This is an optimization exercise on Yosys and OpenROAD, whose aim is small area, not a production implementation.
In this exercise RTL edits were held to simulation tests only and were not proved equivalent to the original.
Some runs may be left out. An edit can pass the tests and still lose a function that they never use.
The flow treats the clock pin as an ideal source, which a real chip does not have.
No activity file was given, so power comes from the tool's default toggle rates.

[flow/config.mk]
export PLATFORM = sky130hd
export DESIGN_NAME = MultTop
export DESIGN_NICKNAME = MultTop
export VERILOG_FILES = /design/flow/design.v
export SDC_FILE = /design/flow/constraint.sdc
export NUM_CORES = 4
export LEC_CHECK = 0
export CAP_MARGIN = 20
export CORE_MARGIN = 2
export CORE_UTILIZATION = 40
export SLEW_MARGIN = 20
[flow/constraint.sdc]
create_clock -name core_clock -period 12.0 [get_ports {clk}]
set_input_delay 2.4000 -clock core_clock [delete_from_list [all_inputs] [get_ports {clk}]]
set_output_delay 2.4000 -clock core_clock [all_outputs]
set_load 0.01 [all_outputs]
[flow/design.v]
`timescale 1ns / 1ps
module BCD_SEG(
    input wire [3:0] BCD, 
    output reg [7:0] s
);
    always @(*) begin
        case(BCD)
            0: s = 8'b0000_0011; 
            1: s = 8'b1001_1111;
            2: s = 8'b0010_0101;
            3: s = 8'b0000_1101;
            4: s = 8'b1001_1001;
            5: s = 8'b0100_1001;
            6: s = 8'b0100_0001;
            7: s = 8'b0001_1111;
            8: s = 8'b0000_0001;
            9: s = 8'b0000_1001;
            default s = 8'b0000_0000;
        endcase
end
endmodule
`timescale 1ns / 1ps
`default_nettype none
module Multi_Driver(
    input wire clk, 
    input wire reset, 
    input wire [15:0] sw,
    output reg [3:0] an,
    output reg [7:0] seg
    );
    wire [7:0] segValues [3:0]; 
    genvar i;
    generate 
        for(i = 0; i < 4; i = i + 1) begin
            BCD_SEG x(sw[3 + 4 * i:4 * i], segValues[i]); 
        end
    endgenerate
    parameter DELAY = 4095; 
    reg [11:0] count;  
    always @(posedge clk) begin
        if(count < (DELAY / 4)) begin
            an <= 4'b1110;
            seg <= segValues[0];
        end
        else if (count < (DELAY / 2)) begin
            an <= 4'b1101;
            seg <= segValues[1];
        end
        else if (count < ((3 * DELAY) / 4)) begin
            an <= 4'b1011;
            seg <= segValues[2];
        end
        else begin
            an <= 4'b0111;
            seg <= segValues[3];
        end
    end
    always @(posedge clk or posedge reset) begin
        if(reset) count <= 0;
        else count <= count + 1;
    end
endmodule
`timescale 1ns / 1ps
module COUNT_BCD(
    input wire clk,  
    input wire reset, 
    input wire en,  
    input wire [15:0] count, 
    output reg [19:0] BCD,
    output reg rdy
    );
    parameter IDLE = 0; 
    parameter SHIFT = 1;
    parameter ADD = 2;
    reg [15:0] count_p;  
    reg [4:0] shift_idx;  
    reg [1:0] state;  
    reg [19:0] BCD_temp;  
    always @(posedge clk or posedge reset) begin
        if(reset) begin
            BCD <= 0;
            rdy <= 0; 
            shift_idx <= 0; 
            count_p <= 0; 
            state <= IDLE;
        end
        else begin
            case(state)
                IDLE : begin  
                    if((count_p != count) && en) begin  
                        rdy <= 0;
                        BCD <= 0;  
                        count_p <= count;  
                        shift_idx <= 0;  
                        state <= SHIFT;  
                    end 
                    else state <= IDLE;  
                    rdy <= 0;  
                end
                SHIFT : begin  
                    BCD <= {BCD[18:0], count_p[15 - shift_idx]};  
                    shift_idx <= shift_idx + 1;  
                    state <= ADD;  
                    rdy <= 0;  
                end
                ADD : begin  
                    if(shift_idx == 16) begin
                        rdy <= 1;     
                        state <= IDLE;   
                    end
                    else begin  
                        BCD <= {(BCD[15:12] >= 5) ? BCD[15:12] + 4'd3 : BCD[15:12], 
                            (BCD[11:8] >= 5) ? BCD[11:8] + 4'd3 : BCD[11:8],
                            (BCD[7:4] >= 5) ? BCD[7:4] + 4'd3 : BCD[7:4],
                            (BCD[3:0] >= 5) ? BCD[3:0] + 4'd3 : BCD[3:0]}; 
                        state <= SHIFT;  
                        rdy <= 0;  
                    end
                end
            endcase             
        end
    end
endmodule
`timescale 1ns / 1ps
module combo_mult(input wire [7:0] a, input wire [7:0] b, output wire [15:0] res);
    wire [15:0] m [7:0];
    wire [15:0] sums [7:0];
    genvar i; 
    generate 
        for(i = 0; i < 8; i = i + 1) begin
            assign m[i] = (a[i] != 0) ? ({{8'b0}, b} << i) : 16'b0;
        end
    endgenerate
    assign res = m[0] + m[1] + m[2] + m[3] + m[4] + m[5] + m[6] + m[7];
endmodule
`timescale 1ns / 1ps
module MultTop(input wire clk, input wire reset, input wire [7:0] a, input wire [7:0] b, 
               output wire [3:0] an, output wire [7:0] seg);
    wire rdy;
    reg [15:0] latched_BCD;  
    wire [15:0] mult_out; 
    combo_mult ComboMultiplier(.a(a), .b(b), .res(mult_out));
    wire [19:0] BCD_out; 
    COUNT_BCD converter(.clk(clk), .reset(reset), .en(1), .count(mult_out), .BCD(BCD_out), .rdy(rdy));
    always @(posedge clk or posedge reset) begin
        if(reset) begin
            latched_BCD <= 0;
        end
        else if(rdy) begin
            latched_BCD <= BCD_out[15:0]; 
        end
    end
    wire [3:0] md_an; wire [7:0] md_seg; 
    Multi_Driver MD(.clk(clk), .reset(reset), .sw(latched_BCD), .an(md_an), .seg(md_seg));
    assign an = md_an;
    assign seg = md_seg;
endmodule
[flow/run.sh]
#!/bin/bash
# synth_recipe.tcl (not shown) runs the flow's synth.tcl, then flattens the netlist and writes it again
# the make line also repeats each setting of config.mk as NAME=value (left out here)
make -C /OpenROAD-flow-scripts/flow DESIGN_CONFIG=/design/flow/config.mk WORK_HOME=/design/flow/orfs CLKGATE_MAP_FILE= SYNTH_SCRIPT=/design/flow/synth_recipe.tcl finish
==> results.txt, run 1 <==
WL met3=353 µm; setup violators final=0; wire length per cell=~15 µm; buffer share of cell area=0.0401; Final Hold Violating Endpoints=0; status=no timing/DRC/antenna violations; clkbuf count=9; Fill cells=1670; sequential share of cell area=0.249; comb_multi_in=570; Post-Synth Simple-Gate Area=0.175; CP Launch Point=a[0]; dpl hpwl=11200 µm; dominant kind of cell by area=multi-input combinational cells; grt met2 use=0.295; worst slack at placement=~2000 ps; top-count cell post-synth=inv_1; area added between synthesis and finish=11.0%; GR met1 Demand/Resource=0.225; layout cells sized above 1=0.0697; FF-to-FF setup slack=9020 ps; xor and xnor area share after synthesis=0.0581; combinational group power=0.000670 W; initial antenna violation count=0; Required @ worst endpoint=between 10000 and 15000 ps; Post-synth ARST share=0.850; CTS tree=yes; Max-Cap Viols=0; final worst slack=between 2000 and 2500 ps; number of nets in the layout=891; vias in the first global route=roughly 5.2k; number of synthesis warnings=6; top cells by area, synth=dfrtp_1, ha_1, fa_1; Clock Network Area Fraction=0.0390; drt drc=0; worst r2r dst=converter.count_p[10]; clock tree buffer depth=2; uppermost layer routed=met4; leakage=3.54 nW; register area share after synthesis=0.277; sequential share of power=0.283; GR Util All Layers=0.171; PwrDens=~170 nW/µm²; hold worst-path end=MD.count[0]; Worst-path clk slew=roughly 60 ps; Critical Path Sink Type=flop; most frequent CP cell=fa_1; seq pwr=0.000376 W; number of cell rows=48; min Tclk post-route=9570 ps; Inst Count DP=roughly 1000; inverters=slightly below 80; Tcrit/Tclk final=0.797; clock share of power=0.213; GR Overflow Total=0; GP Congestion=0.806; latest clock arrival within the worst-skew pair=340 ps; most used routing layer=met2; Pint=between 0.0007 and 0.0008 W; share of the synthesized area in the top cell type=0.242; WS Path Type=primary input to flop; WP data arrival=9790 ps; Antenna Cells=0; placed cell area=7490 µm²; flip-flop and latch count after synthesis=80; CP max-delay cell=fa_1; largest family of logic cells by synthesized area=adder cells; Post-Route M1 WL=approximately 6700 µm; Tap Count=225; Post-synth EDFFs=0; largest net degree at the start of global routing=69; H-tree level count=3; Via density=5.22; overall power=0.00133 W; P_sw=~0.00054 W; core area=17200 µm²; crit path launch type=primary input; syn_area_per_cell=9.30 µm²; post-synth cell types=61; first-pass GRT wire length=25500 µm; fraction of area in multi-input gates=0.598; critical path depth=26; Worst Reg-to-Reg Cells=8; cell family with most CP delay=adder cells; pin slew with the least headroom to its limit=870 ps; Final Skew=~3.6 ps; Buffers on Ports=29; CP Capture Point=converter.count_p[10]; Critical Path Fanout Max=13; leading cell type in the layout, fill and taps excluded=inv_1; slowest cell delay on critical path=560 ps; sequential cell area=1940 µm²; Slew HR=0.420; Post-Syn Instances=755; R2R Path Start=converter.count_p[4]; Compound-Gate Fraction of Synth Area=0.126; top cells by count, synth=inv_1, ha_1, dfrtp_1
**Run 1: clock tree branches**

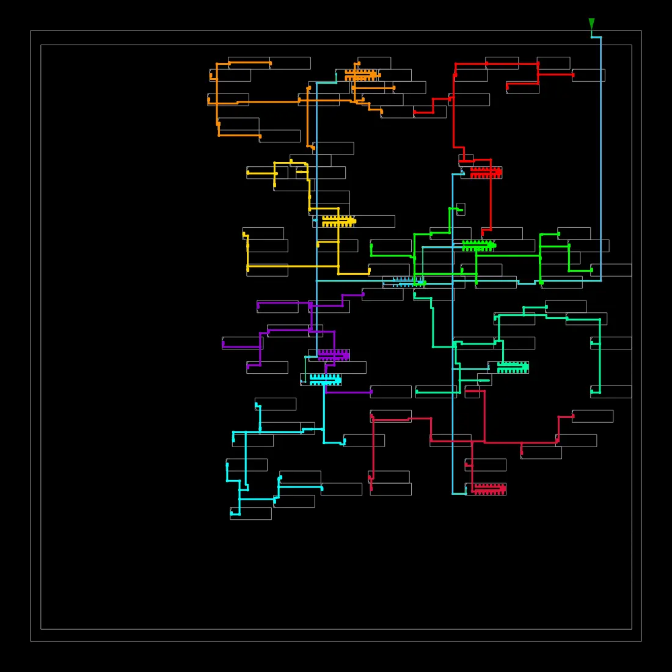
CTS Buf Count: 9
TritonCTS sink count: 80
Root Driver: clkbuf_16
sequential cell count: 80

**Run 1: hierarchy map of the flops**

(3 px per µm)
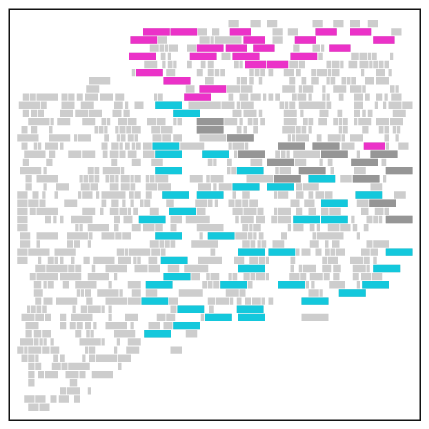
`MD`: marked magenta, flops 24. `converter`: marked cyan, flops 40.
Another 16 sequential cells are not coloured.
fin cells: 1000
Util after Layout: 0.452
total die area: 18600 µm²

**Run 1: finished layout with every layer on**

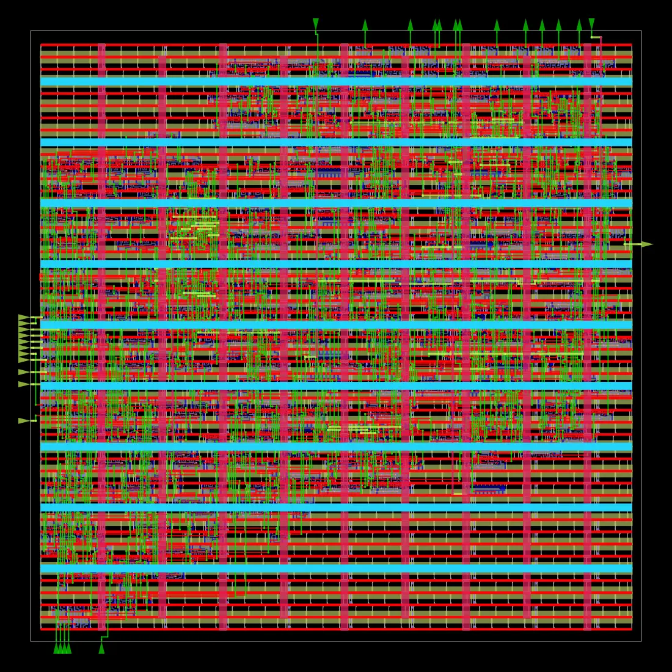
chip width: 136 µm
Final Cell Area: 7790 µm²
I/O Pins: 30
chip height: 136 µm
WL final: 14500 µm

**Run 1: nets reached from selected ports**

(4 px per µm)
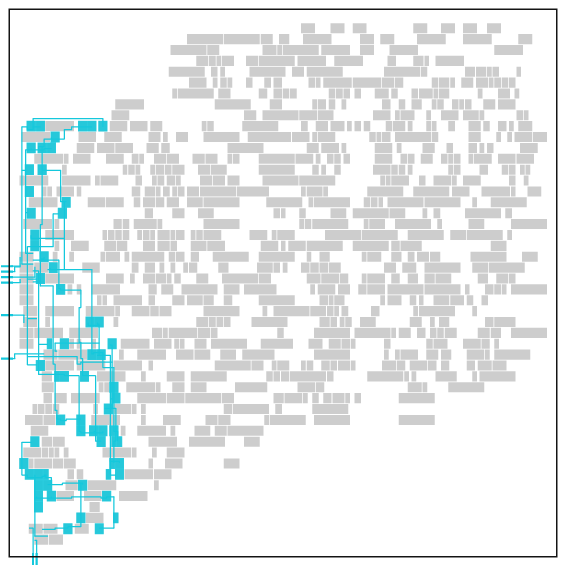

--- run 2 (diff from run 1) ---
==> flow/design.v (replaced) <==
`timescale 1ns / 1ps
module BCD_SEG(
    input wire [3:0] BCD,
    output reg [7:0] s
);
    always @(*) begin
        case(BCD)
            0: s = 8'b0000_0011;
            1: s = 8'b1001_1111;
            2: s = 8'b0010_0101;
            3: s = 8'b0000_1101;
            4: s = 8'b1001_1001;
            5: s = 8'b0100_1001;
            6: s = 8'b0100_0001;
            7: s = 8'b0001_1111;
            8: s = 8'b0000_0001;
            9: s = 8'b0000_1001;
            default s = 8'b0000_0001;
        endcase
    end
endmodule
`timescale 1ns / 1ps
`default_nettype none
module Multi_Driver(
    input wire clk,
    input wire reset,
    input wire ld,
    input wire [15:0] sw,
    output wire [3:0] an,
    output wire [7:0] seg
    );
    reg q;
    always @(posedge clk or posedge reset) begin
        if (reset) q <= 1'b0;
        else q <= 1'b1;
    end
    reg [11:0] c;
    reg [15:0] m;
    always @(posedge clk) begin
        c <= q ? c + 1'b1 : 12'd0;
        if (ld) m <= sw;
    end
    wire [1:0] sel = c[11:10] + {1'b0, (&c[9:0]) & ~(&c[11:10])};
    wire [3:0] digit = m[4 * sel +: 4];
    assign an = ~(4'b0001 << sel);
    BCD_SEG dec(.BCD(digit), .s(seg));
endmodule
`default_nettype wire
`timescale 1ns / 1ps
module COUNT_BCD(
    input wire clk,
    input wire reset,
    input wire [15:0] count,
    output wire [15:0] BCD,
    output reg ld
    );
    reg [15:0] p;
    reg [5:0] t;
    reg [15:0] w;
    wire busy = t[5] ? ~t[4] : (t[4:0] != 5'd0);
    wire differ = (p != count);
    wire step = ~t[5] & ~t[4];
    function [3:0] adj;
        input [3:0] d;
        adj = (d >= 5) ? d + 4'd3 : d;
    endfunction
    wire [15:0] wa = {adj(w[15:12]), adj(w[11:8]), adj(w[7:4]), adj(w[3:0])};
    wire [15:0] wn = {wa[14:0], p[0]};
    always @(posedge clk or posedge reset) begin
        if (reset) begin
            p <= 0;
            t <= 0;
            w <= 0;
        end else begin
            p <= busy ? {p[14:0], p[15]} : count;
            t <= busy ? t - 1'b1 : (differ ? 6'd32 : 6'd48);
            w <= step ? wn : 16'd0;
        end
    end
    always @(posedge clk or posedge reset) begin
        if (reset) ld <= 1'b1;
        else ld <= (t == 6'd0);
    end
    assign BCD = w;
endmodule
`timescale 1ns / 1ps
module combo_mult(input wire [7:0] a, input wire [7:0] b, output wire [15:0] res);
    wire [7:0] pp [0:7];
    wire [7:0] s [0:7];
    wire [7:0] c [0:7];
    genvar i, j;
    generate
        for (i = 0; i < 8; i = i + 1) begin : g_pp
            assign pp[i] = a[i] ? b : 8'd0;
        end
        assign s[0] = pp[0];
        assign c[0] = 8'd0;
        for (i = 1; i < 8; i = i + 1) begin : g_row
            for (j = 0; j < 8; j = j + 1) begin : g_col
                wire x = pp[i][j];
                wire y = (j < 7) ? s[i-1][j+1] : 1'b0;
                wire z = c[i-1][j];
                assign s[i][j] = x ^ y ^ z;
                assign c[i][j] = (x & y) | (x & z) | (y & z);
            end
        end
        for (i = 0; i < 8; i = i + 1) begin : g_lo
            assign res[i] = s[i][0];
        end
    endgenerate
    assign res[15:8] = {1'b0, s[7][7:1]} + c[7];
endmodule
`timescale 1ns / 1ps
module MultTop(input wire clk, input wire reset, input wire [7:0] a, input wire [7:0] b,
               output wire [3:0] an, output wire [7:0] seg);
    wire [15:0] mult_out;
    combo_mult ComboMultiplier(.a(a), .b(b), .res(mult_out));
    wire [15:0] bcd;
    wire ld;
    COUNT_BCD converter(.clk(clk), .reset(reset), .count(mult_out), .BCD(bcd), .ld(ld));
    Multi_Driver MD(.clk(clk), .reset(reset), .ld(ld), .sw(bcd), .an(an), .seg(seg));
endmodule
--- a/flow/config.mk
+++ b/flow/config.mk
@@ -8,4 +8,5 @@
 export CAP_MARGIN = 20
 export CORE_MARGIN = 2
 export CORE_UTILIZATION = 40
+export CTS_BUF_LIST = sky130_fd_sc_hd__clkbuf_4
 export SLEW_MARGIN = 20
**Run 2: nets reached from selected ports**

(4 px per µm)
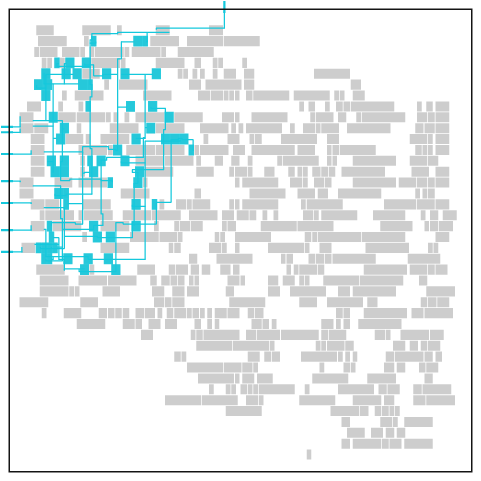
`a`: marked cyan, direction input, end cells 64, buffers 8, wire 702 µm.

==> run 2 against run 1 <==
Compared with the run above: still clean; flip-flop and latch count fell by 12; combinational power is 25% lower; setup slack improved by 1600 ps; non-clock buffer count decreased by 3; power down 26%; highest routed layer unchanged.
==> results.txt, run 2 <==
crit path launch type=primary input; fin cells=706 (-29%); pin slew with the least headroom to its limit=1060 ps (+190 ps); largest family of logic cells by synthesized area=adder cells; CTS tree=yes; GR Util All Layers=0.147 (-0.0240); combinational group power=0.000500 W (-25%); GR Overflow Total=0 (unchanged); flip-flop and latch count after synthesis=68 (-15%); top cells by count, synth=nand2_1, and2_1, inv_1; Tcrit/Tclk final=0.667 (-0.130); sequential share of cell area=0.310 (+0.0611); final worst slack=4000 ps (+1560 ps); number of synthesis warnings=4 (-2); clkbuf count=11 (+2); Pint=0.000585 W (-26%); clock tree buffer depth=2 (unchanged); Worst Reg-to-Reg Cells=6 (-2); CTS Buf Count=9 (unchanged); WL final=8740 µm (-40%); Inst Count DP=690 (-30%); Post-Syn Instances=502 (-34%); Clock Network Area Fraction=0.0261 (-0.0129); CP Capture Point=converter.t[4]; seq pwr=0.000336 W (-11%); Compound-Gate Fraction of Synth Area=0.0607 (-0.0657); Tap Count=168 (-25%); Slew HR=0.294 (-0.127); Util after Layout=0.460 (+0.00825); GR met1 Demand/Resource=0.179 (-0.0452); Required @ worst endpoint=12350 ps (+130 ps); layout cells sized above 1=0.0502 (-0.0195); Post-synth EDFFs=16 (+16); sequential share of power=0.341 (+0.058); clock share of power=0.153 (-0.060); sequential cell count=68 (-15%); top-count cell post-synth=nand2_1; sequential cell area=1720 µm² (-11%); uppermost layer routed=met4; number of nets in the layout=624 (-30%); GP Congestion=0.765 (-5.1%); status=no timing/DRC/antenna violations; most frequent CP cell=fa_1; wire length per cell=12.4 µm (-15%); initial antenna violation count=0 (unchanged); xor and xnor area share after synthesis=0.0743 (+0.0162); grt met2 use=0.257 (-0.0379); critical path depth=19 (-27%); CP max-delay cell=fa_1; worst slack at placement=3540 ps (+1490 ps); inverters=55 (-29%); Post-Route M1 WL=3920 µm (-42%); comb_multi_in=370 (-35%); Critical Path Fanout Max=8 (-5); Post-synth ARST share=0.588 (-0.262); WL met3=241 µm (-32%); total die area=13300 µm² (-29%); FF-to-FF setup slack=9310 ps (+290 ps); Final Skew=13.9 ps (+10.3 ps); setup violators final=0 (unchanged); I/O Pins=30 (unchanged); first-pass GRT wire length=15400 µm (-40%); P_sw=0.000402 W (-25%); slowest cell delay on critical path=540 ps (-20 ps); Fill cells=1167 (-30%); leading cell type in the layout, fill and taps excluded=nand2_1; chip width=115 µm (-16%); placed cell area=5410 µm² (-28%); cell family with most CP delay=adder cells; worst r2r dst=converter.t[4]; Critical Path Sink Type=flop; dpl hpwl=7020 µm (-37%); hold worst-path end=MD.c[0]; vias in the first global route=3385 (-35%); number of cell rows=40 (-17%); R2R Path Start=converter.t[4]; Antenna Cells=0 (unchanged); Hold Crit Depth=1; leakage=2.46 nW (-31%); syn_area_per_cell=9.86 µm² (+6.0%); drt drc=0 (unchanged); Via density=4.72 (-9.7%); latest clock arrival within the worst-skew pair=410 ps (+70 ps); Buffers on Ports=28 (-3.4%); overall power=0.000987 W (-26%); area added between synthesis and finish=12.2%; Max-Cap Viols=0 (unchanged); largest net degree at the start of global routing=41 (-41%); register area share after synthesis=0.348 (+0.0716); dominant kind of cell by area=multi-input combinational cells; Worst-path clk slew=120 ps (+60 ps); buffer share of cell area=0.0518 (+0.0117); Post-Synth Simple-Gate Area=0.197 (+0.0223); share of the synthesized area in the top cell type=0.197 (-0.0452); chip height=115 µm (-16%); WP data arrival=8360 ps (-1430 ps); min Tclk post-route=8000 ps (-1560 ps)
**Run 2: clock tree branches**

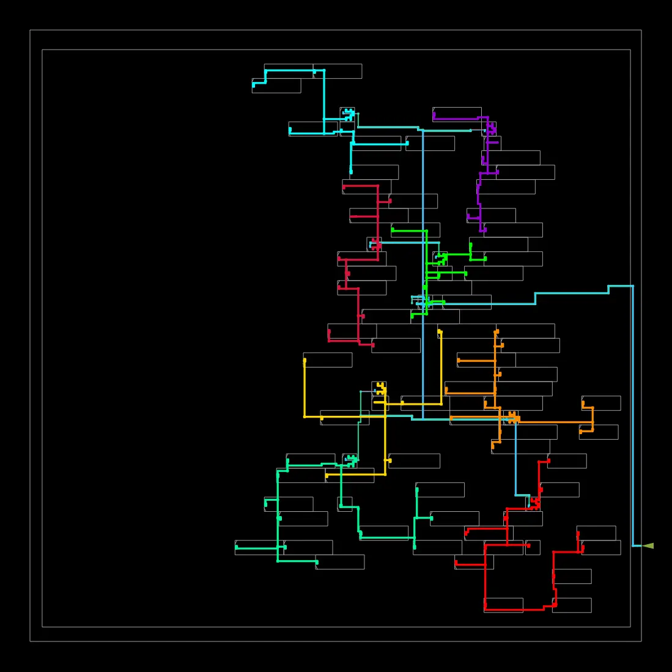
TritonCTS sink count: 68
H-tree level count: 3
Root Driver: clkbuf_4

**Run 2: finished layout with every layer on**

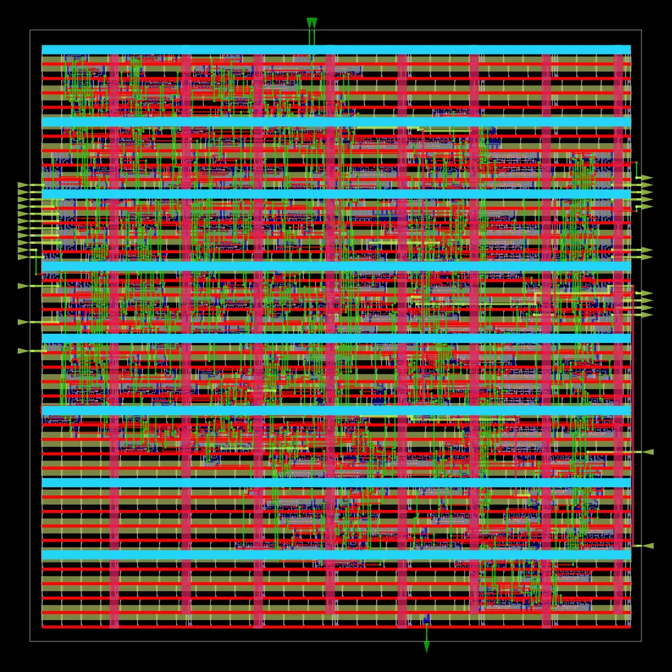

--- run 3 (diff from run 2) ---
--- a/flow/config.mk
+++ b/flow/config.mk
@@ -8,5 +8,4 @@
 export CAP_MARGIN = 20
 export CORE_MARGIN = 2
 export CORE_UTILIZATION = 40
-export CTS_BUF_LIST = sky130_fd_sc_hd__clkbuf_4
 export SLEW_MARGIN = 20
**Run 3: finished layout with every layer on**

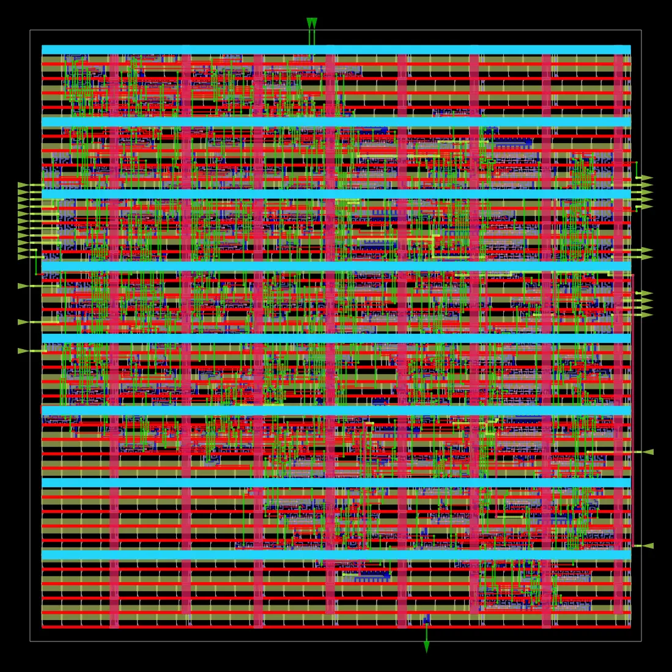
number of cell rows: 40
fin cells: 706
Final Cell Area: 5700 µm²

==> run 3 against run 2 <==
Compared with the run above: sequential power about the same; flip-flop and latch count unchanged; utilization increased by 1.2 points; routed wire length increased by 1.6%; fmax decreased by 1.3%; non-clock buffer count unchanged; clock power increased by 72%; clock skew decreased by 7.9 ps; global-route usage increased by 0.26 points; still clean; cell area increased by 2.7%; cell count unchanged; combinational power about the same; largest cell class unchanged.
==> results.txt, run 3 <==
hold worst-path end=MD.c[0]; latest clock arrival within the worst-skew pair=330 ps (-80 ps); crit path launch type=primary input; Post-synth EDFFs=16 (unchanged); flip-flop and latch count after synthesis=68 (unchanged); worst r2r dst=converter.t[4]; GR Util All Layers=0.149 (+0.00262); GP Congestion=0.765 (unchanged); TritonCTS sink count=68 (unchanged); sequential cell count=68 (unchanged); Critical Path Fanout Max=8 (unchanged); first-pass GRT wire length=15600 µm (+1.2%); Post-Route M1 WL=3950 µm (+0.79%); Post-Synth Simple-Gate Area=0.197 (unchanged); combinational group power=0.000499 W (about the same); Fill cells=1145 (-1.9%); GR Util met3=0.0290; PwrDens=192 nW/µm²; cell family with most CP delay=adder cells; CTS Buf Count=9 (unchanged); inverters=55 (unchanged); overall power=0.00110 W (+11%); clock tree buffer depth=2 (unchanged); setup violators final=0 (unchanged); Post-Syn Instances=502 (unchanged); quantity of gates resized following cts=0; clkbuf count=11 (unchanged); min Tclk post-route=8110 ps (+103 ps); xor and xnor area share after synthesis=0.0743 (unchanged); critical path depth=19 (unchanged); sequential share of power=0.308 (-0.033); H-tree level count=3 (unchanged); vias in the first global route=3410 (+0.74%); layout cells sized above 1=0.0465 (-0.00372); number of nets in the layout=624 (unchanged); most frequent CP cell=fa_1; Max-Cap Viols=0 (unchanged); Hold Slack=450 ps; share of the synthesized area in the top cell type=0.197 (unchanged); dominant kind of cell by area=multi-input combinational cells; largest family of logic cells by synthesized area=adder cells; P_sw=0.000418 W (+3.8%); Hold Crit Depth=1 (unchanged); GR Overflow Total=0 (unchanged); Slew HR=0.296 (+0.00273); Critical Path Sink Type=flop; DR pass1 iterations=4; fin. max-slew vios=0; clock share of power=0.237 (+0.084); top-count cell post-synth=nand2_1; Setup TNS=0 ps; area added between synthesis and finish=15.2%; Compound-Gate Fraction of Synth Area=0.0607 (unchanged); Final Hold Violating Endpoints=0; Required @ worst endpoint=12270 ps (-80 ps); pin slew with the least headroom to its limit=1060 ps (-4.09 ps); Inst Count DP=690 (unchanged); Post-synth ARST share=0.588 (unchanged); most used routing layer=met2; Root Driver=clkbuf_16; Worst Reg-to-Reg Cells=6 (unchanged); WL final=8880 µm (+1.6%); FF-to-FF setup slack=9310 ps (about the same); grt met2 use=0.264 (+0.00667); CP Capture Point=converter.t[4]; largest net degree at the start of global routing=41 (unchanged); I/O Pins=30 (unchanged); Tcrit/Tclk final=0.675 (+0.00854); post-route ant nets=0; chip height=115 µm (unchanged); biggest area consumer among synthesized cells=dfrtp_1; Final Skew=6.04 ps (-7.86 ps); Clock Network Area Fraction=0.0518 (+0.0256); register area share after synthesis=0.348 (unchanged); CTS tree=yes; placed cell area=5410 µm² (unchanged); CP max-delay cell=fa_1; WP data arrival=8380 ps (+20 ps); WL met3=228 µm (-5.4%); leading cell type in the layout, fill and taps excluded=nand2_1; Pint=0.000678 W (+16%); Buffers on Ports=28 (unchanged); GR met1 Demand/Resource=0.181 (+0.00114); slowest cell delay on critical path=540 ps (about the same); Via density=4.73 (+0.39%); syn_area_per_cell=9.86 µm² (unchanged); Net Sw Frac=0.381; worst slack at placement=3540 ps (unchanged); RSZ-0062 raised after global routing=false; dpl hpwl=7020 µm (unchanged); chip width=115 µm (unchanged); leakage=2.52 nW (+2.5%); fraction of area in multi-input gates=0.522; drt drc=0 (unchanged); buffer share of cell area=0.0505 (-0.00137); Antenna Cells=0 (unchanged); final worst slack=3890 ps (-103 ps); uppermost layer routed=met4; Worst-path clk slew=60 ps (-60 ps); status=no timing/DRC/antenna violations; comb_multi_in=370 (unchanged); Cell Area, Synth=4950 µm²; total die area=13300 µm² (unchanged); R2R Path Start=converter.t[4]; top cells by count, synth=nand2_1, and2_1, inv_1; Tap Count=168 (unchanged); initial antenna violation count=0 (unchanged); number of synthesis warnings=4 (unchanged); wire length per cell=12.6 µm (+1.6%)
**Run 3: sequential cells coloured by netlist name**

(6 px per µm)
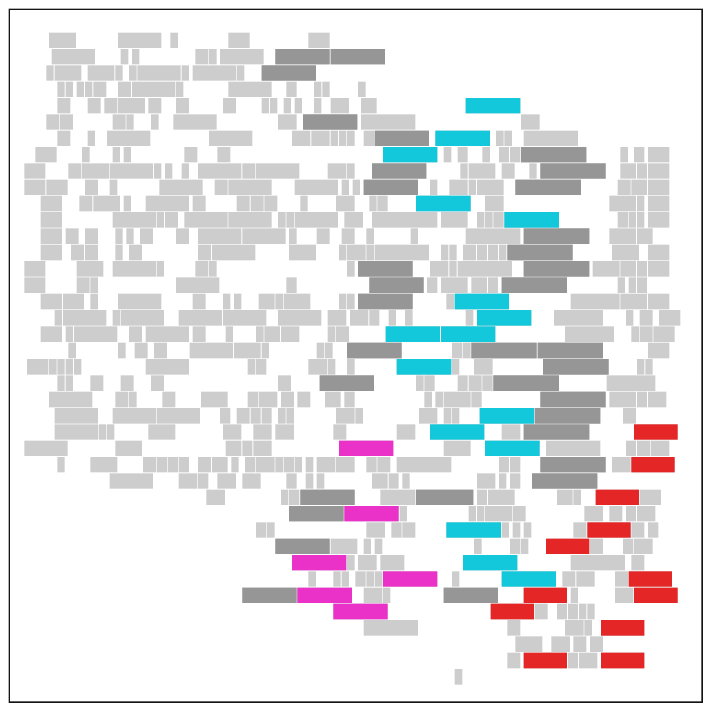
`MD.c`: marked red, flops 12, where south-east. `converter.t`: marked magenta, flops 6, where south. `converter.w`: marked cyan, flops 16.
Another 34 sequential cells are not coloured.
sequential share of cell area: 0.302
seq pwr: 0.000337 W
Util after Layout: 0.473
sequential cell area: 1720 µm²

**Run 3: the metal 3 layer**

(4 px per µm) Cells faint in the background.
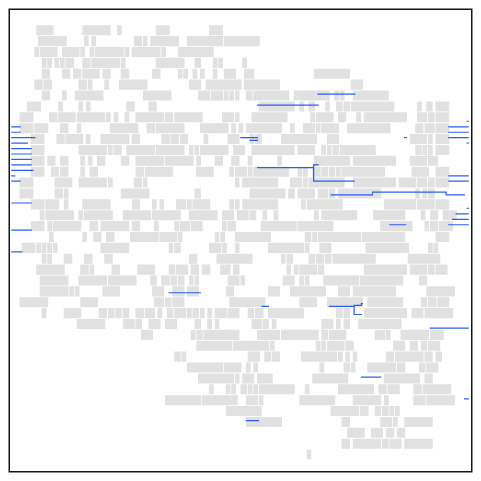

--- run 4 (changed files replaced; the others as in run 3) ---
==> flow/design.v <==
`timescale 1ns / 1ps
module BCD_SEG(
    input wire [3:0] BCD,
    output reg [7:0] s
);
    always @(*) begin
        case(BCD)
            0: s = 8'b0000_0011;
            1: s = 8'b1001_1111;
            2: s = 8'b0010_0101;
            3: s = 8'b0000_1101;
            4: s = 8'b1001_1001;
            5: s = 8'b0100_1001;
            6: s = 8'b0100_0001;
            7: s = 8'b0001_1111;
            8: s = 8'b0000_0001;
            9: s = 8'b0000_1001;
            10: s = 8'b0010_0001;
            11: s = 8'b0000_1101;
            12: s = 8'b0000_1001;
            13: s = 8'b0100_1001;
            14: s = 8'b0100_0001;
            default s = 8'b0001_1111;
        endcase
    end
endmodule
`timescale 1ns / 1ps
`default_nettype none
module Multi_Driver(
    input wire clk,
    input wire reset,
    input wire ld,
    input wire [15:0] sw,
    output wire [3:0] an,
    output wire [7:0] seg
    );
    reg q;
    always @(posedge clk or posedge reset) begin
        if (reset) q <= 1'b0;
        else q <= 1'b1;
    end
    reg [11:0] c;
    reg [15:0] m;
    always @(posedge clk) begin
        c <= q ? c + 1'b1 : 12'd0;
        if (ld) m <= sw;
    end
    wire [1:0] sel = c[11:10] + {1'b0, (&c[9:0]) & ~(&c[11:10])};
    wire [3:0] digit = m[4 * sel +: 4];
    assign an = ~(4'b0001 << sel);
    BCD_SEG dec(.BCD(digit), .s(seg));
endmodule
`default_nettype wire
`timescale 1ns / 1ps
module COUNT_BCD(
    input wire clk,
    input wire reset,
    input wire [15:0] count,
    output wire [15:0] BCD,
    output reg ld
    );
    reg [15:0] p;
    reg [5:0] t;
    reg [15:0] w;
    wire busy = t[5] ? ~t[4] : (t[4:0] != 5'd0);
    wire differ = (p != count);
    wire step = ~t[5] & ~t[4];
    function [3:0] adj;
        input [3:0] d;
        begin
            adj[3] = d[3] | (d[2] & d[1]) | (d[2] & d[0]);
            adj[2] = (d[2] & ~d[1] & ~d[0]) | (d[3] & d[0]);
            adj[1] = (~d[2] & d[1]) | (d[1] & d[0]) | (d[3] & ~d[0]);
            adj[0] = (~d[3] & ~d[2] & d[0]) | (d[2] & d[1] & ~d[0]) | (d[3] & ~d[0]);
        end
    endfunction
    wire [15:0] wa = {adj(w[15:12]), adj(w[11:8]), adj(w[7:4]), adj(w[3:0])};
    wire [15:0] wn = {wa[14:0], p[0]};
    always @(posedge clk or posedge reset) begin
        if (reset) begin
            p <= 0;
            t <= 0;
            w <= 0;
        end else begin
            p <= busy ? {p[14:0], p[15]} : count;
            t <= busy ? t - 1'b1 : (differ ? 6'd32 : 6'd48);
            w <= step ? wn : 16'd0;
        end
    end
    always @(posedge clk or posedge reset) begin
        if (reset) ld <= 1'b1;
        else ld <= (t == 6'd0);
    end
    assign BCD = w;
endmodule
`timescale 1ns / 1ps
module combo_mult(input wire [7:0] a, input wire [7:0] b, output wire [15:0] res);
    wire n1 = (a[0]&b[2]) ^ (a[1]&b[1]) ^ (a[2]&b[0]);
    wire n2 = ((a[0]&b[2]) & (a[1]&b[1])) | ((a[0]&b[2]) & (a[2]&b[0])) | ((a[1]&b[1]) & (a[2]&b[0]));
    wire n3 = (a[0]&b[3]) ^ (a[1]&b[2]) ^ (a[2]&b[1]);
    wire n4 = ((a[0]&b[3]) & (a[1]&b[2])) | ((a[0]&b[3]) & (a[2]&b[1])) | ((a[1]&b[2]) & (a[2]&b[1]));
    wire n5 = (a[0]&b[4]) ^ (a[1]&b[3]) ^ (a[2]&b[2]);
    wire n6 = ((a[0]&b[4]) & (a[1]&b[3])) | ((a[0]&b[4]) & (a[2]&b[2])) | ((a[1]&b[3]) & (a[2]&b[2]));
    wire n7 = (a[0]&b[5]) ^ (a[1]&b[4]) ^ (a[2]&b[3]);
    wire n8 = ((a[0]&b[5]) & (a[1]&b[4])) | ((a[0]&b[5]) & (a[2]&b[3])) | ((a[1]&b[4]) & (a[2]&b[3]));
    wire n9 = (a[3]&b[2]) ^ (a[4]&b[1]) ^ (a[5]&b[0]);
    wire n10 = ((a[3]&b[2]) & (a[4]&b[1])) | ((a[3]&b[2]) & (a[5]&b[0])) | ((a[4]&b[1]) & (a[5]&b[0]));
    wire n11 = (a[0]&b[6]) ^ (a[1]&b[5]) ^ (a[2]&b[4]);
    wire n12 = ((a[0]&b[6]) & (a[1]&b[5])) | ((a[0]&b[6]) & (a[2]&b[4])) | ((a[1]&b[5]) & (a[2]&b[4]));
    wire n13 = (a[3]&b[3]) ^ (a[4]&b[2]) ^ (a[5]&b[1]);
    wire n14 = ((a[3]&b[3]) & (a[4]&b[2])) | ((a[3]&b[3]) & (a[5]&b[1])) | ((a[4]&b[2]) & (a[5]&b[1]));
    wire n15 = (a[0]&b[7]) ^ (a[1]&b[6]) ^ (a[2]&b[5]);
    wire n16 = ((a[0]&b[7]) & (a[1]&b[6])) | ((a[0]&b[7]) & (a[2]&b[5])) | ((a[1]&b[6]) & (a[2]&b[5]));
    wire n17 = (a[3]&b[4]) ^ (a[4]&b[3]) ^ (a[5]&b[2]);
    wire n18 = ((a[3]&b[4]) & (a[4]&b[3])) | ((a[3]&b[4]) & (a[5]&b[2])) | ((a[4]&b[3]) & (a[5]&b[2]));
    wire n19 = (a[1]&b[7]) ^ (a[2]&b[6]) ^ (a[3]&b[5]);
    wire n20 = ((a[1]&b[7]) & (a[2]&b[6])) | ((a[1]&b[7]) & (a[3]&b[5])) | ((a[2]&b[6]) & (a[3]&b[5]));
    wire n21 = (a[4]&b[4]) ^ (a[5]&b[3]) ^ (a[6]&b[2]);
    wire n22 = ((a[4]&b[4]) & (a[5]&b[3])) | ((a[4]&b[4]) & (a[6]&b[2])) | ((a[5]&b[3]) & (a[6]&b[2]));
    wire n23 = (a[2]&b[7]) ^ (a[3]&b[6]) ^ (a[4]&b[5]);
    wire n24 = ((a[2]&b[7]) & (a[3]&b[6])) | ((a[2]&b[7]) & (a[4]&b[5])) | ((a[3]&b[6]) & (a[4]&b[5]));
    wire n25 = (a[5]&b[4]) ^ (a[6]&b[3]) ^ (a[7]&b[2]);
    wire n26 = ((a[5]&b[4]) & (a[6]&b[3])) | ((a[5]&b[4]) & (a[7]&b[2])) | ((a[6]&b[3]) & (a[7]&b[2]));
    wire n27 = (a[3]&b[7]) ^ (a[4]&b[6]) ^ (a[5]&b[5]);
    wire n28 = ((a[3]&b[7]) & (a[4]&b[6])) | ((a[3]&b[7]) & (a[5]&b[5])) | ((a[4]&b[6]) & (a[5]&b[5]));
    wire n29 = (a[4]&b[7]) ^ (a[5]&b[6]) ^ (a[6]&b[5]);
    wire n30 = ((a[4]&b[7]) & (a[5]&b[6])) | ((a[4]&b[7]) & (a[6]&b[5])) | ((a[5]&b[6]) & (a[6]&b[5]));
    wire n31 = (a[5]&b[7]) ^ (a[6]&b[6]) ^ (a[7]&b[5]);
    wire n32 = ((a[5]&b[7]) & (a[6]&b[6])) | ((a[5]&b[7]) & (a[7]&b[5])) | ((a[6]&b[6]) & (a[7]&b[5]));
    wire n33 = n2 ^ n3 ^ (a[3]&b[0]);
    wire n34 = (n2 & n3) | (n2 & (a[3]&b[0])) | (n3 & (a[3]&b[0]));
    wire n35 = n4 ^ n5 ^ (a[3]&b[1]);
    wire n36 = (n4 & n5) | (n4 & (a[3]&b[1])) | (n5 & (a[3]&b[1]));
    wire n37 = n6 ^ n7 ^ n9;
    wire n38 = (n6 & n7) | (n6 & n9) | (n7 & n9);
    wire n39 = n8 ^ n10 ^ n11;
    wire n40 = (n8 & n10) | (n8 & n11) | (n10 & n11);
    wire n41 = n12 ^ n14 ^ n15;
    wire n42 = (n12 & n14) | (n12 & n15) | (n14 & n15);
    wire n43 = n17 ^ (a[6]&b[1]) ^ (a[7]&b[0]);
    wire n44 = (n17 & (a[6]&b[1])) | (n17 & (a[7]&b[0])) | ((a[6]&b[1]) & (a[7]&b[0]));
    wire n45 = n16 ^ n18 ^ n19;
    wire n46 = (n16 & n18) | (n16 & n19) | (n18 & n19);
    wire n47 = n20 ^ n22 ^ n23;
    wire n48 = (n20 & n22) | (n20 & n23) | (n22 & n23);
    wire n49 = n24 ^ n26 ^ n27;
    wire n50 = (n24 & n26) | (n24 & n27) | (n26 & n27);
    wire n51 = n28 ^ n29 ^ (a[7]&b[4]);
    wire n52 = (n28 & n29) | (n28 & (a[7]&b[4])) | (n29 & (a[7]&b[4]));
    wire n53 = n32 ^ (a[6]&b[7]) ^ (a[7]&b[6]);
    wire n54 = (n32 & (a[6]&b[7])) | (n32 & (a[7]&b[6])) | ((a[6]&b[7]) & (a[7]&b[6]));
    wire n55 = n34 ^ n35 ^ (a[4]&b[0]);
    wire n56 = (n34 & n35) | (n34 & (a[4]&b[0])) | (n35 & (a[4]&b[0]));
    wire n57 = n38 ^ n39 ^ n13;
    wire n58 = (n38 & n39) | (n38 & n13) | (n39 & n13);
    wire n59 = n40 ^ n41 ^ n43;
    wire n60 = (n40 & n41) | (n40 & n43) | (n41 & n43);
    wire n61 = n42 ^ n44 ^ n45;
    wire n62 = (n42 & n44) | (n42 & n45) | (n44 & n45);
    wire n63 = n46 ^ n47 ^ n25;
    wire n64 = (n46 & n47) | (n46 & n25) | (n47 & n25);
    wire n65 = n48 ^ n49 ^ (a[6]&b[4]);
    wire n66 = (n48 & n49) | (n48 & (a[6]&b[4])) | (n49 & (a[6]&b[4]));
    wire n67 = n52 ^ n30 ^ n31;
    wire n68 = (n52 & n30) | (n52 & n31) | (n30 & n31);
    wire n69 = n56 ^ n36 ^ n37;
    wire n70 = (n56 & n36) | (n56 & n37) | (n36 & n37);
    wire n71 = n60 ^ n61 ^ n21;
    wire n72 = (n60 & n61) | (n60 & n21) | (n61 & n21);
    wire n73 = n64 ^ n65 ^ (a[7]&b[3]);
    wire n74 = (n64 & n65) | (n64 & (a[7]&b[3])) | (n65 & (a[7]&b[3]));
    wire n75 = n66 ^ n50 ^ n51;
    wire n76 = (n66 & n50) | (n66 & n51) | (n50 & n51);
    wire n77 = n70 ^ n57 ^ (a[6]&b[0]);
    wire n78 = (n70 & n57) | (n70 & (a[6]&b[0])) | (n57 & (a[6]&b[0]));
    wire n79 = n72 ^ n62 ^ n63;
    wire n80 = (n72 & n62) | (n72 & n63) | (n62 & n63);
    wire n81 = n78 ^ n58 ^ n59;
    wire n82 = (n78 & n58) | (n78 & n59) | (n58 & n59);
    wire n83 = n82 ^ n71 ^ (a[7]&b[1]);
    wire n84 = (n82 & n71) | (n82 & (a[7]&b[1])) | (n71 & (a[7]&b[1]));
    wire n85 = (a[0]&b[1]) ^ (a[1]&b[0]);
    wire n86 = (a[0]&b[1]) & (a[1]&b[0]);
    wire n87 = n1 ^ n86;
    wire n88 = n1 & n86;
    wire n89 = n33 ^ n88;
    wire n90 = n33 & n88;
    wire n91 = n55 ^ n90;
    wire n92 = n55 & n90;
    wire n93 = n69 ^ n92;
    wire n94 = n69 & n92;
    wire n95 = n77 ^ n94;
    wire n96 = n77 & n94;
    wire n97 = n81 ^ n96;
    wire n98 = n81 & n96;
    wire n99 = n83 ^ n98;
    wire n100 = n83 & n98;
    wire n101 = n84 ^ n79 ^ n100;
    wire n102 = (n84 & n79) | (n84 & n100) | (n79 & n100);
    wire n103 = n80 ^ n73 ^ n102;
    wire n104 = (n80 & n73) | (n80 & n102) | (n73 & n102);
    wire n105 = n74 ^ n75 ^ n104;
    wire n106 = (n74 & n75) | (n74 & n104) | (n75 & n104);
    wire n107 = n76 ^ n67 ^ n106;
    wire n108 = (n76 & n67) | (n76 & n106) | (n67 & n106);
    wire n109 = n68 ^ n53 ^ n108;
    wire n110 = (n68 & n53) | (n68 & n108) | (n53 & n108);
    wire n111 = n54 ^ (a[7]&b[7]) ^ n110;
    wire n112 = (n54 & (a[7]&b[7])) | (n54 & n110) | ((a[7]&b[7]) & n110);
    assign res = {n112, n111, n109, n107, n105, n103, n101, n99, n97, n95, n93, n91, n89, n87, n85, (a[0]&b[0])};
endmodule
`timescale 1ns / 1ps
module MultTop(input wire clk, input wire reset, input wire [7:0] a, input wire [7:0] b,
               output wire [3:0] an, output wire [7:0] seg);
    wire [15:0] mult_out;
    combo_mult ComboMultiplier(.a(a), .b(b), .res(mult_out));
    wire [15:0] bcd;
    wire ld;
    COUNT_BCD converter(.clk(clk), .reset(reset), .count(mult_out), .BCD(bcd), .ld(ld));
    Multi_Driver MD(.clk(clk), .reset(reset), .ld(ld), .sw(bcd), .an(an), .seg(seg));
endmodule
==> flow/config.mk <==
export PLATFORM = sky130hd
export DESIGN_NAME = MultTop
export DESIGN_NICKNAME = MultTop
export VERILOG_FILES = /design/flow/design.v
export SDC_FILE = /design/flow/constraint.sdc
export NUM_CORES = 4
export LEC_CHECK = 0
export CAP_MARGIN = 20
export CORE_MARGIN = 2
export CORE_UTILIZATION = 40
export CTS_BUF_LIST = sky130_fd_sc_hd__clkbuf_2 sky130_fd_sc_hd__clkbuf_4
export CTS_CLUSTER_DIAMETER = 40
export CTS_CLUSTER_SIZE = 10
export SLEW_MARGIN = 20
**Run 4: the metal 3 layer**

(4 px per µm) Cells faint in the background.
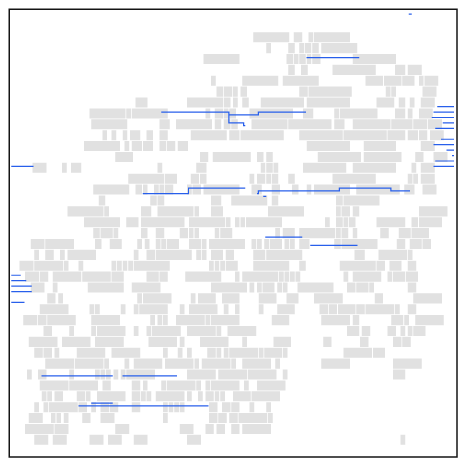
The longest straight run is 32.2 µm. The layer holds 3.4% of the routed length. The wires run mostly horizontal. The layer carries 276 µm of wire.
WL final: 8040 µm
GR Util met3: 0.0343

==> run 4 against run 3 <==
Compared with the run above: combinational power decreased by 21%; utilization decreased by 1.8 points; die area is 6.3% lower; area after synthesis is 6.5% lower; non-clock buffer count unchanged; global-route usage decreased by 1.0 points; register-to-register slack gained 500 ps; synthesized cell count down 9.4%; sequential share of layout area is 3.1 points higher; largest cell class unchanged.
==> results.txt, run 4 <==
inverters=55 (unchanged); clkbuf count=9 (-2); Hold Slack=468 ps (+17.8 ps); WP data arrival=9990 ps (+1610 ps); critical path depth=23 (+4); Inst Count DP=618 (-10%); layout cells sized above 1=0.0468 (+0.000375); Critical Path Sink Type=flop; PwrDens=169 nW/µm² (-12%); Required @ worst endpoint=12320 ps (+50 ps); chip height=112 µm (-3.2%); clock tree buffer depth=2 (unchanged); first-pass GRT wire length=14300 µm (-8.5%); most frequent CP cell=fa_1; leading cell type in the layout, fill and taps excluded=nand2_1; sequential share of cell area=0.333 (+0.0311); crit path launch type=primary input; clock share of power=0.165 (-0.072); most used routing layer=met2; slowest cell delay on critical path=610 ps (+70 ps); drt drc=0 (unchanged); sequential share of power=0.388 (+0.080); seq pwr=0.000340 W (about the same); xor and xnor area share after synthesis=0.0546 (-0.0197); syn_area_per_cell=10.2 µm² (+3.1%); Pint=0.000537 W (-21%); CTS Buf Count=9 (unchanged); TritonCTS sink count=68 (unchanged); overall power=0.000876 W (-20%); fin cells=634 (-10%); Final Cell Area=5170 µm² (-9.3%); status=no timing/DRC/antenna violations; setup violators final=0 (unchanged); FF-to-FF setup slack=9810 ps (+500 ps); sequential cell area=1720 µm² (unchanged); Post-Synth Simple-Gate Area=0.185 (-0.0127); initial antenna violation count=0 (unchanged); Clock Network Area Fraction=0.0257 (-0.0261); Tap Count=143 (-15%); Buffers on Ports=28 (unchanged); Worst-path clk slew=110 ps (+50 ps); GR met1 Demand/Resource=0.170 (-0.0105); fin. max-slew vios=0 (unchanged); dpl hpwl=6120 µm (-13%); total die area=12400 µm² (-6.3%); P_sw=0.000340 W (-19%); Worst Reg-to-Reg Cells=6 (unchanged); Post-synth ARST share=0.588 (unchanged); RSZ-0062 raised after global routing=false; I/O Pins=30 (unchanged); placed cell area=5040 µm² (-6.8%); DR pass1 iterations=4 (unchanged); top-count cell post-synth=nand2_1; Setup TNS=0 ps (unchanged); Root Driver=clkbuf_4; number of synthesis warnings=3 (-1); largest net degree at the start of global routing=41 (unchanged); Via density=4.80 (+1.5%); Max-Cap Viols=0 (unchanged); Tcrit/Tclk final=0.806 (+0.130); combinational group power=0.000392 W (-21%); CTS tree=yes; CP max-delay cell=clkdlybuf4s50_1; post-route ant nets=0 (unchanged); Final Skew=16.2 ps (+10.2 ps); wire length per cell=12.7 µm (+0.86%); cell family with most CP delay=adder cells; Hold Crit Depth=1 (unchanged); biggest area consumer among synthesized cells=dfrtp_1; chip width=112 µm (-3.2%); Post-synth EDFFs=16 (unchanged); worst r2r dst=converter.p[0]; GR Util All Layers=0.139 (-0.0104); Post-Route M1 WL=3700 µm (-6.4%); latest clock arrival within the worst-skew pair=400 ps (+70 ps); pin slew with the least headroom to its limit=1070 ps (+15.5 ps); register area share after synthesis=0.372 (+0.0243)
**Run 4: clock tree branches**

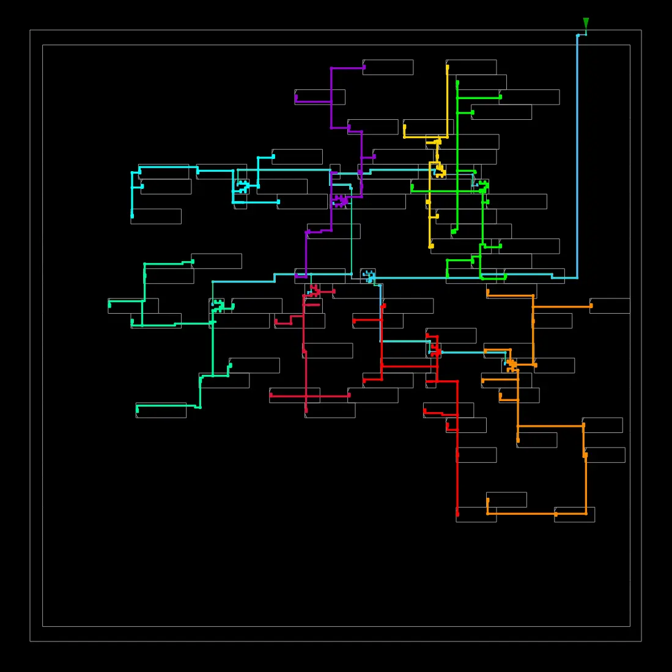
sequential cell count: 68

--- run 5 (diff from run 4) ---
--- a/flow/config.mk
+++ b/flow/config.mk
@@ -8,7 +8,5 @@
 export CAP_MARGIN = 20
 export CORE_MARGIN = 2
 export CORE_UTILIZATION = 40
-export CTS_BUF_LIST = sky130_fd_sc_hd__clkbuf_2 sky130_fd_sc_hd__clkbuf_4
-export CTS_CLUSTER_DIAMETER = 40
-export CTS_CLUSTER_SIZE = 10
+export CTS_BUF_LIST = sky130_fd_sc_hd__clkbuf_4
 export SLEW_MARGIN = 20
**Run 5: nets reached from selected ports**

(4 px per µm)
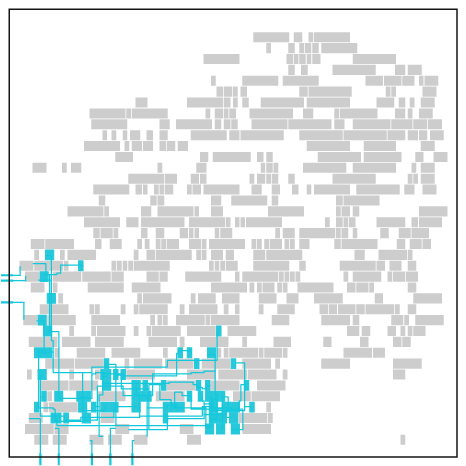
`a`: marked cyan, direction input, end cells 64, buffers 8, wire 755 µm.
Buffers on Ports: 28

==> run 5 against run 4 <==
Compared with the run above: clock-buffer cell count did not move; critical path type unchanged; sequential power about the same; global-route usage unchanged; utilization unchanged; die area stayed put.
==> results.txt, run 5 <==
CTS Buf Count=9 (unchanged); clock share of power=0.165 (about the same); wire length per cell=12.7 µm (unchanged); Root Driver=clkbuf_4; Post-synth EDFFs=16 (unchanged); top-count cell post-synth=nand2_1; drt drc=0 (unchanged); placed cell area=5040 µm² (unchanged); post-route ant nets=0 (unchanged); Final Skew=16.2 ps (unchanged); latest clock arrival within the worst-skew pair=400 ps (about the same); initial antenna violation count=0 (unchanged); crit path launch type=primary input; fin. max-slew vios=0 (unchanged); WL final=8040 µm (unchanged); WP data arrival=9990 ps (about the same); TritonCTS sink count=68 (unchanged); clkbuf count=9 (unchanged); FF-to-FF setup slack=9810 ps (about the same); Setup TNS=0 ps (unchanged); syn_area_per_cell=10.2 µm² (unchanged); xor and xnor area share after synthesis=0.0546 (unchanged); leading cell type in the layout, fill and taps excluded=nand2_1; Required @ worst endpoint=12320 ps (about the same); sequential cell area=1720 µm² (unchanged); chip width=112 µm (unchanged); Post-Route M1 WL=3700 µm (unchanged); RSZ-0062 raised after global routing=false; cell family with most CP delay=adder cells; GR met1 Demand/Resource=0.170 (unchanged); most used routing layer=met2; Worst Reg-to-Reg Cells=6 (unchanged); overall power=0.000876 W (unchanged); Tcrit/Tclk final=0.806 (unchanged); status=no timing/DRC/antenna violations; sequential share of cell area=0.333 (unchanged); largest net degree at the start of global routing=41 (unchanged); layout cells sized above 1=0.0468 (unchanged); clock tree buffer depth=2 (unchanged); Hold Slack=468 ps (unchanged); Post-Synth Simple-Gate Area=0.185 (unchanged); Pint=0.000537 W (unchanged); CTS tree=yes; critical path depth=23 (unchanged); DR pass1 iterations=4 (unchanged)
**Run 5: finished layout with every layer on**

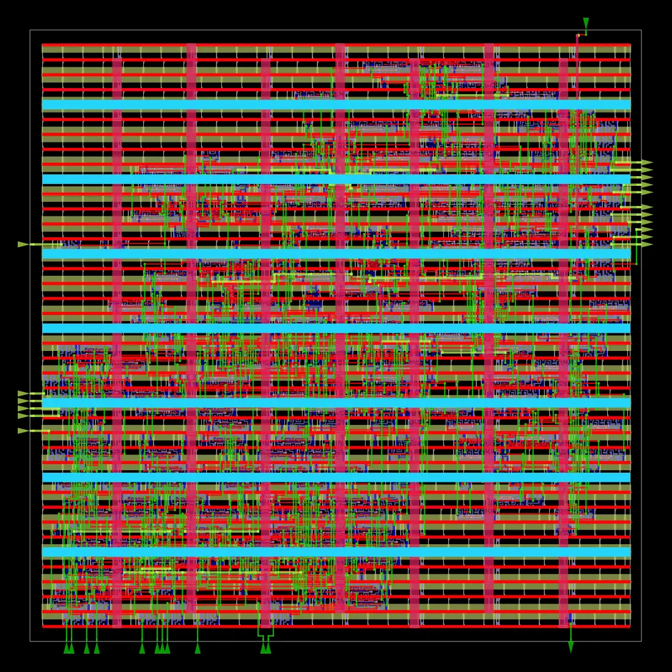
total die area: 12400 µm²
Final Cell Area: 5170 µm²
number of cell rows: 39
fin cells: 634
Util after Layout: 0.455

**Run 5: hierarchy map of the flops**

(3 px per µm)
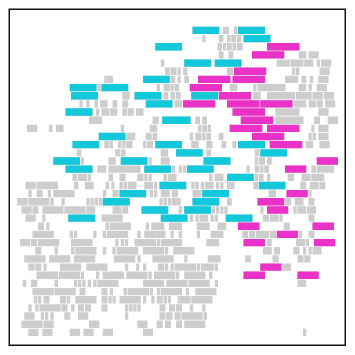

--- run 6 (diff from run 5) ---
==> flow/flow/run.sh (new file) <==
#!/bin/bash
# Layout flow: the standard flow (standard.sh), with the input/output port
# buffers made from the smallest buffer cell and a leaner clock tree (no dummy
# loads). Each step's full output goes to its own log file in this folder.
set -euo pipefail
bash standard.sh synth > synth.log 2>&1
bash standard.sh \
  BUFFER_PORTS_ARGS="-buffer_cell sky130_fd_sc_hd__buf_1" \
  CTS_ARGS="-sink_clustering_enable -repair_clock_nets -dont_use_dummy_load -buf_list {sky130_fd_sc_hd__clkbuf_4 sky130_fd_sc_hd__clkbuf_8} -sink_clustering_size 20 -sink_clustering_max_diameter 60" \
  finish > layout.log 2>&1
==> flow/standard.sh (new file) <==
#!/bin/bash
# synth_recipe.tcl (not shown) runs the flow's synth.tcl, then flattens the netlist and writes it again
# the make line also repeats each setting of config.mk as NAME=value (left out here)
make -C /OpenROAD-flow-scripts/flow DESIGN_CONFIG=/design/flow/config.mk WORK_HOME=/design/flow/orfs CLKGATE_MAP_FILE= SYNTH_SCRIPT=/design/flow/synth_recipe.tcl "${@:-finish}"
--- a/flow/config.mk
+++ b/flow/config.mk
@@ -8,5 +8,4 @@
 export CAP_MARGIN = 20
 export CORE_MARGIN = 2
 export CORE_UTILIZATION = 40
-export CTS_BUF_LIST = sky130_fd_sc_hd__clkbuf_4
 export SLEW_MARGIN = 20
removed: flow/run.sh
**Run 6: hierarchy map of the flops**

(3 px per µm)
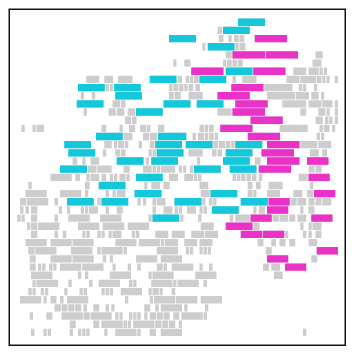
`converter`: marked cyan, flops 39. `MD`: marked magenta, flops 29.

==> run 6 against run 5 <==
Compared with the run above: power shrank 1.7%; die area unchanged; flip-flop and latch count did not move; combinational power down 3%; sequential power hardly changed; utilization is 1.6 points lower; largest power group unchanged; non-clock buffer count rose by 1; cell count shrank 0.95%; fmax up 4.4%; sequential share of layout area rose by 1.2 points; register-to-register slack improved by 80 ps.
==> results.txt, run 6 <==
status=no timing/DRC/antenna violations; Pint=0.000534 W (-0.55%); Routed met2 length=4010 µm; Initial DRC Count=187; number of cell rows=39 (unchanged); chip width=112 µm (unchanged); Hold Slack=471 ps (+2.51 ps); wire length per cell=12.7 µm (about the same); Setup TNS=0 ps (unchanged); most used routing layer=met2; CTS tree=yes; Tap Count=143; drt drc=0 (unchanged); syn_area_per_cell=10.2 µm² (unchanged); Initial Util=0.407; dpl hpwl=6170 µm; WL met3=395 µm; sequential cell area=1720 µm² (unchanged); fmax=108 MHz; TritonCTS sink count=68 (unchanged); Buffers on Ports=28 (unchanged); xor and xnor area share after synthesis=0.0546 (unchanged); placed cell area=4860 µm² (-3.5%); post-route ant nets=0 (unchanged); Root Driver=clkbuf_8; number of nets in the layout=568; worst hold path type=flop to flop; top-count cell post-synth=nand2_1; latest clock arrival within the worst-skew pair=350 ps (-50 ps); critical path depth=23 (unchanged); RSZ-0062 raised after global routing=false; WS Path Type=primary input to flop; leading cell type in the layout, fill and taps excluded=nand2_1; Final Skew=25.0 ps (+8.79 ps); Required @ worst endpoint=12260 ps (-60 ps); clkbuf count=9 (unchanged); R2R Path Start=converter.t[0]; crit path launch type=primary input; DR pass1 iterations=4 (unchanged); clock tree buffer depth=2 (unchanged); pin slew with the least headroom to its limit=683 ps; worst path bufs/invs=3; uppermost layer routed=met4; largest family of logic cells by synthesized area=adder cells; slowest cell delay on critical path=590 ps; setup violators final=0; fin. max-slew vios=0 (unchanged); Post-synth EDFFs=16 (unchanged); CP Launch Point=a[0]; P_sw=between 0.0003 and 0.0004 W; GR Util met3=0.0343; largest net degree at the start of global routing=41 (unchanged); most frequent CP cell=fa_1; top cells by count, synth=nand2_1, inv_1, fa_1; Antenna Cells=0; total die area=12400 µm² (unchanged); Post-Synth Simple-Gate Area=0.185 (unchanged); leading power group=combinational cells; Cell Area, Synth=roughly 4600 µm²; final worst slack=2730 ps; initial antenna violation count=0 (unchanged); clock share of power=0.162 (-0.003); Tcrit/Tclk final=0.772 (-0.0336); Inst Count DP=618; top flop regs=MD.m x16, converter.p x16, converter.w x16; FF-to-FF setup slack=9890 ps (+80 ps); overall power=0.000861 W (-1.7%); GP Congestion=0.797; worst slack at placement=2340 ps; worst r2r dst=converter.p[13]; GR met1 Demand/Resource=0.180 (+0.00980); fin cells=628 (-0.95%); Final Cell Area=4990 µm² (-3.4%); WP data arrival=9520 ps (-470 ps); Worst Min Path Start=converter.w[2]; combinational group power=roughly 0.00038 W; hold worst-path end=MD.m[2]; Worst Reg-to-Reg Cells=7 (+1); Logic pwr share=0.442; WL final=7970 µm (-0.92%); layout cells sized above 1=0.0351 (-0.0118); cell family with most CP delay=adder cells; Post-Route M1 WL=3520 µm (-4.8%); Final Hold Violating Endpoints=0; CTS Buf Count=9 (unchanged); Compound-Gate Fraction of Synth Area=0.0522
**Run 6: sequential cells coloured by netlist name**

(6 px per µm)
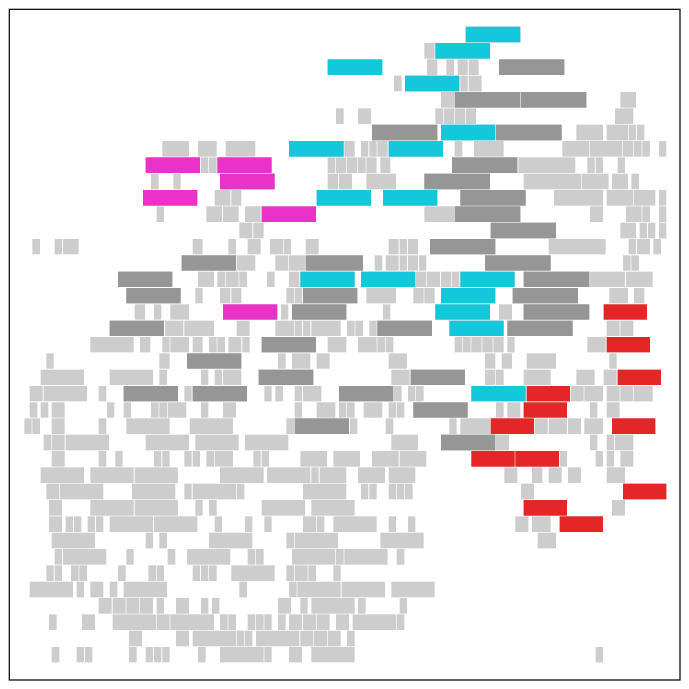
`converter.t`: marked magenta, flops 6. `converter.w`: marked cyan, flops 16. `MD.c`: marked red, flops 12.
Another 34 sequential cells are not coloured.
sequential share of cell area: 0.345
seq pwr: 0.000341 W
Util after Layout: 0.439

**Run 6: finished layout with every layer on**

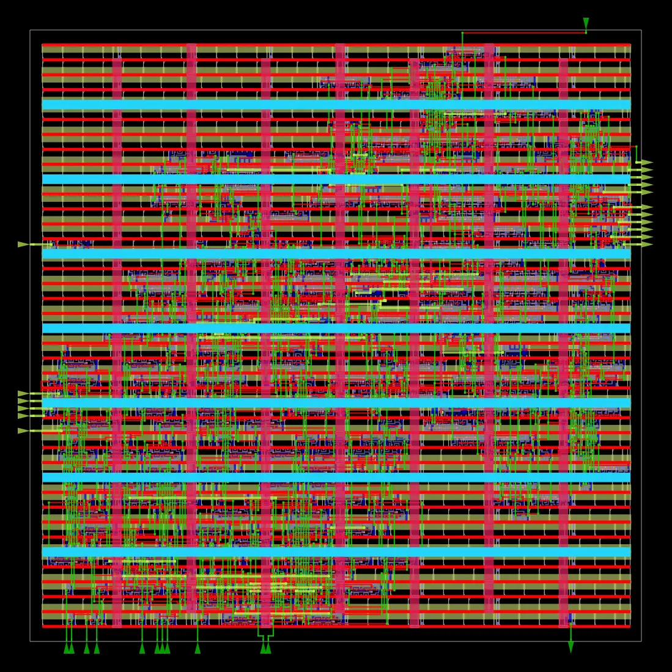

--- run 7 (diff from run 6) ---
==> flow/flow/run.sh (replaced) <==
#!/bin/bash
# Layout flow: the standard flow (standard.sh) with three changes.
#  1. After the standard synthesis, polarity.py picks the polarity of each full
#     adder and of each gate that comes in both polarities so that the netlist
#     needs fewer inverters; Yosys proves the new netlist equivalent to the
#     synthesized one (registers unchanged), else the synthesized one is kept.
#  2. The input/output port buffers use the smallest buffer cell.
#  3. Clock tree without dummy loads; leaf buffers with many flip-flops are
#     upsized after CTS (post_cts.tcl).
# Each step's full output goes to its own log file in this folder.
set -euo pipefail
HERE=$(pwd)
RES=$HERE/orfs/results/$FLOW_PLATFORM/MultTop/base
bash standard.sh synth > synth.log 2>&1
cp $RES/1_2_yosys.v $HERE/synth_orig.v
if python3 $HERE/flow/polarity.py $HERE/synth_orig.v $HERE/synth_pol.v > polarity.log 2>&1; then
  sed -E 's/\b(_[0-9]+_)\b/\1p/g; s/\b(_polinv[c]?[0-9]+_)\b/\1p/g' $HERE/synth_pol.v > $HERE/synth_pol_renamed.v
  sed "s|LIB|$FLOW_HOME/platforms/$FLOW_PLATFORM/lib/sky130_fd_sc_hd__tt_025C_1v80.lib|; s|GOLD|$HERE/synth_orig.v|; s|GATE|$HERE/synth_pol_renamed.v|" \
    $HERE/flow/eq.ys > $HERE/eq_run.ys
  if yosys -s $HERE/eq_run.ys > equiv.log 2>&1; then
    cp $HERE/synth_pol.v $RES/1_2_yosys.v
    echo "using the polarity-optimised netlist" >> polarity.log
  else
    echo "equivalence not proven; keeping the synthesized netlist" >> polarity.log
  fi
fi
bash standard.sh \
  BUFFER_PORTS_ARGS="-buffer_cell sky130_fd_sc_hd__buf_1" \
  CTS_ARGS="-sink_clustering_enable -repair_clock_nets -dont_use_dummy_load -buf_list sky130_fd_sc_hd__clkbuf_4" \
  POST_CTS_TCL=$HERE/flow/post_cts.tcl \
  finish > layout.log 2>&1
==> flow/flow/eq.ys (new file) <==
read_liberty -ignore_miss_func LIB
read_verilog GOLD
rename MultTop gold
read_verilog GATE
rename MultTop gate
hierarchy -check
flatten
opt_clean
async2sync
equiv_make gold gate eq
hierarchy -top eq
equiv_simple -seq 2
equiv_induct
equiv_status -assert
==> flow/flow/polarity.py (new file) <==
#!/usr/bin/env python3
"""Signal polarity optimisation of a mapped sky130hd netlist (yosys write_verilog).

Full adders are self-dual: inverting all three inputs inverts both outputs. Many
two-level gates come in both polarities (and2/nand2, or2/nor2, xor2/xnor2, a21o/
a21oi, ...), the inverting one usually smaller. This script chooses, for every
full adder and every such gate, which polarity to build, so that the inverters
the netlist needs (at most one per signal) and the gates' area are as small as
possible. Flip-flops and every other cell are kept as they are.

usage: polarity.py IN.v OUT.v
"""
import random
import re
import sys

AREA = {
    'inv_1': 3.7536, 'inv_2': 3.7536, 'clkinv_1': 3.7536, 'clkinv_2': 5.0048,
    'and2_0': 6.256, 'and2_1': 6.256, 'nand2_1': 3.7536,
    'or2_0': 6.256, 'or2_1': 6.256, 'nor2_1': 3.7536,
    'xor2_1': 8.7584, 'xnor2_1': 8.7584,
    'and3_1': 6.256, 'nand3_1': 5.0048, 'or3_1': 6.256, 'nor3_1': 5.0048,
    'and4_1': 8.7584, 'nand4_1': 6.256, 'or4_1': 7.5072, 'nor4_1': 6.256,
    'a21o_1': 7.5072, 'a21oi_1': 5.0048, 'o21a_1': 7.5072, 'o21ai_0': 5.0048,
    'o21ai_1': 5.0048,
    'a22o_1': 8.7584, 'a22oi_1': 7.5072, 'o22a_1': 8.7584, 'o22ai_1': 6.256,
    'a211o_1': 8.7584, 'a211oi_1': 7.5072, 'o211a_1': 10.0096, 'o211ai_1': 7.5072,
    'a31o_1': 8.7584, 'a31oi_1': 6.256, 'o31a_1': 8.7584, 'o31ai_1': 7.5072,
    'a32o_1': 10.0096, 'a32oi_1': 8.7584, 'o32a_1': 10.0096, 'o32ai_1': 8.7584,
    'a2bb2o_1': 10.0096, 'a2bb2oi_1': 8.7584, 'o2bb2a_1': 10.0096, 'o2bb2ai_1': 8.7584,
    'a221o_1': 10.0096, 'a221oi_1': 8.7584, 'o221a_1': 11.2608, 'o221ai_1': 8.7584,
    'mux2_1': 11.2608, 'mux2i_1': 10.0096,
    'and2b_1': 7.5072, 'nor2b_1': 6.256, 'or2b_1': 7.5072, 'nand2b_1': 6.256,
    'and3b_1': 8.7584, 'nor3b_1': 7.5072, 'or3b_1': 8.7584, 'nand3b_1': 7.5072,
    'a21bo_1': 10.0096, 'a21boi_0': 7.5072, 'o21ba_1': 10.0096, 'o21bai_1': 7.5072,
}
# cell -> (complementary cell, output pin of cell, output pin of complement);
# the pin names of the inputs are the same in both.
PAIRS = [
    ('and2_1', 'nand2_1', 'X', 'Y'), ('and2_0', 'nand2_1', 'X', 'Y'),
    ('or2_1', 'nor2_1', 'X', 'Y'), ('or2_0', 'nor2_1', 'X', 'Y'),
    ('xor2_1', 'xnor2_1', 'X', 'Y'),
    ('and3_1', 'nand3_1', 'X', 'Y'), ('or3_1', 'nor3_1', 'X', 'Y'),
    ('and4_1', 'nand4_1', 'X', 'Y'), ('or4_1', 'nor4_1', 'X', 'Y'),
    ('a21o_1', 'a21oi_1', 'X', 'Y'), ('o21a_1', 'o21ai_0', 'X', 'Y'),
    ('a22o_1', 'a22oi_1', 'X', 'Y'), ('o22a_1', 'o22ai_1', 'X', 'Y'),
    ('a211o_1', 'a211oi_1', 'X', 'Y'), ('o211a_1', 'o211ai_1', 'X', 'Y'),
    ('a31o_1', 'a31oi_1', 'X', 'Y'), ('o31a_1', 'o31ai_1', 'X', 'Y'),
    ('a32o_1', 'a32oi_1', 'X', 'Y'), ('o32a_1', 'o32ai_1', 'X', 'Y'),
    ('a2bb2o_1', 'a2bb2oi_1', 'X', 'Y'), ('o2bb2a_1', 'o2bb2ai_1', 'X', 'Y'),
    ('a221o_1', 'a221oi_1', 'X', 'Y'), ('o221a_1', 'o221ai_1', 'X', 'Y'),
    ('mux2_1', 'mux2i_1', 'X', 'Y'),
    ('and2b_1', 'nor2b_1', None, None),  # placeholder, not a complement pair
]
COMP = {}
for a, b, pa, pb in PAIRS:
    if pa is None:
        continue
    COMP[a] = (b, pa, pb)
    if b not in COMP:
        COMP[b] = (a, pb, pa)
# nand2/nor2/xnor2 map back to the _1 versions
COMP['nand2_1'] = ('and2_1', 'Y', 'X')
COMP['nor2_1'] = ('or2_1', 'Y', 'X')
COMP['o21ai_1'] = ('o21a_1', 'Y', 'X')

INV = {'inv_1', 'inv_2', 'clkinv_1', 'clkinv_2'}
OUTPINS = {'X', 'Y', 'Q', 'Q_N', 'SUM', 'COUT', 'HI', 'LO'}
INV_AREA = AREA['inv_1']
PFX = 'sky130_fd_sc_hd__'

CELL_RE = re.compile(r'^\s*(' + PFX + r'\w+)\s+(\\\S+\s|\S+)\s*\((.*?)\);', re.M | re.S)
PIN_RE = re.compile(r'\.(\w+)\(\s*(\\\S+\s|[^()]*?)\s*\)')


def parse(text):
    cells = []
    first = None
    last = None
    for m in CELL_RE.finditer(text):
        if first is None:
            first = m.start()
        last = m.end()
        typ = m.group(1)[len(PFX):]
        name = m.group(2).strip()
        pins = [(p, n.strip()) for p, n in PIN_RE.findall(m.group(3))]
        cells.append({'type': typ, 'name': name, 'pins': pins})
    return text[:first], cells, text[last:]


def fmt_net(n):
    return n + ' ' if n.startswith('\\') else n


def emit(head, cells, tail, new_wires):
    out = [head.rstrip('\n') + '\n']
    for w in new_wires:
        out.append(f'  wire {w};\n')
    for c in cells:
        pins = ',\n'.join(f'    .{p}({fmt_net(n)})' for p, n in c['pins'])
        out.append(f"  {PFX}{c['type']} {fmt_net(c['name'])} (\n{pins}\n  );\n")
    out.append(tail.lstrip('\n') if tail.strip() else 'endmodule\n')
    return ''.join(out)


def main():
    src, dst = sys.argv[1], sys.argv[2]
    text = open(src).read()
    if re.search(r'^\s*assign\s', text, re.M):
        sys.exit('netlist has assign statements; not handled')
    head, cells, tail = parse(text)
    ports = set()
    for m in re.finditer(r'^\s*output\s+(\[[^\]]*\]\s*)?(\S+);', head, re.M):
        ports.add(m.group(2))

    def is_port(net):
        base = net.split('[')[0].strip()
        return base in ports

    drv = {}   # net -> (cell index, pin)
    for i, c in enumerate(cells):
        for p, n in c['pins']:
            if p in OUTPINS:
                drv[n] = (i, p)
    # removable inverters: inv cells whose output is not a port
    removable = set()
    for i, c in enumerate(cells):
        if c['type'] in INV:
            out = [n for p, n in c['pins'] if p == 'Y'][0]
            if not is_port(out):
                removable.add(i)

    def trace(net):
        par = 0
        seen = 0
        while net in drv and drv[net][0] in removable:
            ci = drv[net][0]
            net = [n for p, n in cells[ci]['pins'] if p == 'A'][0]
            par ^= 1
            seen += 1
            if seen > 50:
                raise RuntimeError('inverter loop')
        return net, par

    # sinks: (cell index, pin index) -> (root net, parity)
    sinks = []
    for i, c in enumerate(cells):
        if i in removable:
            continue
        for k, (p, n) in enumerate(c['pins']):
            if p in OUTPINS:
                continue
            if n.startswith("1'") or n == '':
                continue
            root, par = trace(n)
            sinks.append((i, k, root, par))
    # output ports are sinks that need their net as it is
    port_sinks = []
    for n in drv:
        if is_port(n):
            root, par = trace(n)
            port_sinks.append((root, par))
    # variables: FA cells and complementable cells
    var_of_cell = {}
    nvar = 0
    for i, c in enumerate(cells):
        if i in removable:
            continue
        if c['type'] == 'fa_1' or c['type'] in COMP:
            var_of_cell[i] = nvar
            nvar += 1
    # root -> variable that flips it (driver)
    root_var = {}
    for root in set(s[2] for s in sinks) | set(r for r, _ in port_sinks):
        if root in drv and drv[root][0] in var_of_cell:
            root_var[root] = var_of_cell[drv[root][0]]
    roots = sorted(set(s[2] for s in sinks) | set(r for r, _ in port_sinks))
    rid = {r: k for k, r in enumerate(roots)}
    # per root: list of (sink parity, variable of sink cell if FA input else None)
    root_sinks = [[] for _ in roots]
    for (i, k, root, par) in sinks:
        sv = var_of_cell[i] if cells[i]['type'] == 'fa_1' else None
        root_sinks[rid[root]].append((par, sv))
    port_roots = set()
    for root, par in port_sinks:
        root_sinks[rid[root]].append((par, None))
        port_roots.add(rid[root])
    # variable -> roots it affects
    var_roots = [set() for _ in range(nvar)]
    for r, v in root_var.items():
        var_roots[v].add(rid[r])
    for k, lst in enumerate(root_sinks):
        for par, sv in lst:
            if sv is not None:
                var_roots[sv].add(k)
    cell_of_var = {v: i for i, v in var_of_cell.items()}
    root_drv_var = [root_var.get(r) for r in roots]

    def var_area(v, x):
        c = cells[cell_of_var[v]]
        if c['type'] == 'fa_1':
            return 0.0
        t = c['type'] if not x else COMP[c['type']][0]
        return AREA.get(t, 100.0)

    def root_cost(k, x):
        dv = root_drv_var[k]
        flip = x[dv] if dv is not None else 0
        for par, sv in root_sinks[k]:
            e = par ^ flip ^ (x[sv] if sv is not None else 0)
            if e:
                return 1e6 if k in port_roots else INV_AREA
        return 0.0

    def total(x):
        return sum(root_cost(k, x) for k in range(len(roots))) + \
            sum(var_area(v, x[v]) for v in range(nvar))

    x0 = [0] * nvar
    base = total(x0)
    best_x, best = x0[:], base
    rng = random.Random(1)
    for restart in range(40):
        x = best_x[:] if restart % 2 == 0 else [rng.randint(0, 1) if rng.random() < 0.3 else b
                                                  for b in best_x]
        cur = total(x)
        improved = True
        while improved:
            improved = False
            order = list(range(nvar))
            rng.shuffle(order)
            for v in order:
                aff = var_roots[v]
                before = sum(root_cost(k, x) for k in aff) + var_area(v, x[v])
                x[v] ^= 1
                after = sum(root_cost(k, x) for k in aff) + var_area(v, x[v])
                if after < before - 1e-9:
                    cur += after - before
                    improved = True
                else:
                    x[v] ^= 1
            # pairs of neighbouring variables
            if not improved:
                for v in order:
                    for k in list(var_roots[v]):
                        others = set()
                        dv = root_drv_var[k]
                        if dv is not None:
                            others.add(dv)
                        for par, sv in root_sinks[k]:
                            if sv is not None:
                                others.add(sv)
                        for w in others:
                            if w == v:
                                continue
                            aff = var_roots[v] | var_roots[w]
                            before = sum(root_cost(q, x) for q in aff) + var_area(v, x[v]) + var_area(w, x[w])
                            x[v] ^= 1
                            x[w] ^= 1
                            after = sum(root_cost(q, x) for q in aff) + var_area(v, x[v]) + var_area(w, x[w])
                            if after < before - 1e-9:
                                cur += after - before
                                improved = True
                            else:
                                x[v] ^= 1
                                x[w] ^= 1
        cur = total(x)
        if cur < best - 1e-9:
            best, best_x = cur, x[:]
    x = best_x
    # original area of removable inverters and complementable cells, for the report
    orig = sum(AREA.get(cells[i]['type'], 0) for i in removable) + \
        sum(var_area(v, 0) for v in range(nvar))
    sys.stderr.write(f'polarity: {nvar} variables, {len(removable)} inverters; '
                     f'area of the affected cells {orig:.1f} -> {best:.1f}\n')
    # rebuild
    new_cells = []
    new_wires = []
    inv_net = {}
    for k, r in enumerate(roots):
        dv = root_drv_var[k]
        flip = x[dv] if dv is not None else 0
        need = any(par ^ flip ^ (x[sv] if sv is not None else 0) for par, sv in root_sinks[k])
        if need:
            w = f'_polinv{k}_'
            inv_net[r] = w
            new_wires.append(w)
    sink_map = {}
    for (i, kk, root, par) in sinks:
        dv = root_var.get(root)
        flip = x[dv] if dv is not None else 0
        sv = var_of_cell[i] if cells[i]['type'] == 'fa_1' else None
        e = par ^ flip ^ (x[sv] if sv is not None else 0)
        sink_map[(i, kk)] = inv_net[root] if e else root
    for i, c in enumerate(cells):
        if i in removable:
            continue
        c2 = {'type': c['type'], 'name': c['name'], 'pins': []}
        v = var_of_cell.get(i)
        swap = v is not None and x[v] and c['type'] != 'fa_1'
        if swap:
            t2, pa, pb = COMP[c['type']]
            c2['type'] = t2
        for kk, (p, n) in enumerate(c['pins']):
            if (i, kk) in sink_map:
                n = sink_map[(i, kk)]
            if swap and p == pa:
                p = pb
            c2['pins'].append((p, n))
        new_cells.append(c2)
    for r, w in inv_net.items():
        new_cells.append({'type': 'inv_1', 'name': w.replace('_polinv', '_polinvc'),
                          'pins': [('A', r), ('Y', w)]})
    open(dst, 'w').write(emit(head, new_cells, tail, new_wires))


if __name__ == '__main__':
    main()
==> flow/flow/post_cts.tcl (new file) <==
# After clock tree synthesis: a clock buffer that drives many flip-flops gets the
# next larger size, to keep the slew at the flip-flops' clock pins low.
set upsized 0
foreach inst [get_cells clkbuf_*] {
  if { [get_property $inst ref_name] != "sky130_fd_sc_hd__clkbuf_4" } { continue }
  set opin [get_pins -of_objects $inst -filter "direction == output"]
  set net [get_nets -of_objects $opin]
  set n [llength [get_pins -of_objects $net -filter "direction == input"]]
  if { $n > 11 } {
    replace_cell $inst sky130_fd_sc_hd__clkbuf_8
    puts "post_cts: [get_full_name $inst] drives $n pins, now clkbuf_8"
    incr upsized
  }
}
if { $upsized > 0 } {
  detailed_placement
  estimate_parasitics -placement
}
**Run 7: finished layout with every layer on**

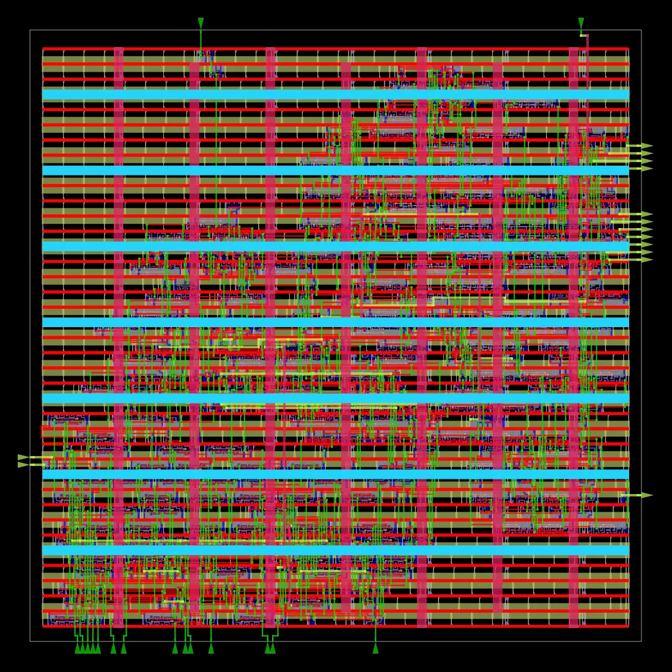
chip width: 109 µm
WL final: 7570 µm
chip height: 109 µm

**Run 7: hierarchy map of the flops**

(3 px per µm)
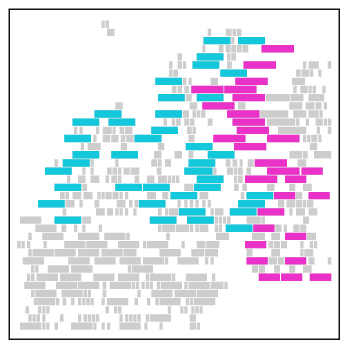
`MD`: marked magenta, flops 29. `converter`: marked cyan, flops 39.

==> run 7 against run 6 <==
Compared with the run above: sequential power about the same; highest routed layer unchanged; critical path type unchanged; register-to-register slack worse by 30 ps; utilization about the same; still clean on timing, DRC and antenna.
==> results.txt, run 7 <==
Antenna Cells=0 (unchanged); clkbuf count=9 (unchanged); clock share of power=0.130 (-0.032); Worst Min Path Start=converter.t[0]; worst path bufs/invs=3 (unchanged); dpl hpwl=5900 µm (-4.5%); status=no timing/DRC/antenna violations; most used routing layer=met2; Inst Count DP=586 (-5.2%); CP Launch Point=b[3]; Post-Route M1 WL=3520 µm (-0.17%); number of nets in the layout=538 (-5.3%); Util after Layout=0.439 (-0.000487); crit path launch type=primary input; post-route ant nets=0 (unchanged); Final Hold Violating Endpoints=0 (unchanged); cell family with most CP delay=adder cells; worst hold path type=flop to flop; slowest cell delay on critical path=550 ps (-40 ps); Setup TNS=0 ps (unchanged); overall power=0.000821 W (-4.6%); Pint=0.000499 W (-6.5%); Routed met2 length=3560 µm (-11%); syn_area_per_cell=10.4 µm² (+2.7%); WL met3=334 µm (-15%); Hold Slack=475 ps (+4.38 ps); Buffers on Ports=28 (unchanged); fin cells=595 (-5.3%); WP data arrival=9710 ps (+190 ps); leading cell type in the layout, fill and taps excluded=nand2_1; Initial DRC Count=171 (-8.6%); WS Path Type=primary input to flop; P_sw=0.000323 W (-1.6%); TritonCTS sink count=68 (unchanged); hold worst-path end=converter.t[0]; sequential cell area=1720 µm² (unchanged); final worst slack=2600 ps (-132 ps); fin. max-slew vios=0 (unchanged); Tap Count=140 (-2.1%); leading power group=combinational cells; setup violators final=0 (unchanged); Initial Util=0.410 (+0.00359); combinational group power=0.000375 W (-1%); GR Util met3=0.0421 (+0.00779); sequential share of cell area=0.362 (+0.0172); number of cell rows=38 (-2.6%); Final Skew=29.2 ps (+4.16 ps); drt drc=0 (unchanged); initial antenna violation count=0 (unchanged); Cell Area, Synth=4450 µm² (-3.8%); most frequent CP cell=fa_1; DR pass1 iterations=5 (+1); placed cell area=4680 µm² (-3.7%); GR met1 Demand/Resource=0.186 (+0.00656); layout cells sized above 1=0.0352 (+0.000113); seq pwr=0.000340 W (about the same); worst r2r dst=converter.p[0]; Tcrit/Tclk final=0.783 (+0.0110); R2R Path Start=converter.t[0]; critical path depth=23 (unchanged); Logic pwr share=0.456 (+0.014); Required @ worst endpoint=12310 ps (+50 ps)
**Run 7: sequential cells coloured by netlist name**

(8 px per µm)
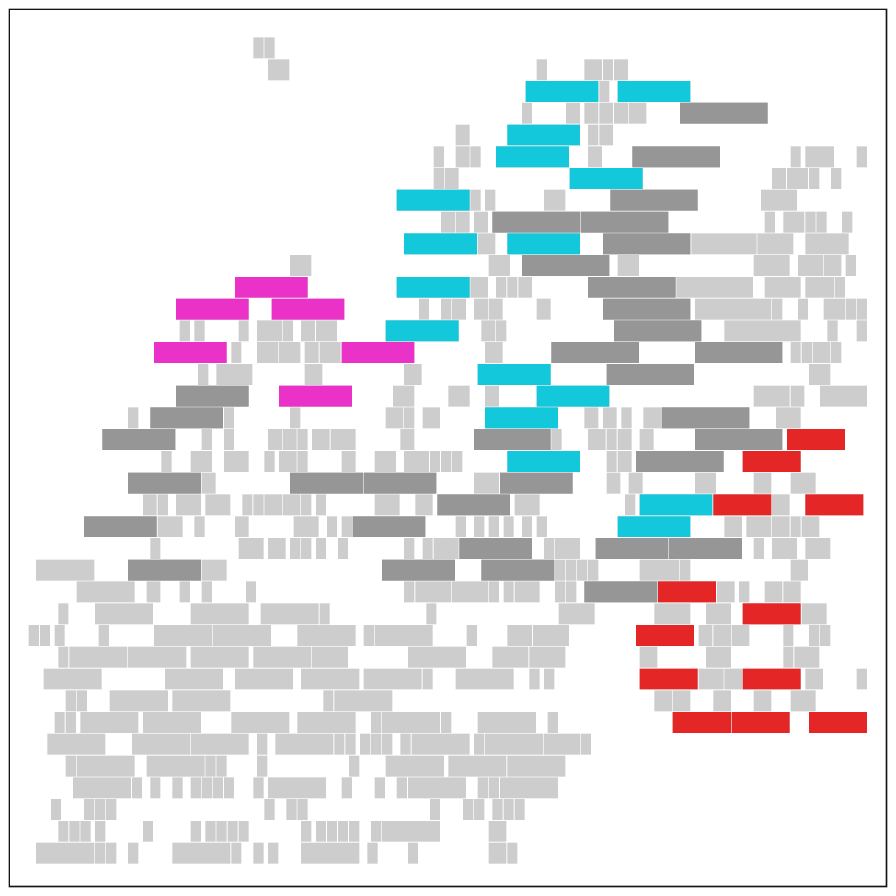

--- run 8 (diff from run 7) ---
--- a/flow/design.v
+++ b/flow/design.v
@@ -1,44 +1,28 @@
 `timescale 1ns / 1ps
 module BCD_SEG(
     input wire [3:0] BCD,
-    output reg [7:0] s
+    output wire [7:0] s
 );
-    always @(*) begin
-        case(BCD)
-            0: s = 8'b0000_0011;
-            1: s = 8'b1001_1111;
-            2: s = 8'b0010_0101;
-            3: s = 8'b0000_1101;
-            4: s = 8'b1001_1001;
-            5: s = 8'b0100_1001;
-            6: s = 8'b0100_0001;
-            7: s = 8'b0001_1111;
-            8: s = 8'b0000_0001;
-            9: s = 8'b0000_1001;
-            10: s = 8'b0010_0001;
-            11: s = 8'b0000_1101;
-            12: s = 8'b0000_1001;
-            13: s = 8'b0100_1001;
-            14: s = 8'b0100_0001;
-            default s = 8'b0001_1111;
-        endcase
-    end
+    wire d3 = BCD[3], d2 = BCD[2], d1 = BCD[1], d0 = BCD[0];
+    assign s[7] = ~d3 & ~d1 & (d2 ? ~d0 : d0);                    
+    assign s[6] = d2 & (d1 ? ~d0 : d0);                           
+    assign s[5] = ~d2 & d1 & ~d0;                                 
+    assign s[4] = (~d3 & ~d1 & (d2 ? ~d0 : d0)) | (d2 & d1 & d0);  
+    assign s[3] = d0 | (d2 & ~d1);                                
+    assign s[2] = (~d3 & ~d2 & (d1 | d0)) | (d1 & d0);            
+    assign s[1] = (~d3 & ~d2 & ~d1) | (d2 & d1 & d0);             
+    assign s[0] = 1'b1;
 endmodule
 `timescale 1ns / 1ps
 `default_nettype none
 module Multi_Driver(
     input wire clk,
-    input wire reset,
+    input wire q,
     input wire ld,
     input wire [15:0] sw,
     output wire [3:0] an,
     output wire [7:0] seg
     );
-    reg q;
-    always @(posedge clk or posedge reset) begin
-        if (reset) q <= 1'b0;
-        else q <= 1'b1;
-    end
     reg [11:0] c;
     reg [15:0] m;
     always @(posedge clk) begin
@@ -55,6 +39,7 @@
 module COUNT_BCD(
     input wire clk,
     input wire reset,
+    input wire q,
     input wire [15:0] count,
     output wire [15:0] BCD,
     output reg ld
@@ -63,7 +48,7 @@
     reg [5:0] t;
     reg [15:0] w;
     wire busy = t[5] ? ~t[4] : (t[4:0] != 5'd0);
-    wire differ = (p != count);
+    wire differ = q ? (p != count) : (count != 16'd0);
     wire step = ~t[5] & ~t[4];
     function [3:0] adj;
         input [3:0] d;
@@ -76,13 +61,14 @@
     endfunction
     wire [15:0] wa = {adj(w[15:12]), adj(w[11:8]), adj(w[7:4]), adj(w[3:0])};
     wire [15:0] wn = {wa[14:0], p[0]};
+    always @(posedge clk) begin
+        p <= busy ? {p[14:0], p[15]} : count;
+    end
     always @(posedge clk or posedge reset) begin
         if (reset) begin
-            p <= 0;
-            t <= 0;
+            t <= 6'd48;
             w <= 0;
         end else begin
-            p <= busy ? {p[14:0], p[15]} : count;
             t <= busy ? t - 1'b1 : (differ ? 6'd32 : 6'd48);
             w <= step ? wn : 16'd0;
         end
@@ -214,8 +200,13 @@
                output wire [3:0] an, output wire [7:0] seg);
     wire [15:0] mult_out;
     combo_mult ComboMultiplier(.a(a), .b(b), .res(mult_out));
+    reg q;
+    always @(posedge clk or posedge reset) begin
+        if (reset) q <= 1'b0;
+        else q <= 1'b1;
+    end
     wire [15:0] bcd;
     wire ld;
-    COUNT_BCD converter(.clk(clk), .reset(reset), .count(mult_out), .BCD(bcd), .ld(ld));
-    Multi_Driver MD(.clk(clk), .reset(reset), .ld(ld), .sw(bcd), .an(an), .seg(seg));
-endmodule
+    COUNT_BCD converter(.clk(clk), .reset(reset), .q(q), .count(mult_out), .BCD(bcd), .ld(ld));
+    Multi_Driver MD(.clk(clk), .q(q), .ld(ld), .sw(bcd), .an(an), .seg(seg));
+endmodule
**Run 8: sequential cells coloured by netlist name**

(8 px per µm)
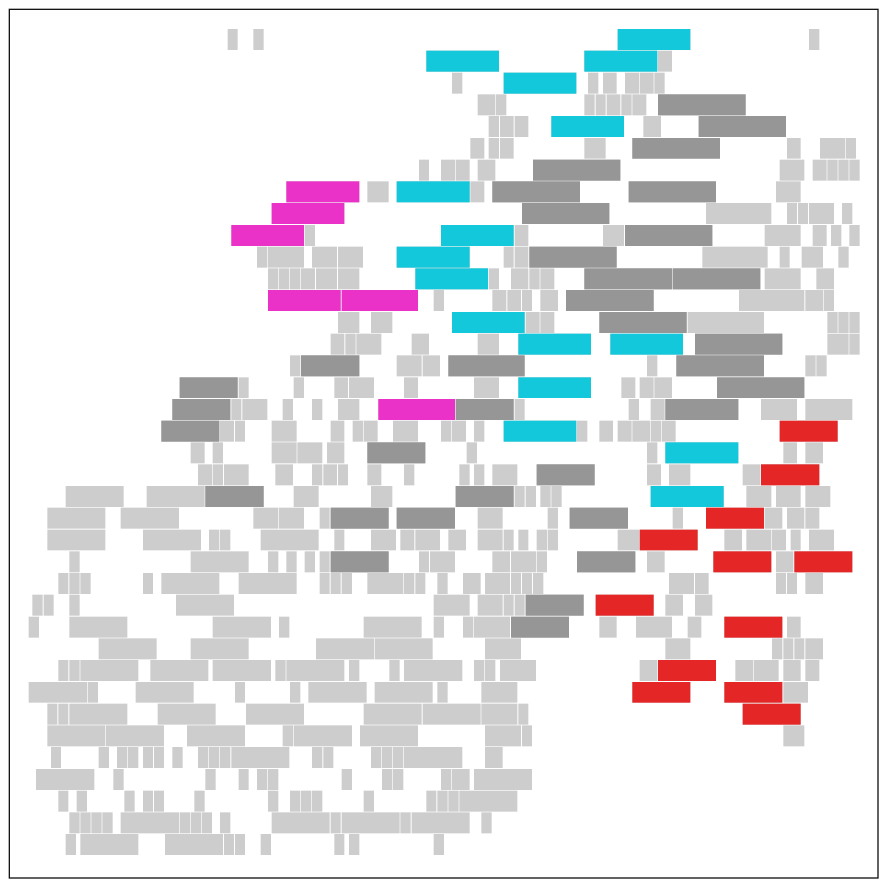
`converter.w`: marked cyan, flops 16. `MD.c`: marked red, flops 12. `converter.t`: marked magenta, flops 6.
Another 34 sequential cells are not coloured.

==> run 8 against run 7 <==
Compared with the run above: still clean; routed wire length is 1.5% higher; sequential power is 9.4% higher; largest power group unchanged; clock-buffer cell count stayed put; critical path depth stayed put; hold slack worse by 28 ps.
==> results.txt, run 8 <==
GR Util met3=0.0241 (-0.0180); R2R Path Start=converter.t[4]; top flop regs=MD.m x16, converter.p x16, converter.w x16; Required @ worst endpoint=12290 ps (-20 ps); Final Hold Violating Endpoints=0 (unchanged); Inst Count DP=587 (+0.17%); sequential cell area=1650 µm² (-4.5%); cell family with most CP delay=adder cells; fraction of area in multi-input gates=0.549; Hold Slack=447 ps (-28.0 ps); Util after Layout=0.433 (-0.00601); drt drc=0 (unchanged); initial antenna violation count=0 (unchanged); chip width=108 µm (-0.96%); TritonCTS sink count=68 (unchanged); Pint=0.000536 W (+7.5%); PwrDens=194 nW/µm²; slowest cell delay on critical path=570 ps (+20 ps); Final Skew=29.8 ps (+0.643 ps); seq pwr=0.000372 W (+9.4%); Net Sw Frac=0.406; WL met3=188 µm (-44%); total die area=11800 µm²; Tcrit/Tclk final=0.789 (+0.00594); dpl hpwl=5950 µm (+0.87%); Worst-path clk slew=roughly 100 ps; Initial DRC Count=180 (+5.3%); leading power group=combinational cells; fin. max-slew vios=0 (unchanged); hold worst-path end=converter.p[4]; post-route ant nets=0 (unchanged); setup violators final=0 (unchanged); P_clk=0.000102 W; number of nets in the layout=537 (-0.19%); layout cells sized above 1=0.0526 (+0.0175); sequential share of cell area=0.354 (-0.00840); placed cell area=4580 µm² (-2.1%); Routed met2 length=3550 µm (-0.31%); Post-Route M1 WL=3790 µm (+7.7%); clkbuf count=9 (unchanged); WS Path Type=primary input to flop; Antenna Cells=0 (unchanged); worst r2r dst=converter.p[0]; Fill cells=~1.0k; CP Launch Point=b[4]; Logic pwr share=0.475 (+0.019); critical path depth=23 (unchanged); final worst slack=2530 ps (-71.3 ps); syn_area_per_cell=10.2 µm² (-2.2%); Slew HR=0.365; crit path launch type=primary input; fin cells=596 (+0.17%); footprint of the multi-input gates=2550 µm²; fmax=106 MHz; inverters=28; Initial Util=0.406 (-0.00464); Setup TNS=0 ps (unchanged); overall power=0.000903 W (+9.9%); worst path bufs/invs=3 (unchanged); most used routing layer=met2; FF-to-FF setup slack=around 9900 ps; number of cell rows=38 (unchanged); Worst Min Path Start=converter.p[3]; WL final=7680 µm (+1.5%); status=no timing/DRC/antenna violations; Tap Count=140 (unchanged); most frequent CP cell=fa_1; Cell Area, Synth=4360 µm² (-2.0%); GR met1 Demand/Resource=0.203 (+0.0169); leakage=1.78 nW; P_sw=0.000367 W (+14%); DR pass1 iterations=4 (-1); worst hold path type=flop to flop; core area=10700 µm²; clock share of power=0.113 (-0.017); WP data arrival=9760 ps (+50 ps); buffer share of cell area=0.0226; Buffers on Ports=28 (unchanged); leading cell type in the layout, fill and taps excluded=nand2_1; combinational group power=0.000429 W (+14%)
**Run 8: finished layout with every layer on**

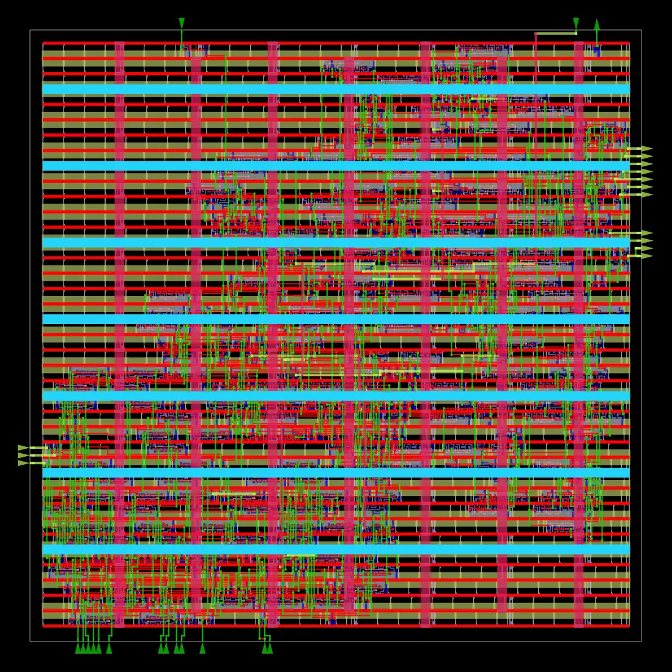
chip height: 108 µm
Final Cell Area: 4650 µm²

**Run 8: the metal 3 layer**

(4 px per µm) Cells faint in the background.
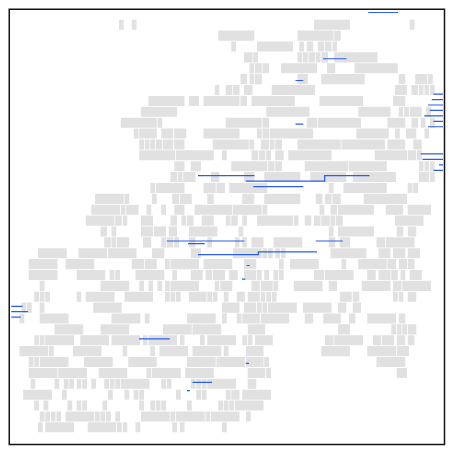

--- run 9 (diff from run 8) ---
--- a/flow/design.v
+++ b/flow/design.v
@@ -23,13 +23,20 @@
     output wire [3:0] an,
     output wire [7:0] seg
     );
-    reg [11:0] c;
+    reg [1:0] h;
+    reg x;
+    reg [9:0] l;
     reg [15:0] m;
+    wire z = ~|l[7:0];
+    wire fb = ~(l[9] ^ l[6]) ^ (&l[8:0]);
+    wire adv = l[9] & z & ((&h) ? x & ~l[8] : l[8]);
     always @(posedge clk) begin
-        c <= q ? c + 1'b1 : 12'd0;
+        l <= q ? {l[8:0], fb} : 10'd0;
+        h <= q ? h + {1'b0, adv} : 2'd0;
+        x <= &h;
         if (ld) m <= sw;
     end
-    wire [1:0] sel = c[11:10] + {1'b0, (&c[9:0]) & ~(&c[11:10])};
+    wire [1:0] sel = h;
     wire [3:0] digit = m[4 * sel +: 4];
     assign an = ~(4'b0001 << sel);
     BCD_SEG dec(.BCD(digit), .s(seg));
**Run 9: the metal 3 layer**

(4 px per µm) Cells faint in the background.
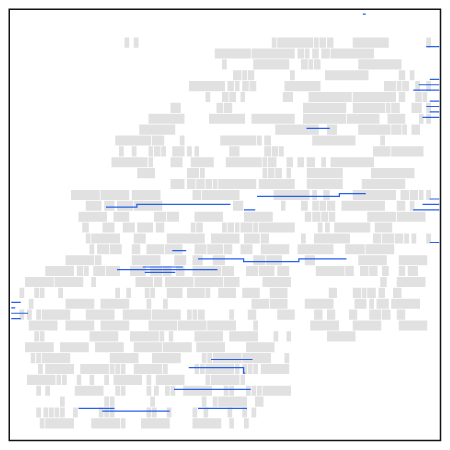
The wires run mostly horizontal. The layer holds 4.0% of the routed length. The layer carries 282 µm of wire.

==> run 9 against run 8 <==
Compared with the run above: cell count down 6.9%; cell area shrank 1.7%; largest cell class unchanged; power down 7.4%.
==> results.txt, run 9 <==
inverters=28 (unchanged); grt met2 use=0.220; min Tclk post-route=9350 ps; top flop regs=MD.m x16, converter.p x16, converter.w x16; dpl hpwl=5570 µm (-6.4%); placed cell area=4500 µm² (-1.9%); WL final=7110 µm (-7.4%); WP data arrival=9660 ps (-100 ps); overall power=0.000836 W (-7.4%); Setup TNS=0 ps (unchanged); Initial DRC Count=151 (-16%); footprint of the multi-input gates=2450 µm² (-3.9%); Initial Util=0.413 (+0.00685); fmax=107 MHz (+1.3%); clkbuf count=9 (unchanged); DR pass1 iterations=4 (unchanged); TritonCTS sink count=69 (+1.5%); drt drc=0 (unchanged); fin cells=555 (-6.9%); GR Util met3=0.0412 (+0.0171); Worst-path clk slew=80 ps (-20 ps); largest net degree at the start of global routing=28; critical path depth=22 (-4.3%); fraction of area in multi-input gates=0.536 (-0.0124); total die area=11500 µm² (-1.8%); seq pwr=0.000339 W (-8.9%); post-route ant nets=0 (unchanged); Max rail drop VDD=89.3 µV; Fill cells=1008 (-3.3%); cell family with most CP delay=adder cells; uppermost layer routed=met4; area added between synthesis and finish=6.81%; Logic pwr share=0.470 (-0.005); WL met3=282 µm (+50%); chip height=107 µm (-0.90%); slowest cell delay on critical path=580 ps (about the same); combinational group power=0.000393 W (-8.4%); Net Sw Frac=0.386 (-0.0205); worst path bufs/invs=3 (unchanged); sequential share of cell area=0.364 (+0.0105); Slew HR=0.384 (+0.0190); PwrDens=183 nW/µm² (-5.8%); number of synthesis warnings=3; Tcrit/Tclk final=0.779 (-0.00981); layout cells sized above 1=0.0788 (+0.0261); Buffers on Ports=28 (unchanged); Inst Count DP=546 (-7.0%); CP Capture Point=converter.t[4]; GR met1 Demand/Resource=0.192 (-0.0118); clock share of power=0.125 (+0.012); Hold Slack=458 ps (+10.7 ps); P_clk=0.000105 W (about the same); syn_area_per_cell=10.9 µm² (+6.6%); Final Cell Area=4570 µm² (-1.7%); P_sw=0.000323 W (-12%); fin. max-slew vios=0 (unchanged); buffer share of cell area=0.0230 (+0.000390); leading cell type in the layout, fill and taps excluded=nand2_1; Final Skew=33.6 ps (+3.81 ps); setup violators final=0 (unchanged); WS Path Type=primary input to flop; worst hold path type=flop to flop; Via density=4.91; leakage=1.75 nW (-1.5%); FF-to-FF setup slack=9770 ps (-120 ps); initial antenna violation count=0 (unchanged); most used routing layer=met2; Worst Reg-to-Reg Cells=5; Required @ worst endpoint=12310 ps (+20 ps); worst r2r dst=converter.p[6]; Antenna Cells=0 (unchanged); CP Launch Point=a[0]; crit path launch type=primary input; Tap Count=136 (-2.9%); leading power group=combinational cells; chip width=107 µm (-0.90%); number of cell rows=37 (-2.6%); vias in the first global route=2760; RSZ-0062 raised after global routing=false; status=no timing/DRC/antenna violations; number of nets in the layout=499 (-7.1%); final worst slack=2650 ps (+118 ps); Pint=0.000514 W (-4.2%); core area=10400 µm² (-3.5%); Final Hold Violating Endpoints=0 (unchanged); Cell Area, Synth=4280 µm² (-1.9%); hold worst-path end=converter.t[0]; Post-Route M1 WL=3480 µm (-8.1%); sequential cell area=1670 µm² (+1.2%); Util after Layout=0.441 (+0.00806); Routed met2 length=3290 µm (-7.2%); Worst Min Path Start=converter.t[0]; R2R Path Start=converter.t[0]; most frequent CP cell=fa_1
**Run 9: hierarchy map of the flops**

(3 px per µm)
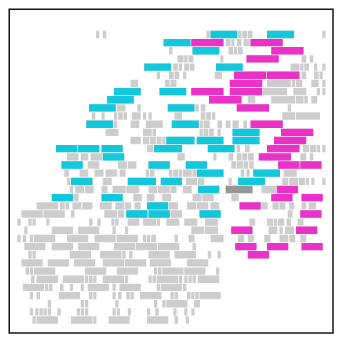
`converter`: marked cyan, flops 39. `MD`: marked magenta, flops 29.
Another 1 sequential cells are not coloured.

--- run 10 (diff from run 9) ---
--- a/flow/flow/polarity.py
+++ b/flow/flow/polarity.py
@@ -206,10 +206,12 @@
     def root_cost(k, x):
         dv = root_drv_var[k]
         flip = x[dv] if dv is not None else 0
+        if flip and k in port_roots:
+            return 1e6
         for par, sv in root_sinks[k]:
             e = par ^ flip ^ (x[sv] if sv is not None else 0)
             if e:
-                return 1e6 if k in port_roots else INV_AREA
+                return INV_AREA
         return 0.0
 
     def total(x):
**Run 10: sequential cells coloured by netlist name**

(8 px per µm)
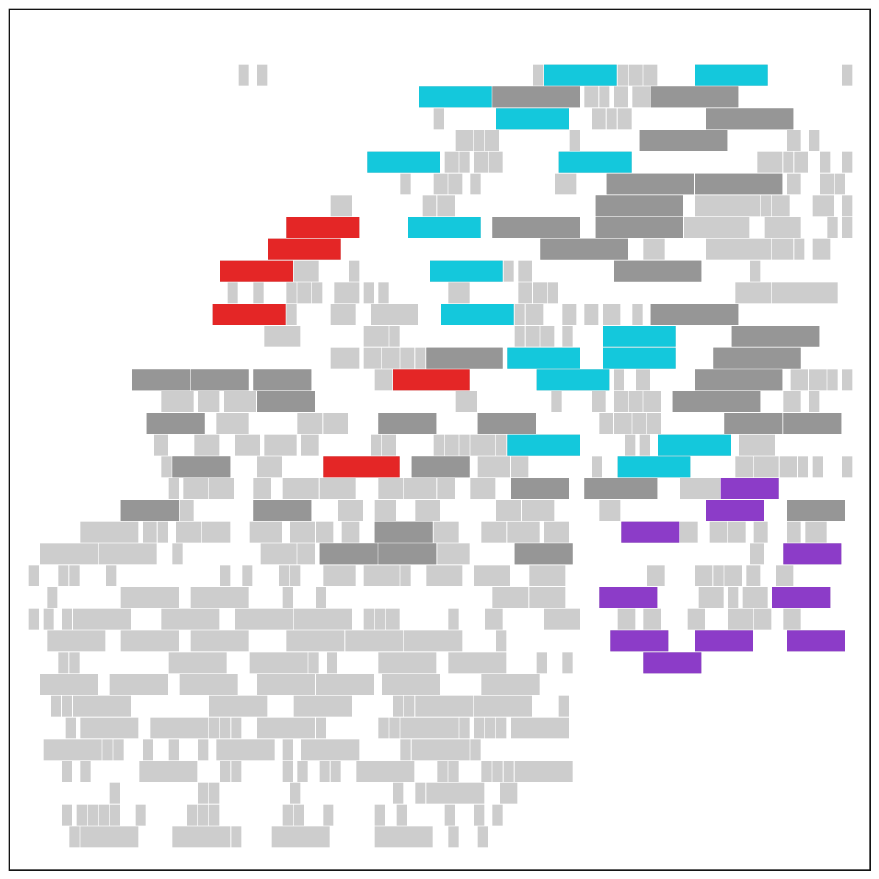
`converter.t`: marked red, flops 6. `converter.w`: marked cyan, flops 16. `MD.l`: marked purple, flops 10.
Another 37 sequential cells are not coloured.

**Run 10: finished layout with every layer on**

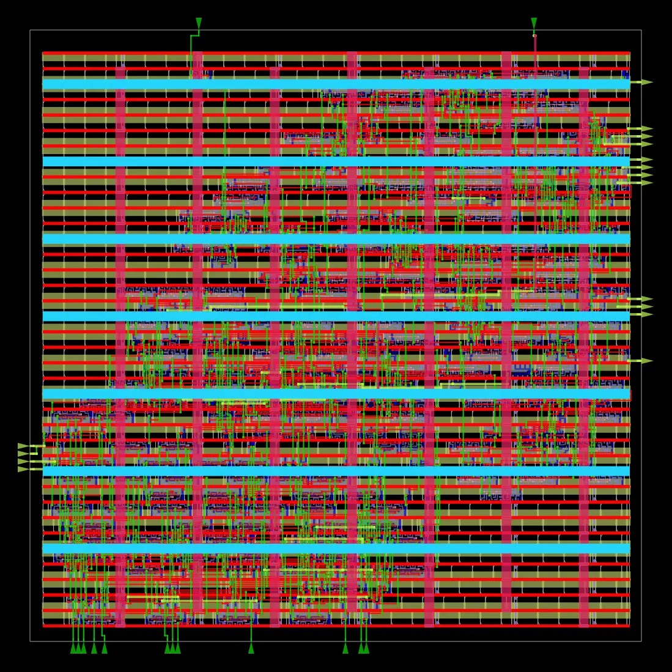
Util after Layout: 0.441
Final Cell Area: 4570 µm²
chip width: 107 µm

==> run 10 against run 9 <==
Compared with the run above: global-route usage unchanged; highest routed layer unchanged; still clean on timing, DRC and antenna; utilization unchanged; cell count stayed put; fmax did not move; routed wire length is the same; largest power group unchanged; combinational power hardly changed; register-to-register slack barely moved; non-clock buffer count is the same; clock skew stayed put; largest cell class unchanged; cell area is the same; first-iteration DRC count unchanged.
==> results.txt, run 10 <==
crit path launch type=primary input; initial antenna violation count=0 (unchanged); TritonCTS sink count=69 (unchanged); WS Path Type=primary input to flop; Slew HR=0.384 (unchanged); Worst-path clk slew=80 ps (about the same); Final Hold Violating Endpoints=0 (unchanged); Buffers on Ports=28 (unchanged); P_clk=0.000105 W (about the same); Hold Slack=458 ps (unchanged); GR met1 Demand/Resource=0.192 (unchanged); Setup TNS=0 ps (unchanged); Worst Min Path Start=converter.t[0]; Tcrit/Tclk final=0.779 (unchanged); clkbuf count=9 (unchanged); worst r2r dst=converter.p[6]; RSZ-0062 raised after global routing=false; WL final=7110 µm (unchanged); Initial Util=0.413 (unchanged); status=no timing/DRC/antenna violations; fin cells=555 (unchanged); core area=10400 µm² (unchanged); WP data arrival=9660 ps (about the same); overall power=0.000836 W (unchanged); layout cells sized above 1=0.0788 (unchanged); Required @ worst endpoint=12310 ps (about the same); worst path bufs/invs=3 (unchanged); Tap Count=136 (unchanged); leading cell type in the layout, fill and taps excluded=nand2_1; Initial DRC Count=151 (unchanged); most frequent CP cell=fa_1; sequential cell area=1670 µm² (unchanged); CP Capture Point=converter.t[4]; final worst slack=2650 ps (unchanged); critical path depth=22 (unchanged); Max rail drop VDD=89.3 µV (unchanged); number of cell rows=37 (unchanged); area added between synthesis and finish=6.81% (unchanged); PwrDens=183 nW/µm² (unchanged); Pint=0.000514 W (unchanged); buffer share of cell area=0.0230 (unchanged); fin. max-slew vios=0 (unchanged); sequential share of cell area=0.364 (unchanged); commonest non-fill, non-tap cells in the layout=nand2_1, fa_1, dfxtp_1, inv_1, buf_1; most used routing layer=met2; drt drc=0 (unchanged); fmax=107 MHz (unchanged); Via density=4.91 (unchanged); worst hold path type=flop to flop; Fill cells=1008 (unchanged); number of synthesis warnings=3 (unchanged); CP Launch Point=a[0]; uppermost layer routed=met4; min Tclk post-route=9350 ps (unchanged); first-pass GRT wire length=12700 µm; inverters=28 (unchanged); FF-to-FF setup slack=9770 ps (about the same); total die area=11500 µm² (unchanged); Worst Reg-to-Reg Cells=5 (unchanged); WL met3=282 µm (unchanged); placed cell area=4500 µm² (unchanged); R2R Path Start=converter.t[0]; Cell Area, Synth=4280 µm² (unchanged); hold worst-path end=converter.t[0]; top flop regs=MD.m x16, converter.p x16, converter.w x16; Net Sw Frac=0.386 (unchanged); Antenna Cells=0 (unchanged); largest net degree at the start of global routing=28 (unchanged); dpl hpwl=5570 µm (unchanged); Post-Route M1 WL=3480 µm (unchanged); setup violators final=0 (unchanged); Inst Count DP=546 (unchanged); fraction of area in multi-input gates=0.536 (unchanged); syn_area_per_cell=10.9 µm² (unchanged); vias in the first global route=2760 (unchanged); DR pass1 iterations=4 (unchanged); leakage=1.75 nW (unchanged); leading power group=combinational cells; slowest cell delay on critical path=580 ps (about the same); post-route ant nets=0 (unchanged); Routed met2 length=3290 µm (unchanged); combinational group power=0.000393 W (about the same)
**Run 10: nets reached from selected ports**

(6 px per µm)
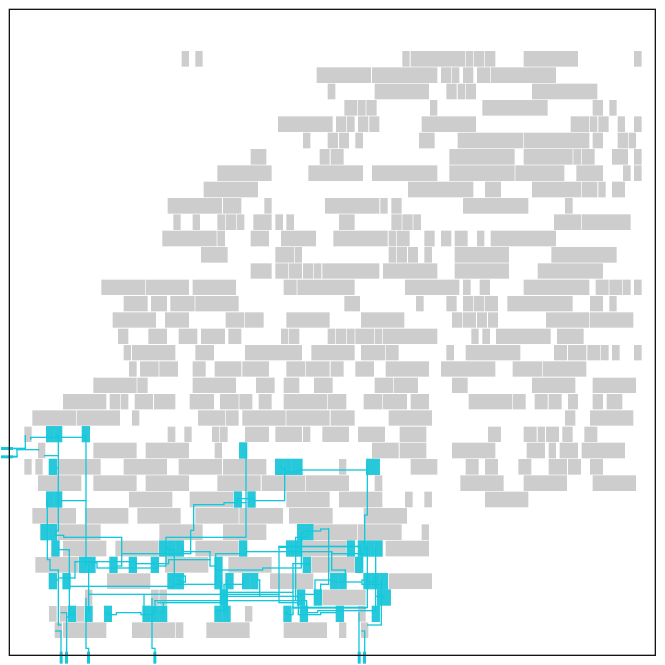

--- run 11 (diff from run 10) ---
--- a/flow/design.v
+++ b/flow/design.v
@@ -30,14 +30,16 @@
     wire z = ~|l[7:0];
     wire fb = ~(l[9] ^ l[6]) ^ (&l[8:0]);
     wire adv = l[9] & z & ((&h) ? x & ~l[8] : l[8]);
+    reg v;
     always @(posedge clk) begin
         l <= q ? {l[8:0], fb} : 10'd0;
         h <= q ? h + {1'b0, adv} : 2'd0;
         x <= &h;
+        v <= q & (v | ld);
         if (ld) m <= sw;
     end
     wire [1:0] sel = h;
-    wire [3:0] digit = m[4 * sel +: 4];
+    wire [3:0] digit = v ? m[4 * sel +: 4] : 4'd0;
     assign an = ~(4'b0001 << sel);
     BCD_SEG dec(.BCD(digit), .s(seg));
 endmodule
@@ -70,18 +72,14 @@
     wire [15:0] wn = {wa[14:0], p[0]};
     always @(posedge clk) begin
         p <= busy ? {p[14:0], p[15]} : count;
+        w <= step ? wn : 16'd0;
     end
     always @(posedge clk or posedge reset) begin
-        if (reset) begin
-            t <= 6'd48;
-            w <= 0;
-        end else begin
-            t <= busy ? t - 1'b1 : (differ ? 6'd32 : 6'd48);
-            w <= step ? wn : 16'd0;
-        end
+        if (reset) t <= 6'd48;
+        else t <= busy ? t - 1'b1 : (differ ? 6'd32 : 6'd48);
     end
     always @(posedge clk or posedge reset) begin
-        if (reset) ld <= 1'b1;
+        if (reset) ld <= 1'b0;
         else ld <= (t == 6'd0);
     end
     assign BCD = w;
**Run 11: nets reached from selected ports**

(6 px per µm)
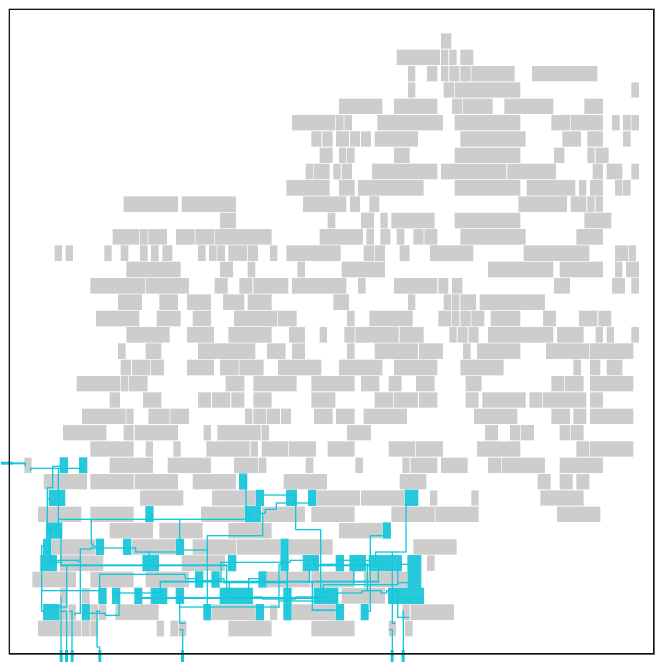
`a`: marked cyan, direction input, end cells 65, buffers 8, wire 679 µm.

**Run 11: finished layout with every layer on**

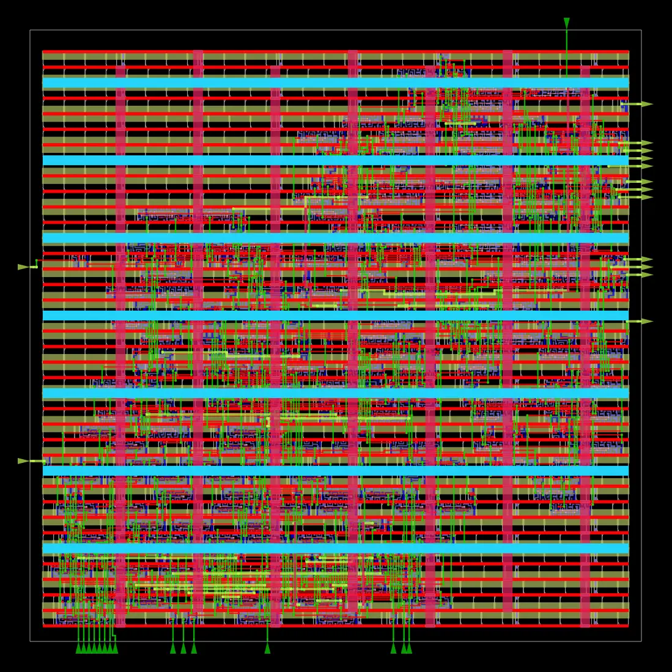
chip height: 107 µm
total die area: 11500 µm²

==> run 11 against run 10 <==
Compared with the run above: still clean on timing, DRC and antenna; routed wire length increased by 3.4%; utilization about the same; fmax shrank 0.15%; die area decreased by 0.48%; clock power rose by 5%; flip-flop and latch count rose by 1; area after synthesis decreased by 0.50%; sequential power about the same; cell count grew 0.36%; via count up 1.4%; power increased by 1.3%; sequential share of layout area decreased by 1.2 points; critical path type unchanged; highest routed layer unchanged.
==> results.txt, run 11 <==
most used routing layer=met2; Setup TNS=0 ps (unchanged); Final Hold Violating Endpoints=0 (unchanged); top flop regs=MD.m x16, converter.p x16, converter.w x12; buffer share of cell area=0.0231 (+0.0000948); min Tclk post-route=9370 ps (+14.5 ps); WS Path Type=primary input to flop; Antenna Cells=0 (unchanged); crit path launch type=primary input; Via density=4.96 (+1.0%); Slew HR=0.499 (+0.114); commonest non-fill, non-tap cells in the layout=nand2_1, fa_1, dfxtp_1, buf_1, inv_1; Initial DRC Count=149 (-1.3%); leading power group=combinational cells; WP data arrival=9690 ps (+30 ps); largest net degree at the start of global routing=28 (unchanged); number of cell rows=37 (unchanged); Pint=0.000521 W (+1.4%); dpl hpwl=5740 µm (+3.1%); TritonCTS sink count=70 (+1.4%); leading cell type in the layout, fill and taps excluded=nand2_1; Tcrit/Tclk final=0.781 (+0.00120); post-route ant nets=0 (unchanged); WL final=7360 µm (+3.4%); FF-to-FF setup slack=9750 ps (-20 ps); Tap Count=136 (unchanged); status=no timing/DRC/antenna violations; uppermost layer routed=met4; worst path bufs/invs=3 (unchanged); fin cells=557 (+0.36%); sequential cell area=1600 µm² (-3.7%); R2R Path Start=converter.t[1]; Cell Area, Synth=4260 µm² (-0.50%); CP Capture Point=converter.t[4]; core area=10300 µm² (-0.45%); inverters=27 (-3.6%); worst hold path type=flop to flop; Buffers on Ports=28 (unchanged); Inst Count DP=548 (+0.37%); GR met1 Demand/Resource=0.203 (+0.0111); fmax=107 MHz (-0.15%); Worst Reg-to-Reg Cells=5 (unchanged); worst r2r dst=converter.p[7]; Required @ worst endpoint=12320 ps (about the same); syn_area_per_cell=10.8 µm² (-1.0%)

## Gallery

The metal 3 layer.
(a)
(3 px per µm) Cells faint in the background.
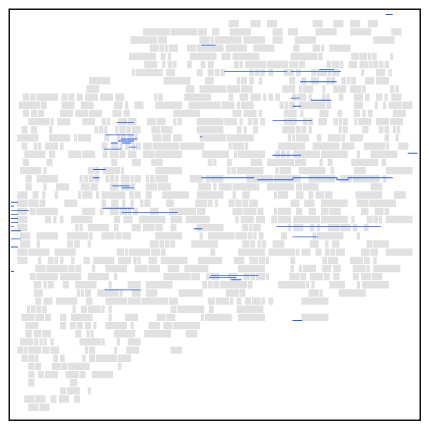
(b)
(4 px per µm) Cells faint in the background.
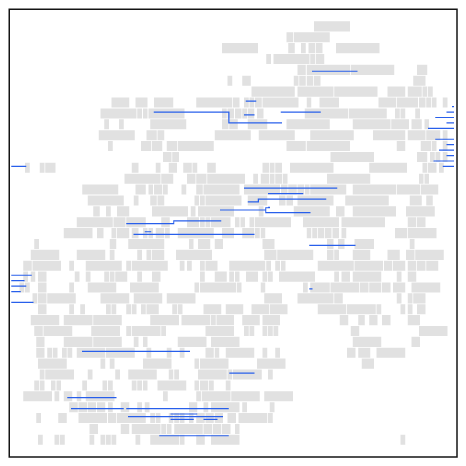
(c)
(4 px per µm) Cells faint in the background.
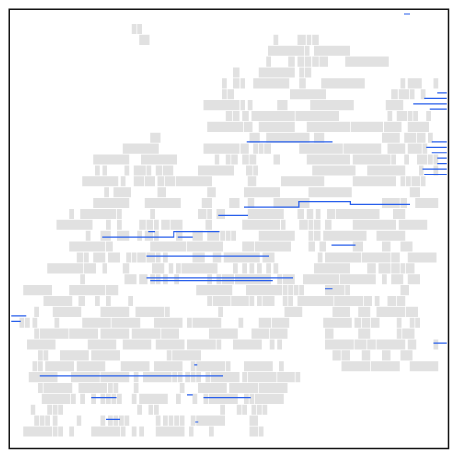
(d)
(4 px per µm) Cells faint in the background.
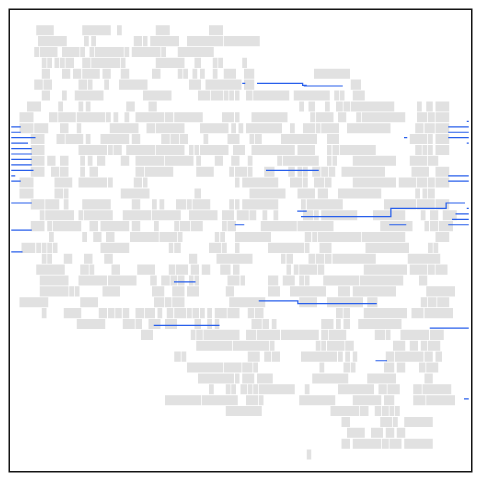
(a): run 1
(b): run 6
(d): run 2
(c): run 7
- largest die: (a)

Key to (b):
35 nets have wire on it. The layer carries 396 µm of wire. The longest straight run is 29.9 µm. The layer holds 5.0% of the routed length.


==> layout pictures side by side <==
Nets reached from selected ports.
(4 px per µm)
picture 1
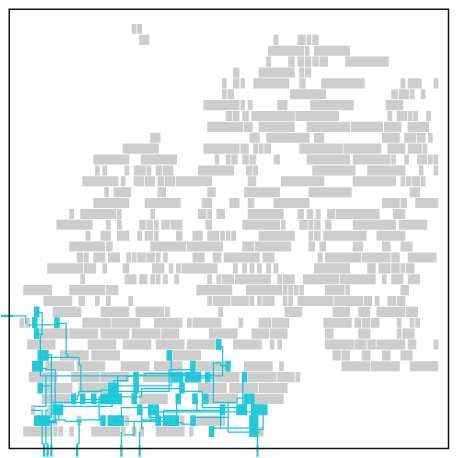
picture 2
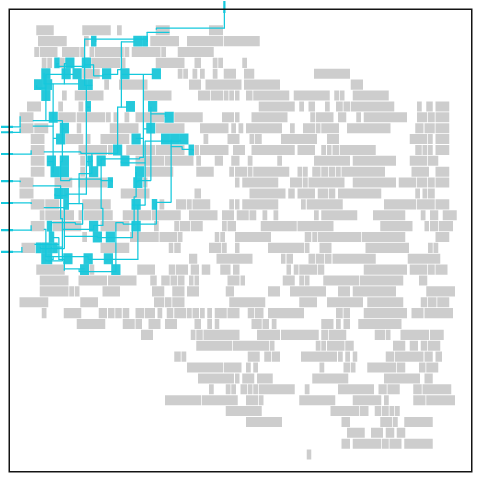
| from | picture |
|---|---|
| run 3 | picture 2 |
| run 7 | picture 1 |
The one with the most cells is picture 2.

-- re-timing with driven ports --
No port has a modelled driver above. Below, the same layouts with a new extraction and two added sets of constraints. Step 1 (the two cells are an assumption about what drives the block):
set clk [get_ports {clk}]
set_driving_cell -lib_cell sky130_fd_sc_hd__clkbuf_16 $clk
set_driving_cell -lib_cell sky130_fd_sc_hd__buf_2 [delete_from_list [all_inputs] $clk]
Step 2, shift: input delay + t, output delay - t, t = (earliest + latest rising clock arrival at the registers) / 2. This alone moves slack from input paths to output paths. a / b / c = ideal ports / drivers / drivers and shift; a / b = the first two.
run	shift t [ns]	slack for setup (ns)	hold WS [ns]	cell pins on the clock port's net
run 1	0.378	2.435 / 2.455 / 2.077	0.458 / 0.458 / 0.458	1
run 2	0.433	3.997 / 4.004 / 3.570	0.461 / 0.461 / 0.461	1
run 3	0.365	3.894 / 3.908 / 3.543	0.450 / 0.450 / 0.450	1
run 4	0.426	2.330 / 2.339 / 1.913	0.468 / 0.468 / 0.468	1
run 5	0.426	2.330 / 2.339 / 1.913	0.468 / 0.468 / 0.468	1
run 6	0.367	2.734 / 2.741 / 2.374	0.471 / 0.471 / 0.471	1
run 7	0.425	2.602 / 2.608 / 2.182	0.475 / 0.475 / 0.475	1
run 8	0.409	2.531 / 2.535 / 2.126	0.447 / 0.447 / 0.447	1
run 9	0.419	2.648 / 2.654 / 2.235	0.458 / 0.458 / 0.458	1
run 10	0.419	2.648 / 2.654 / 2.235	0.458 / 0.458 / 0.458	1
run 11	0.415	2.634 / 2.642 / 2.227	0.470 / 0.470 / 0.470	1
After both steps every run listed still meets setup and hold. The setup slack of run 2, which loses most, moves by +0.007 ns with the drivers and by -0.427 ns with both steps.
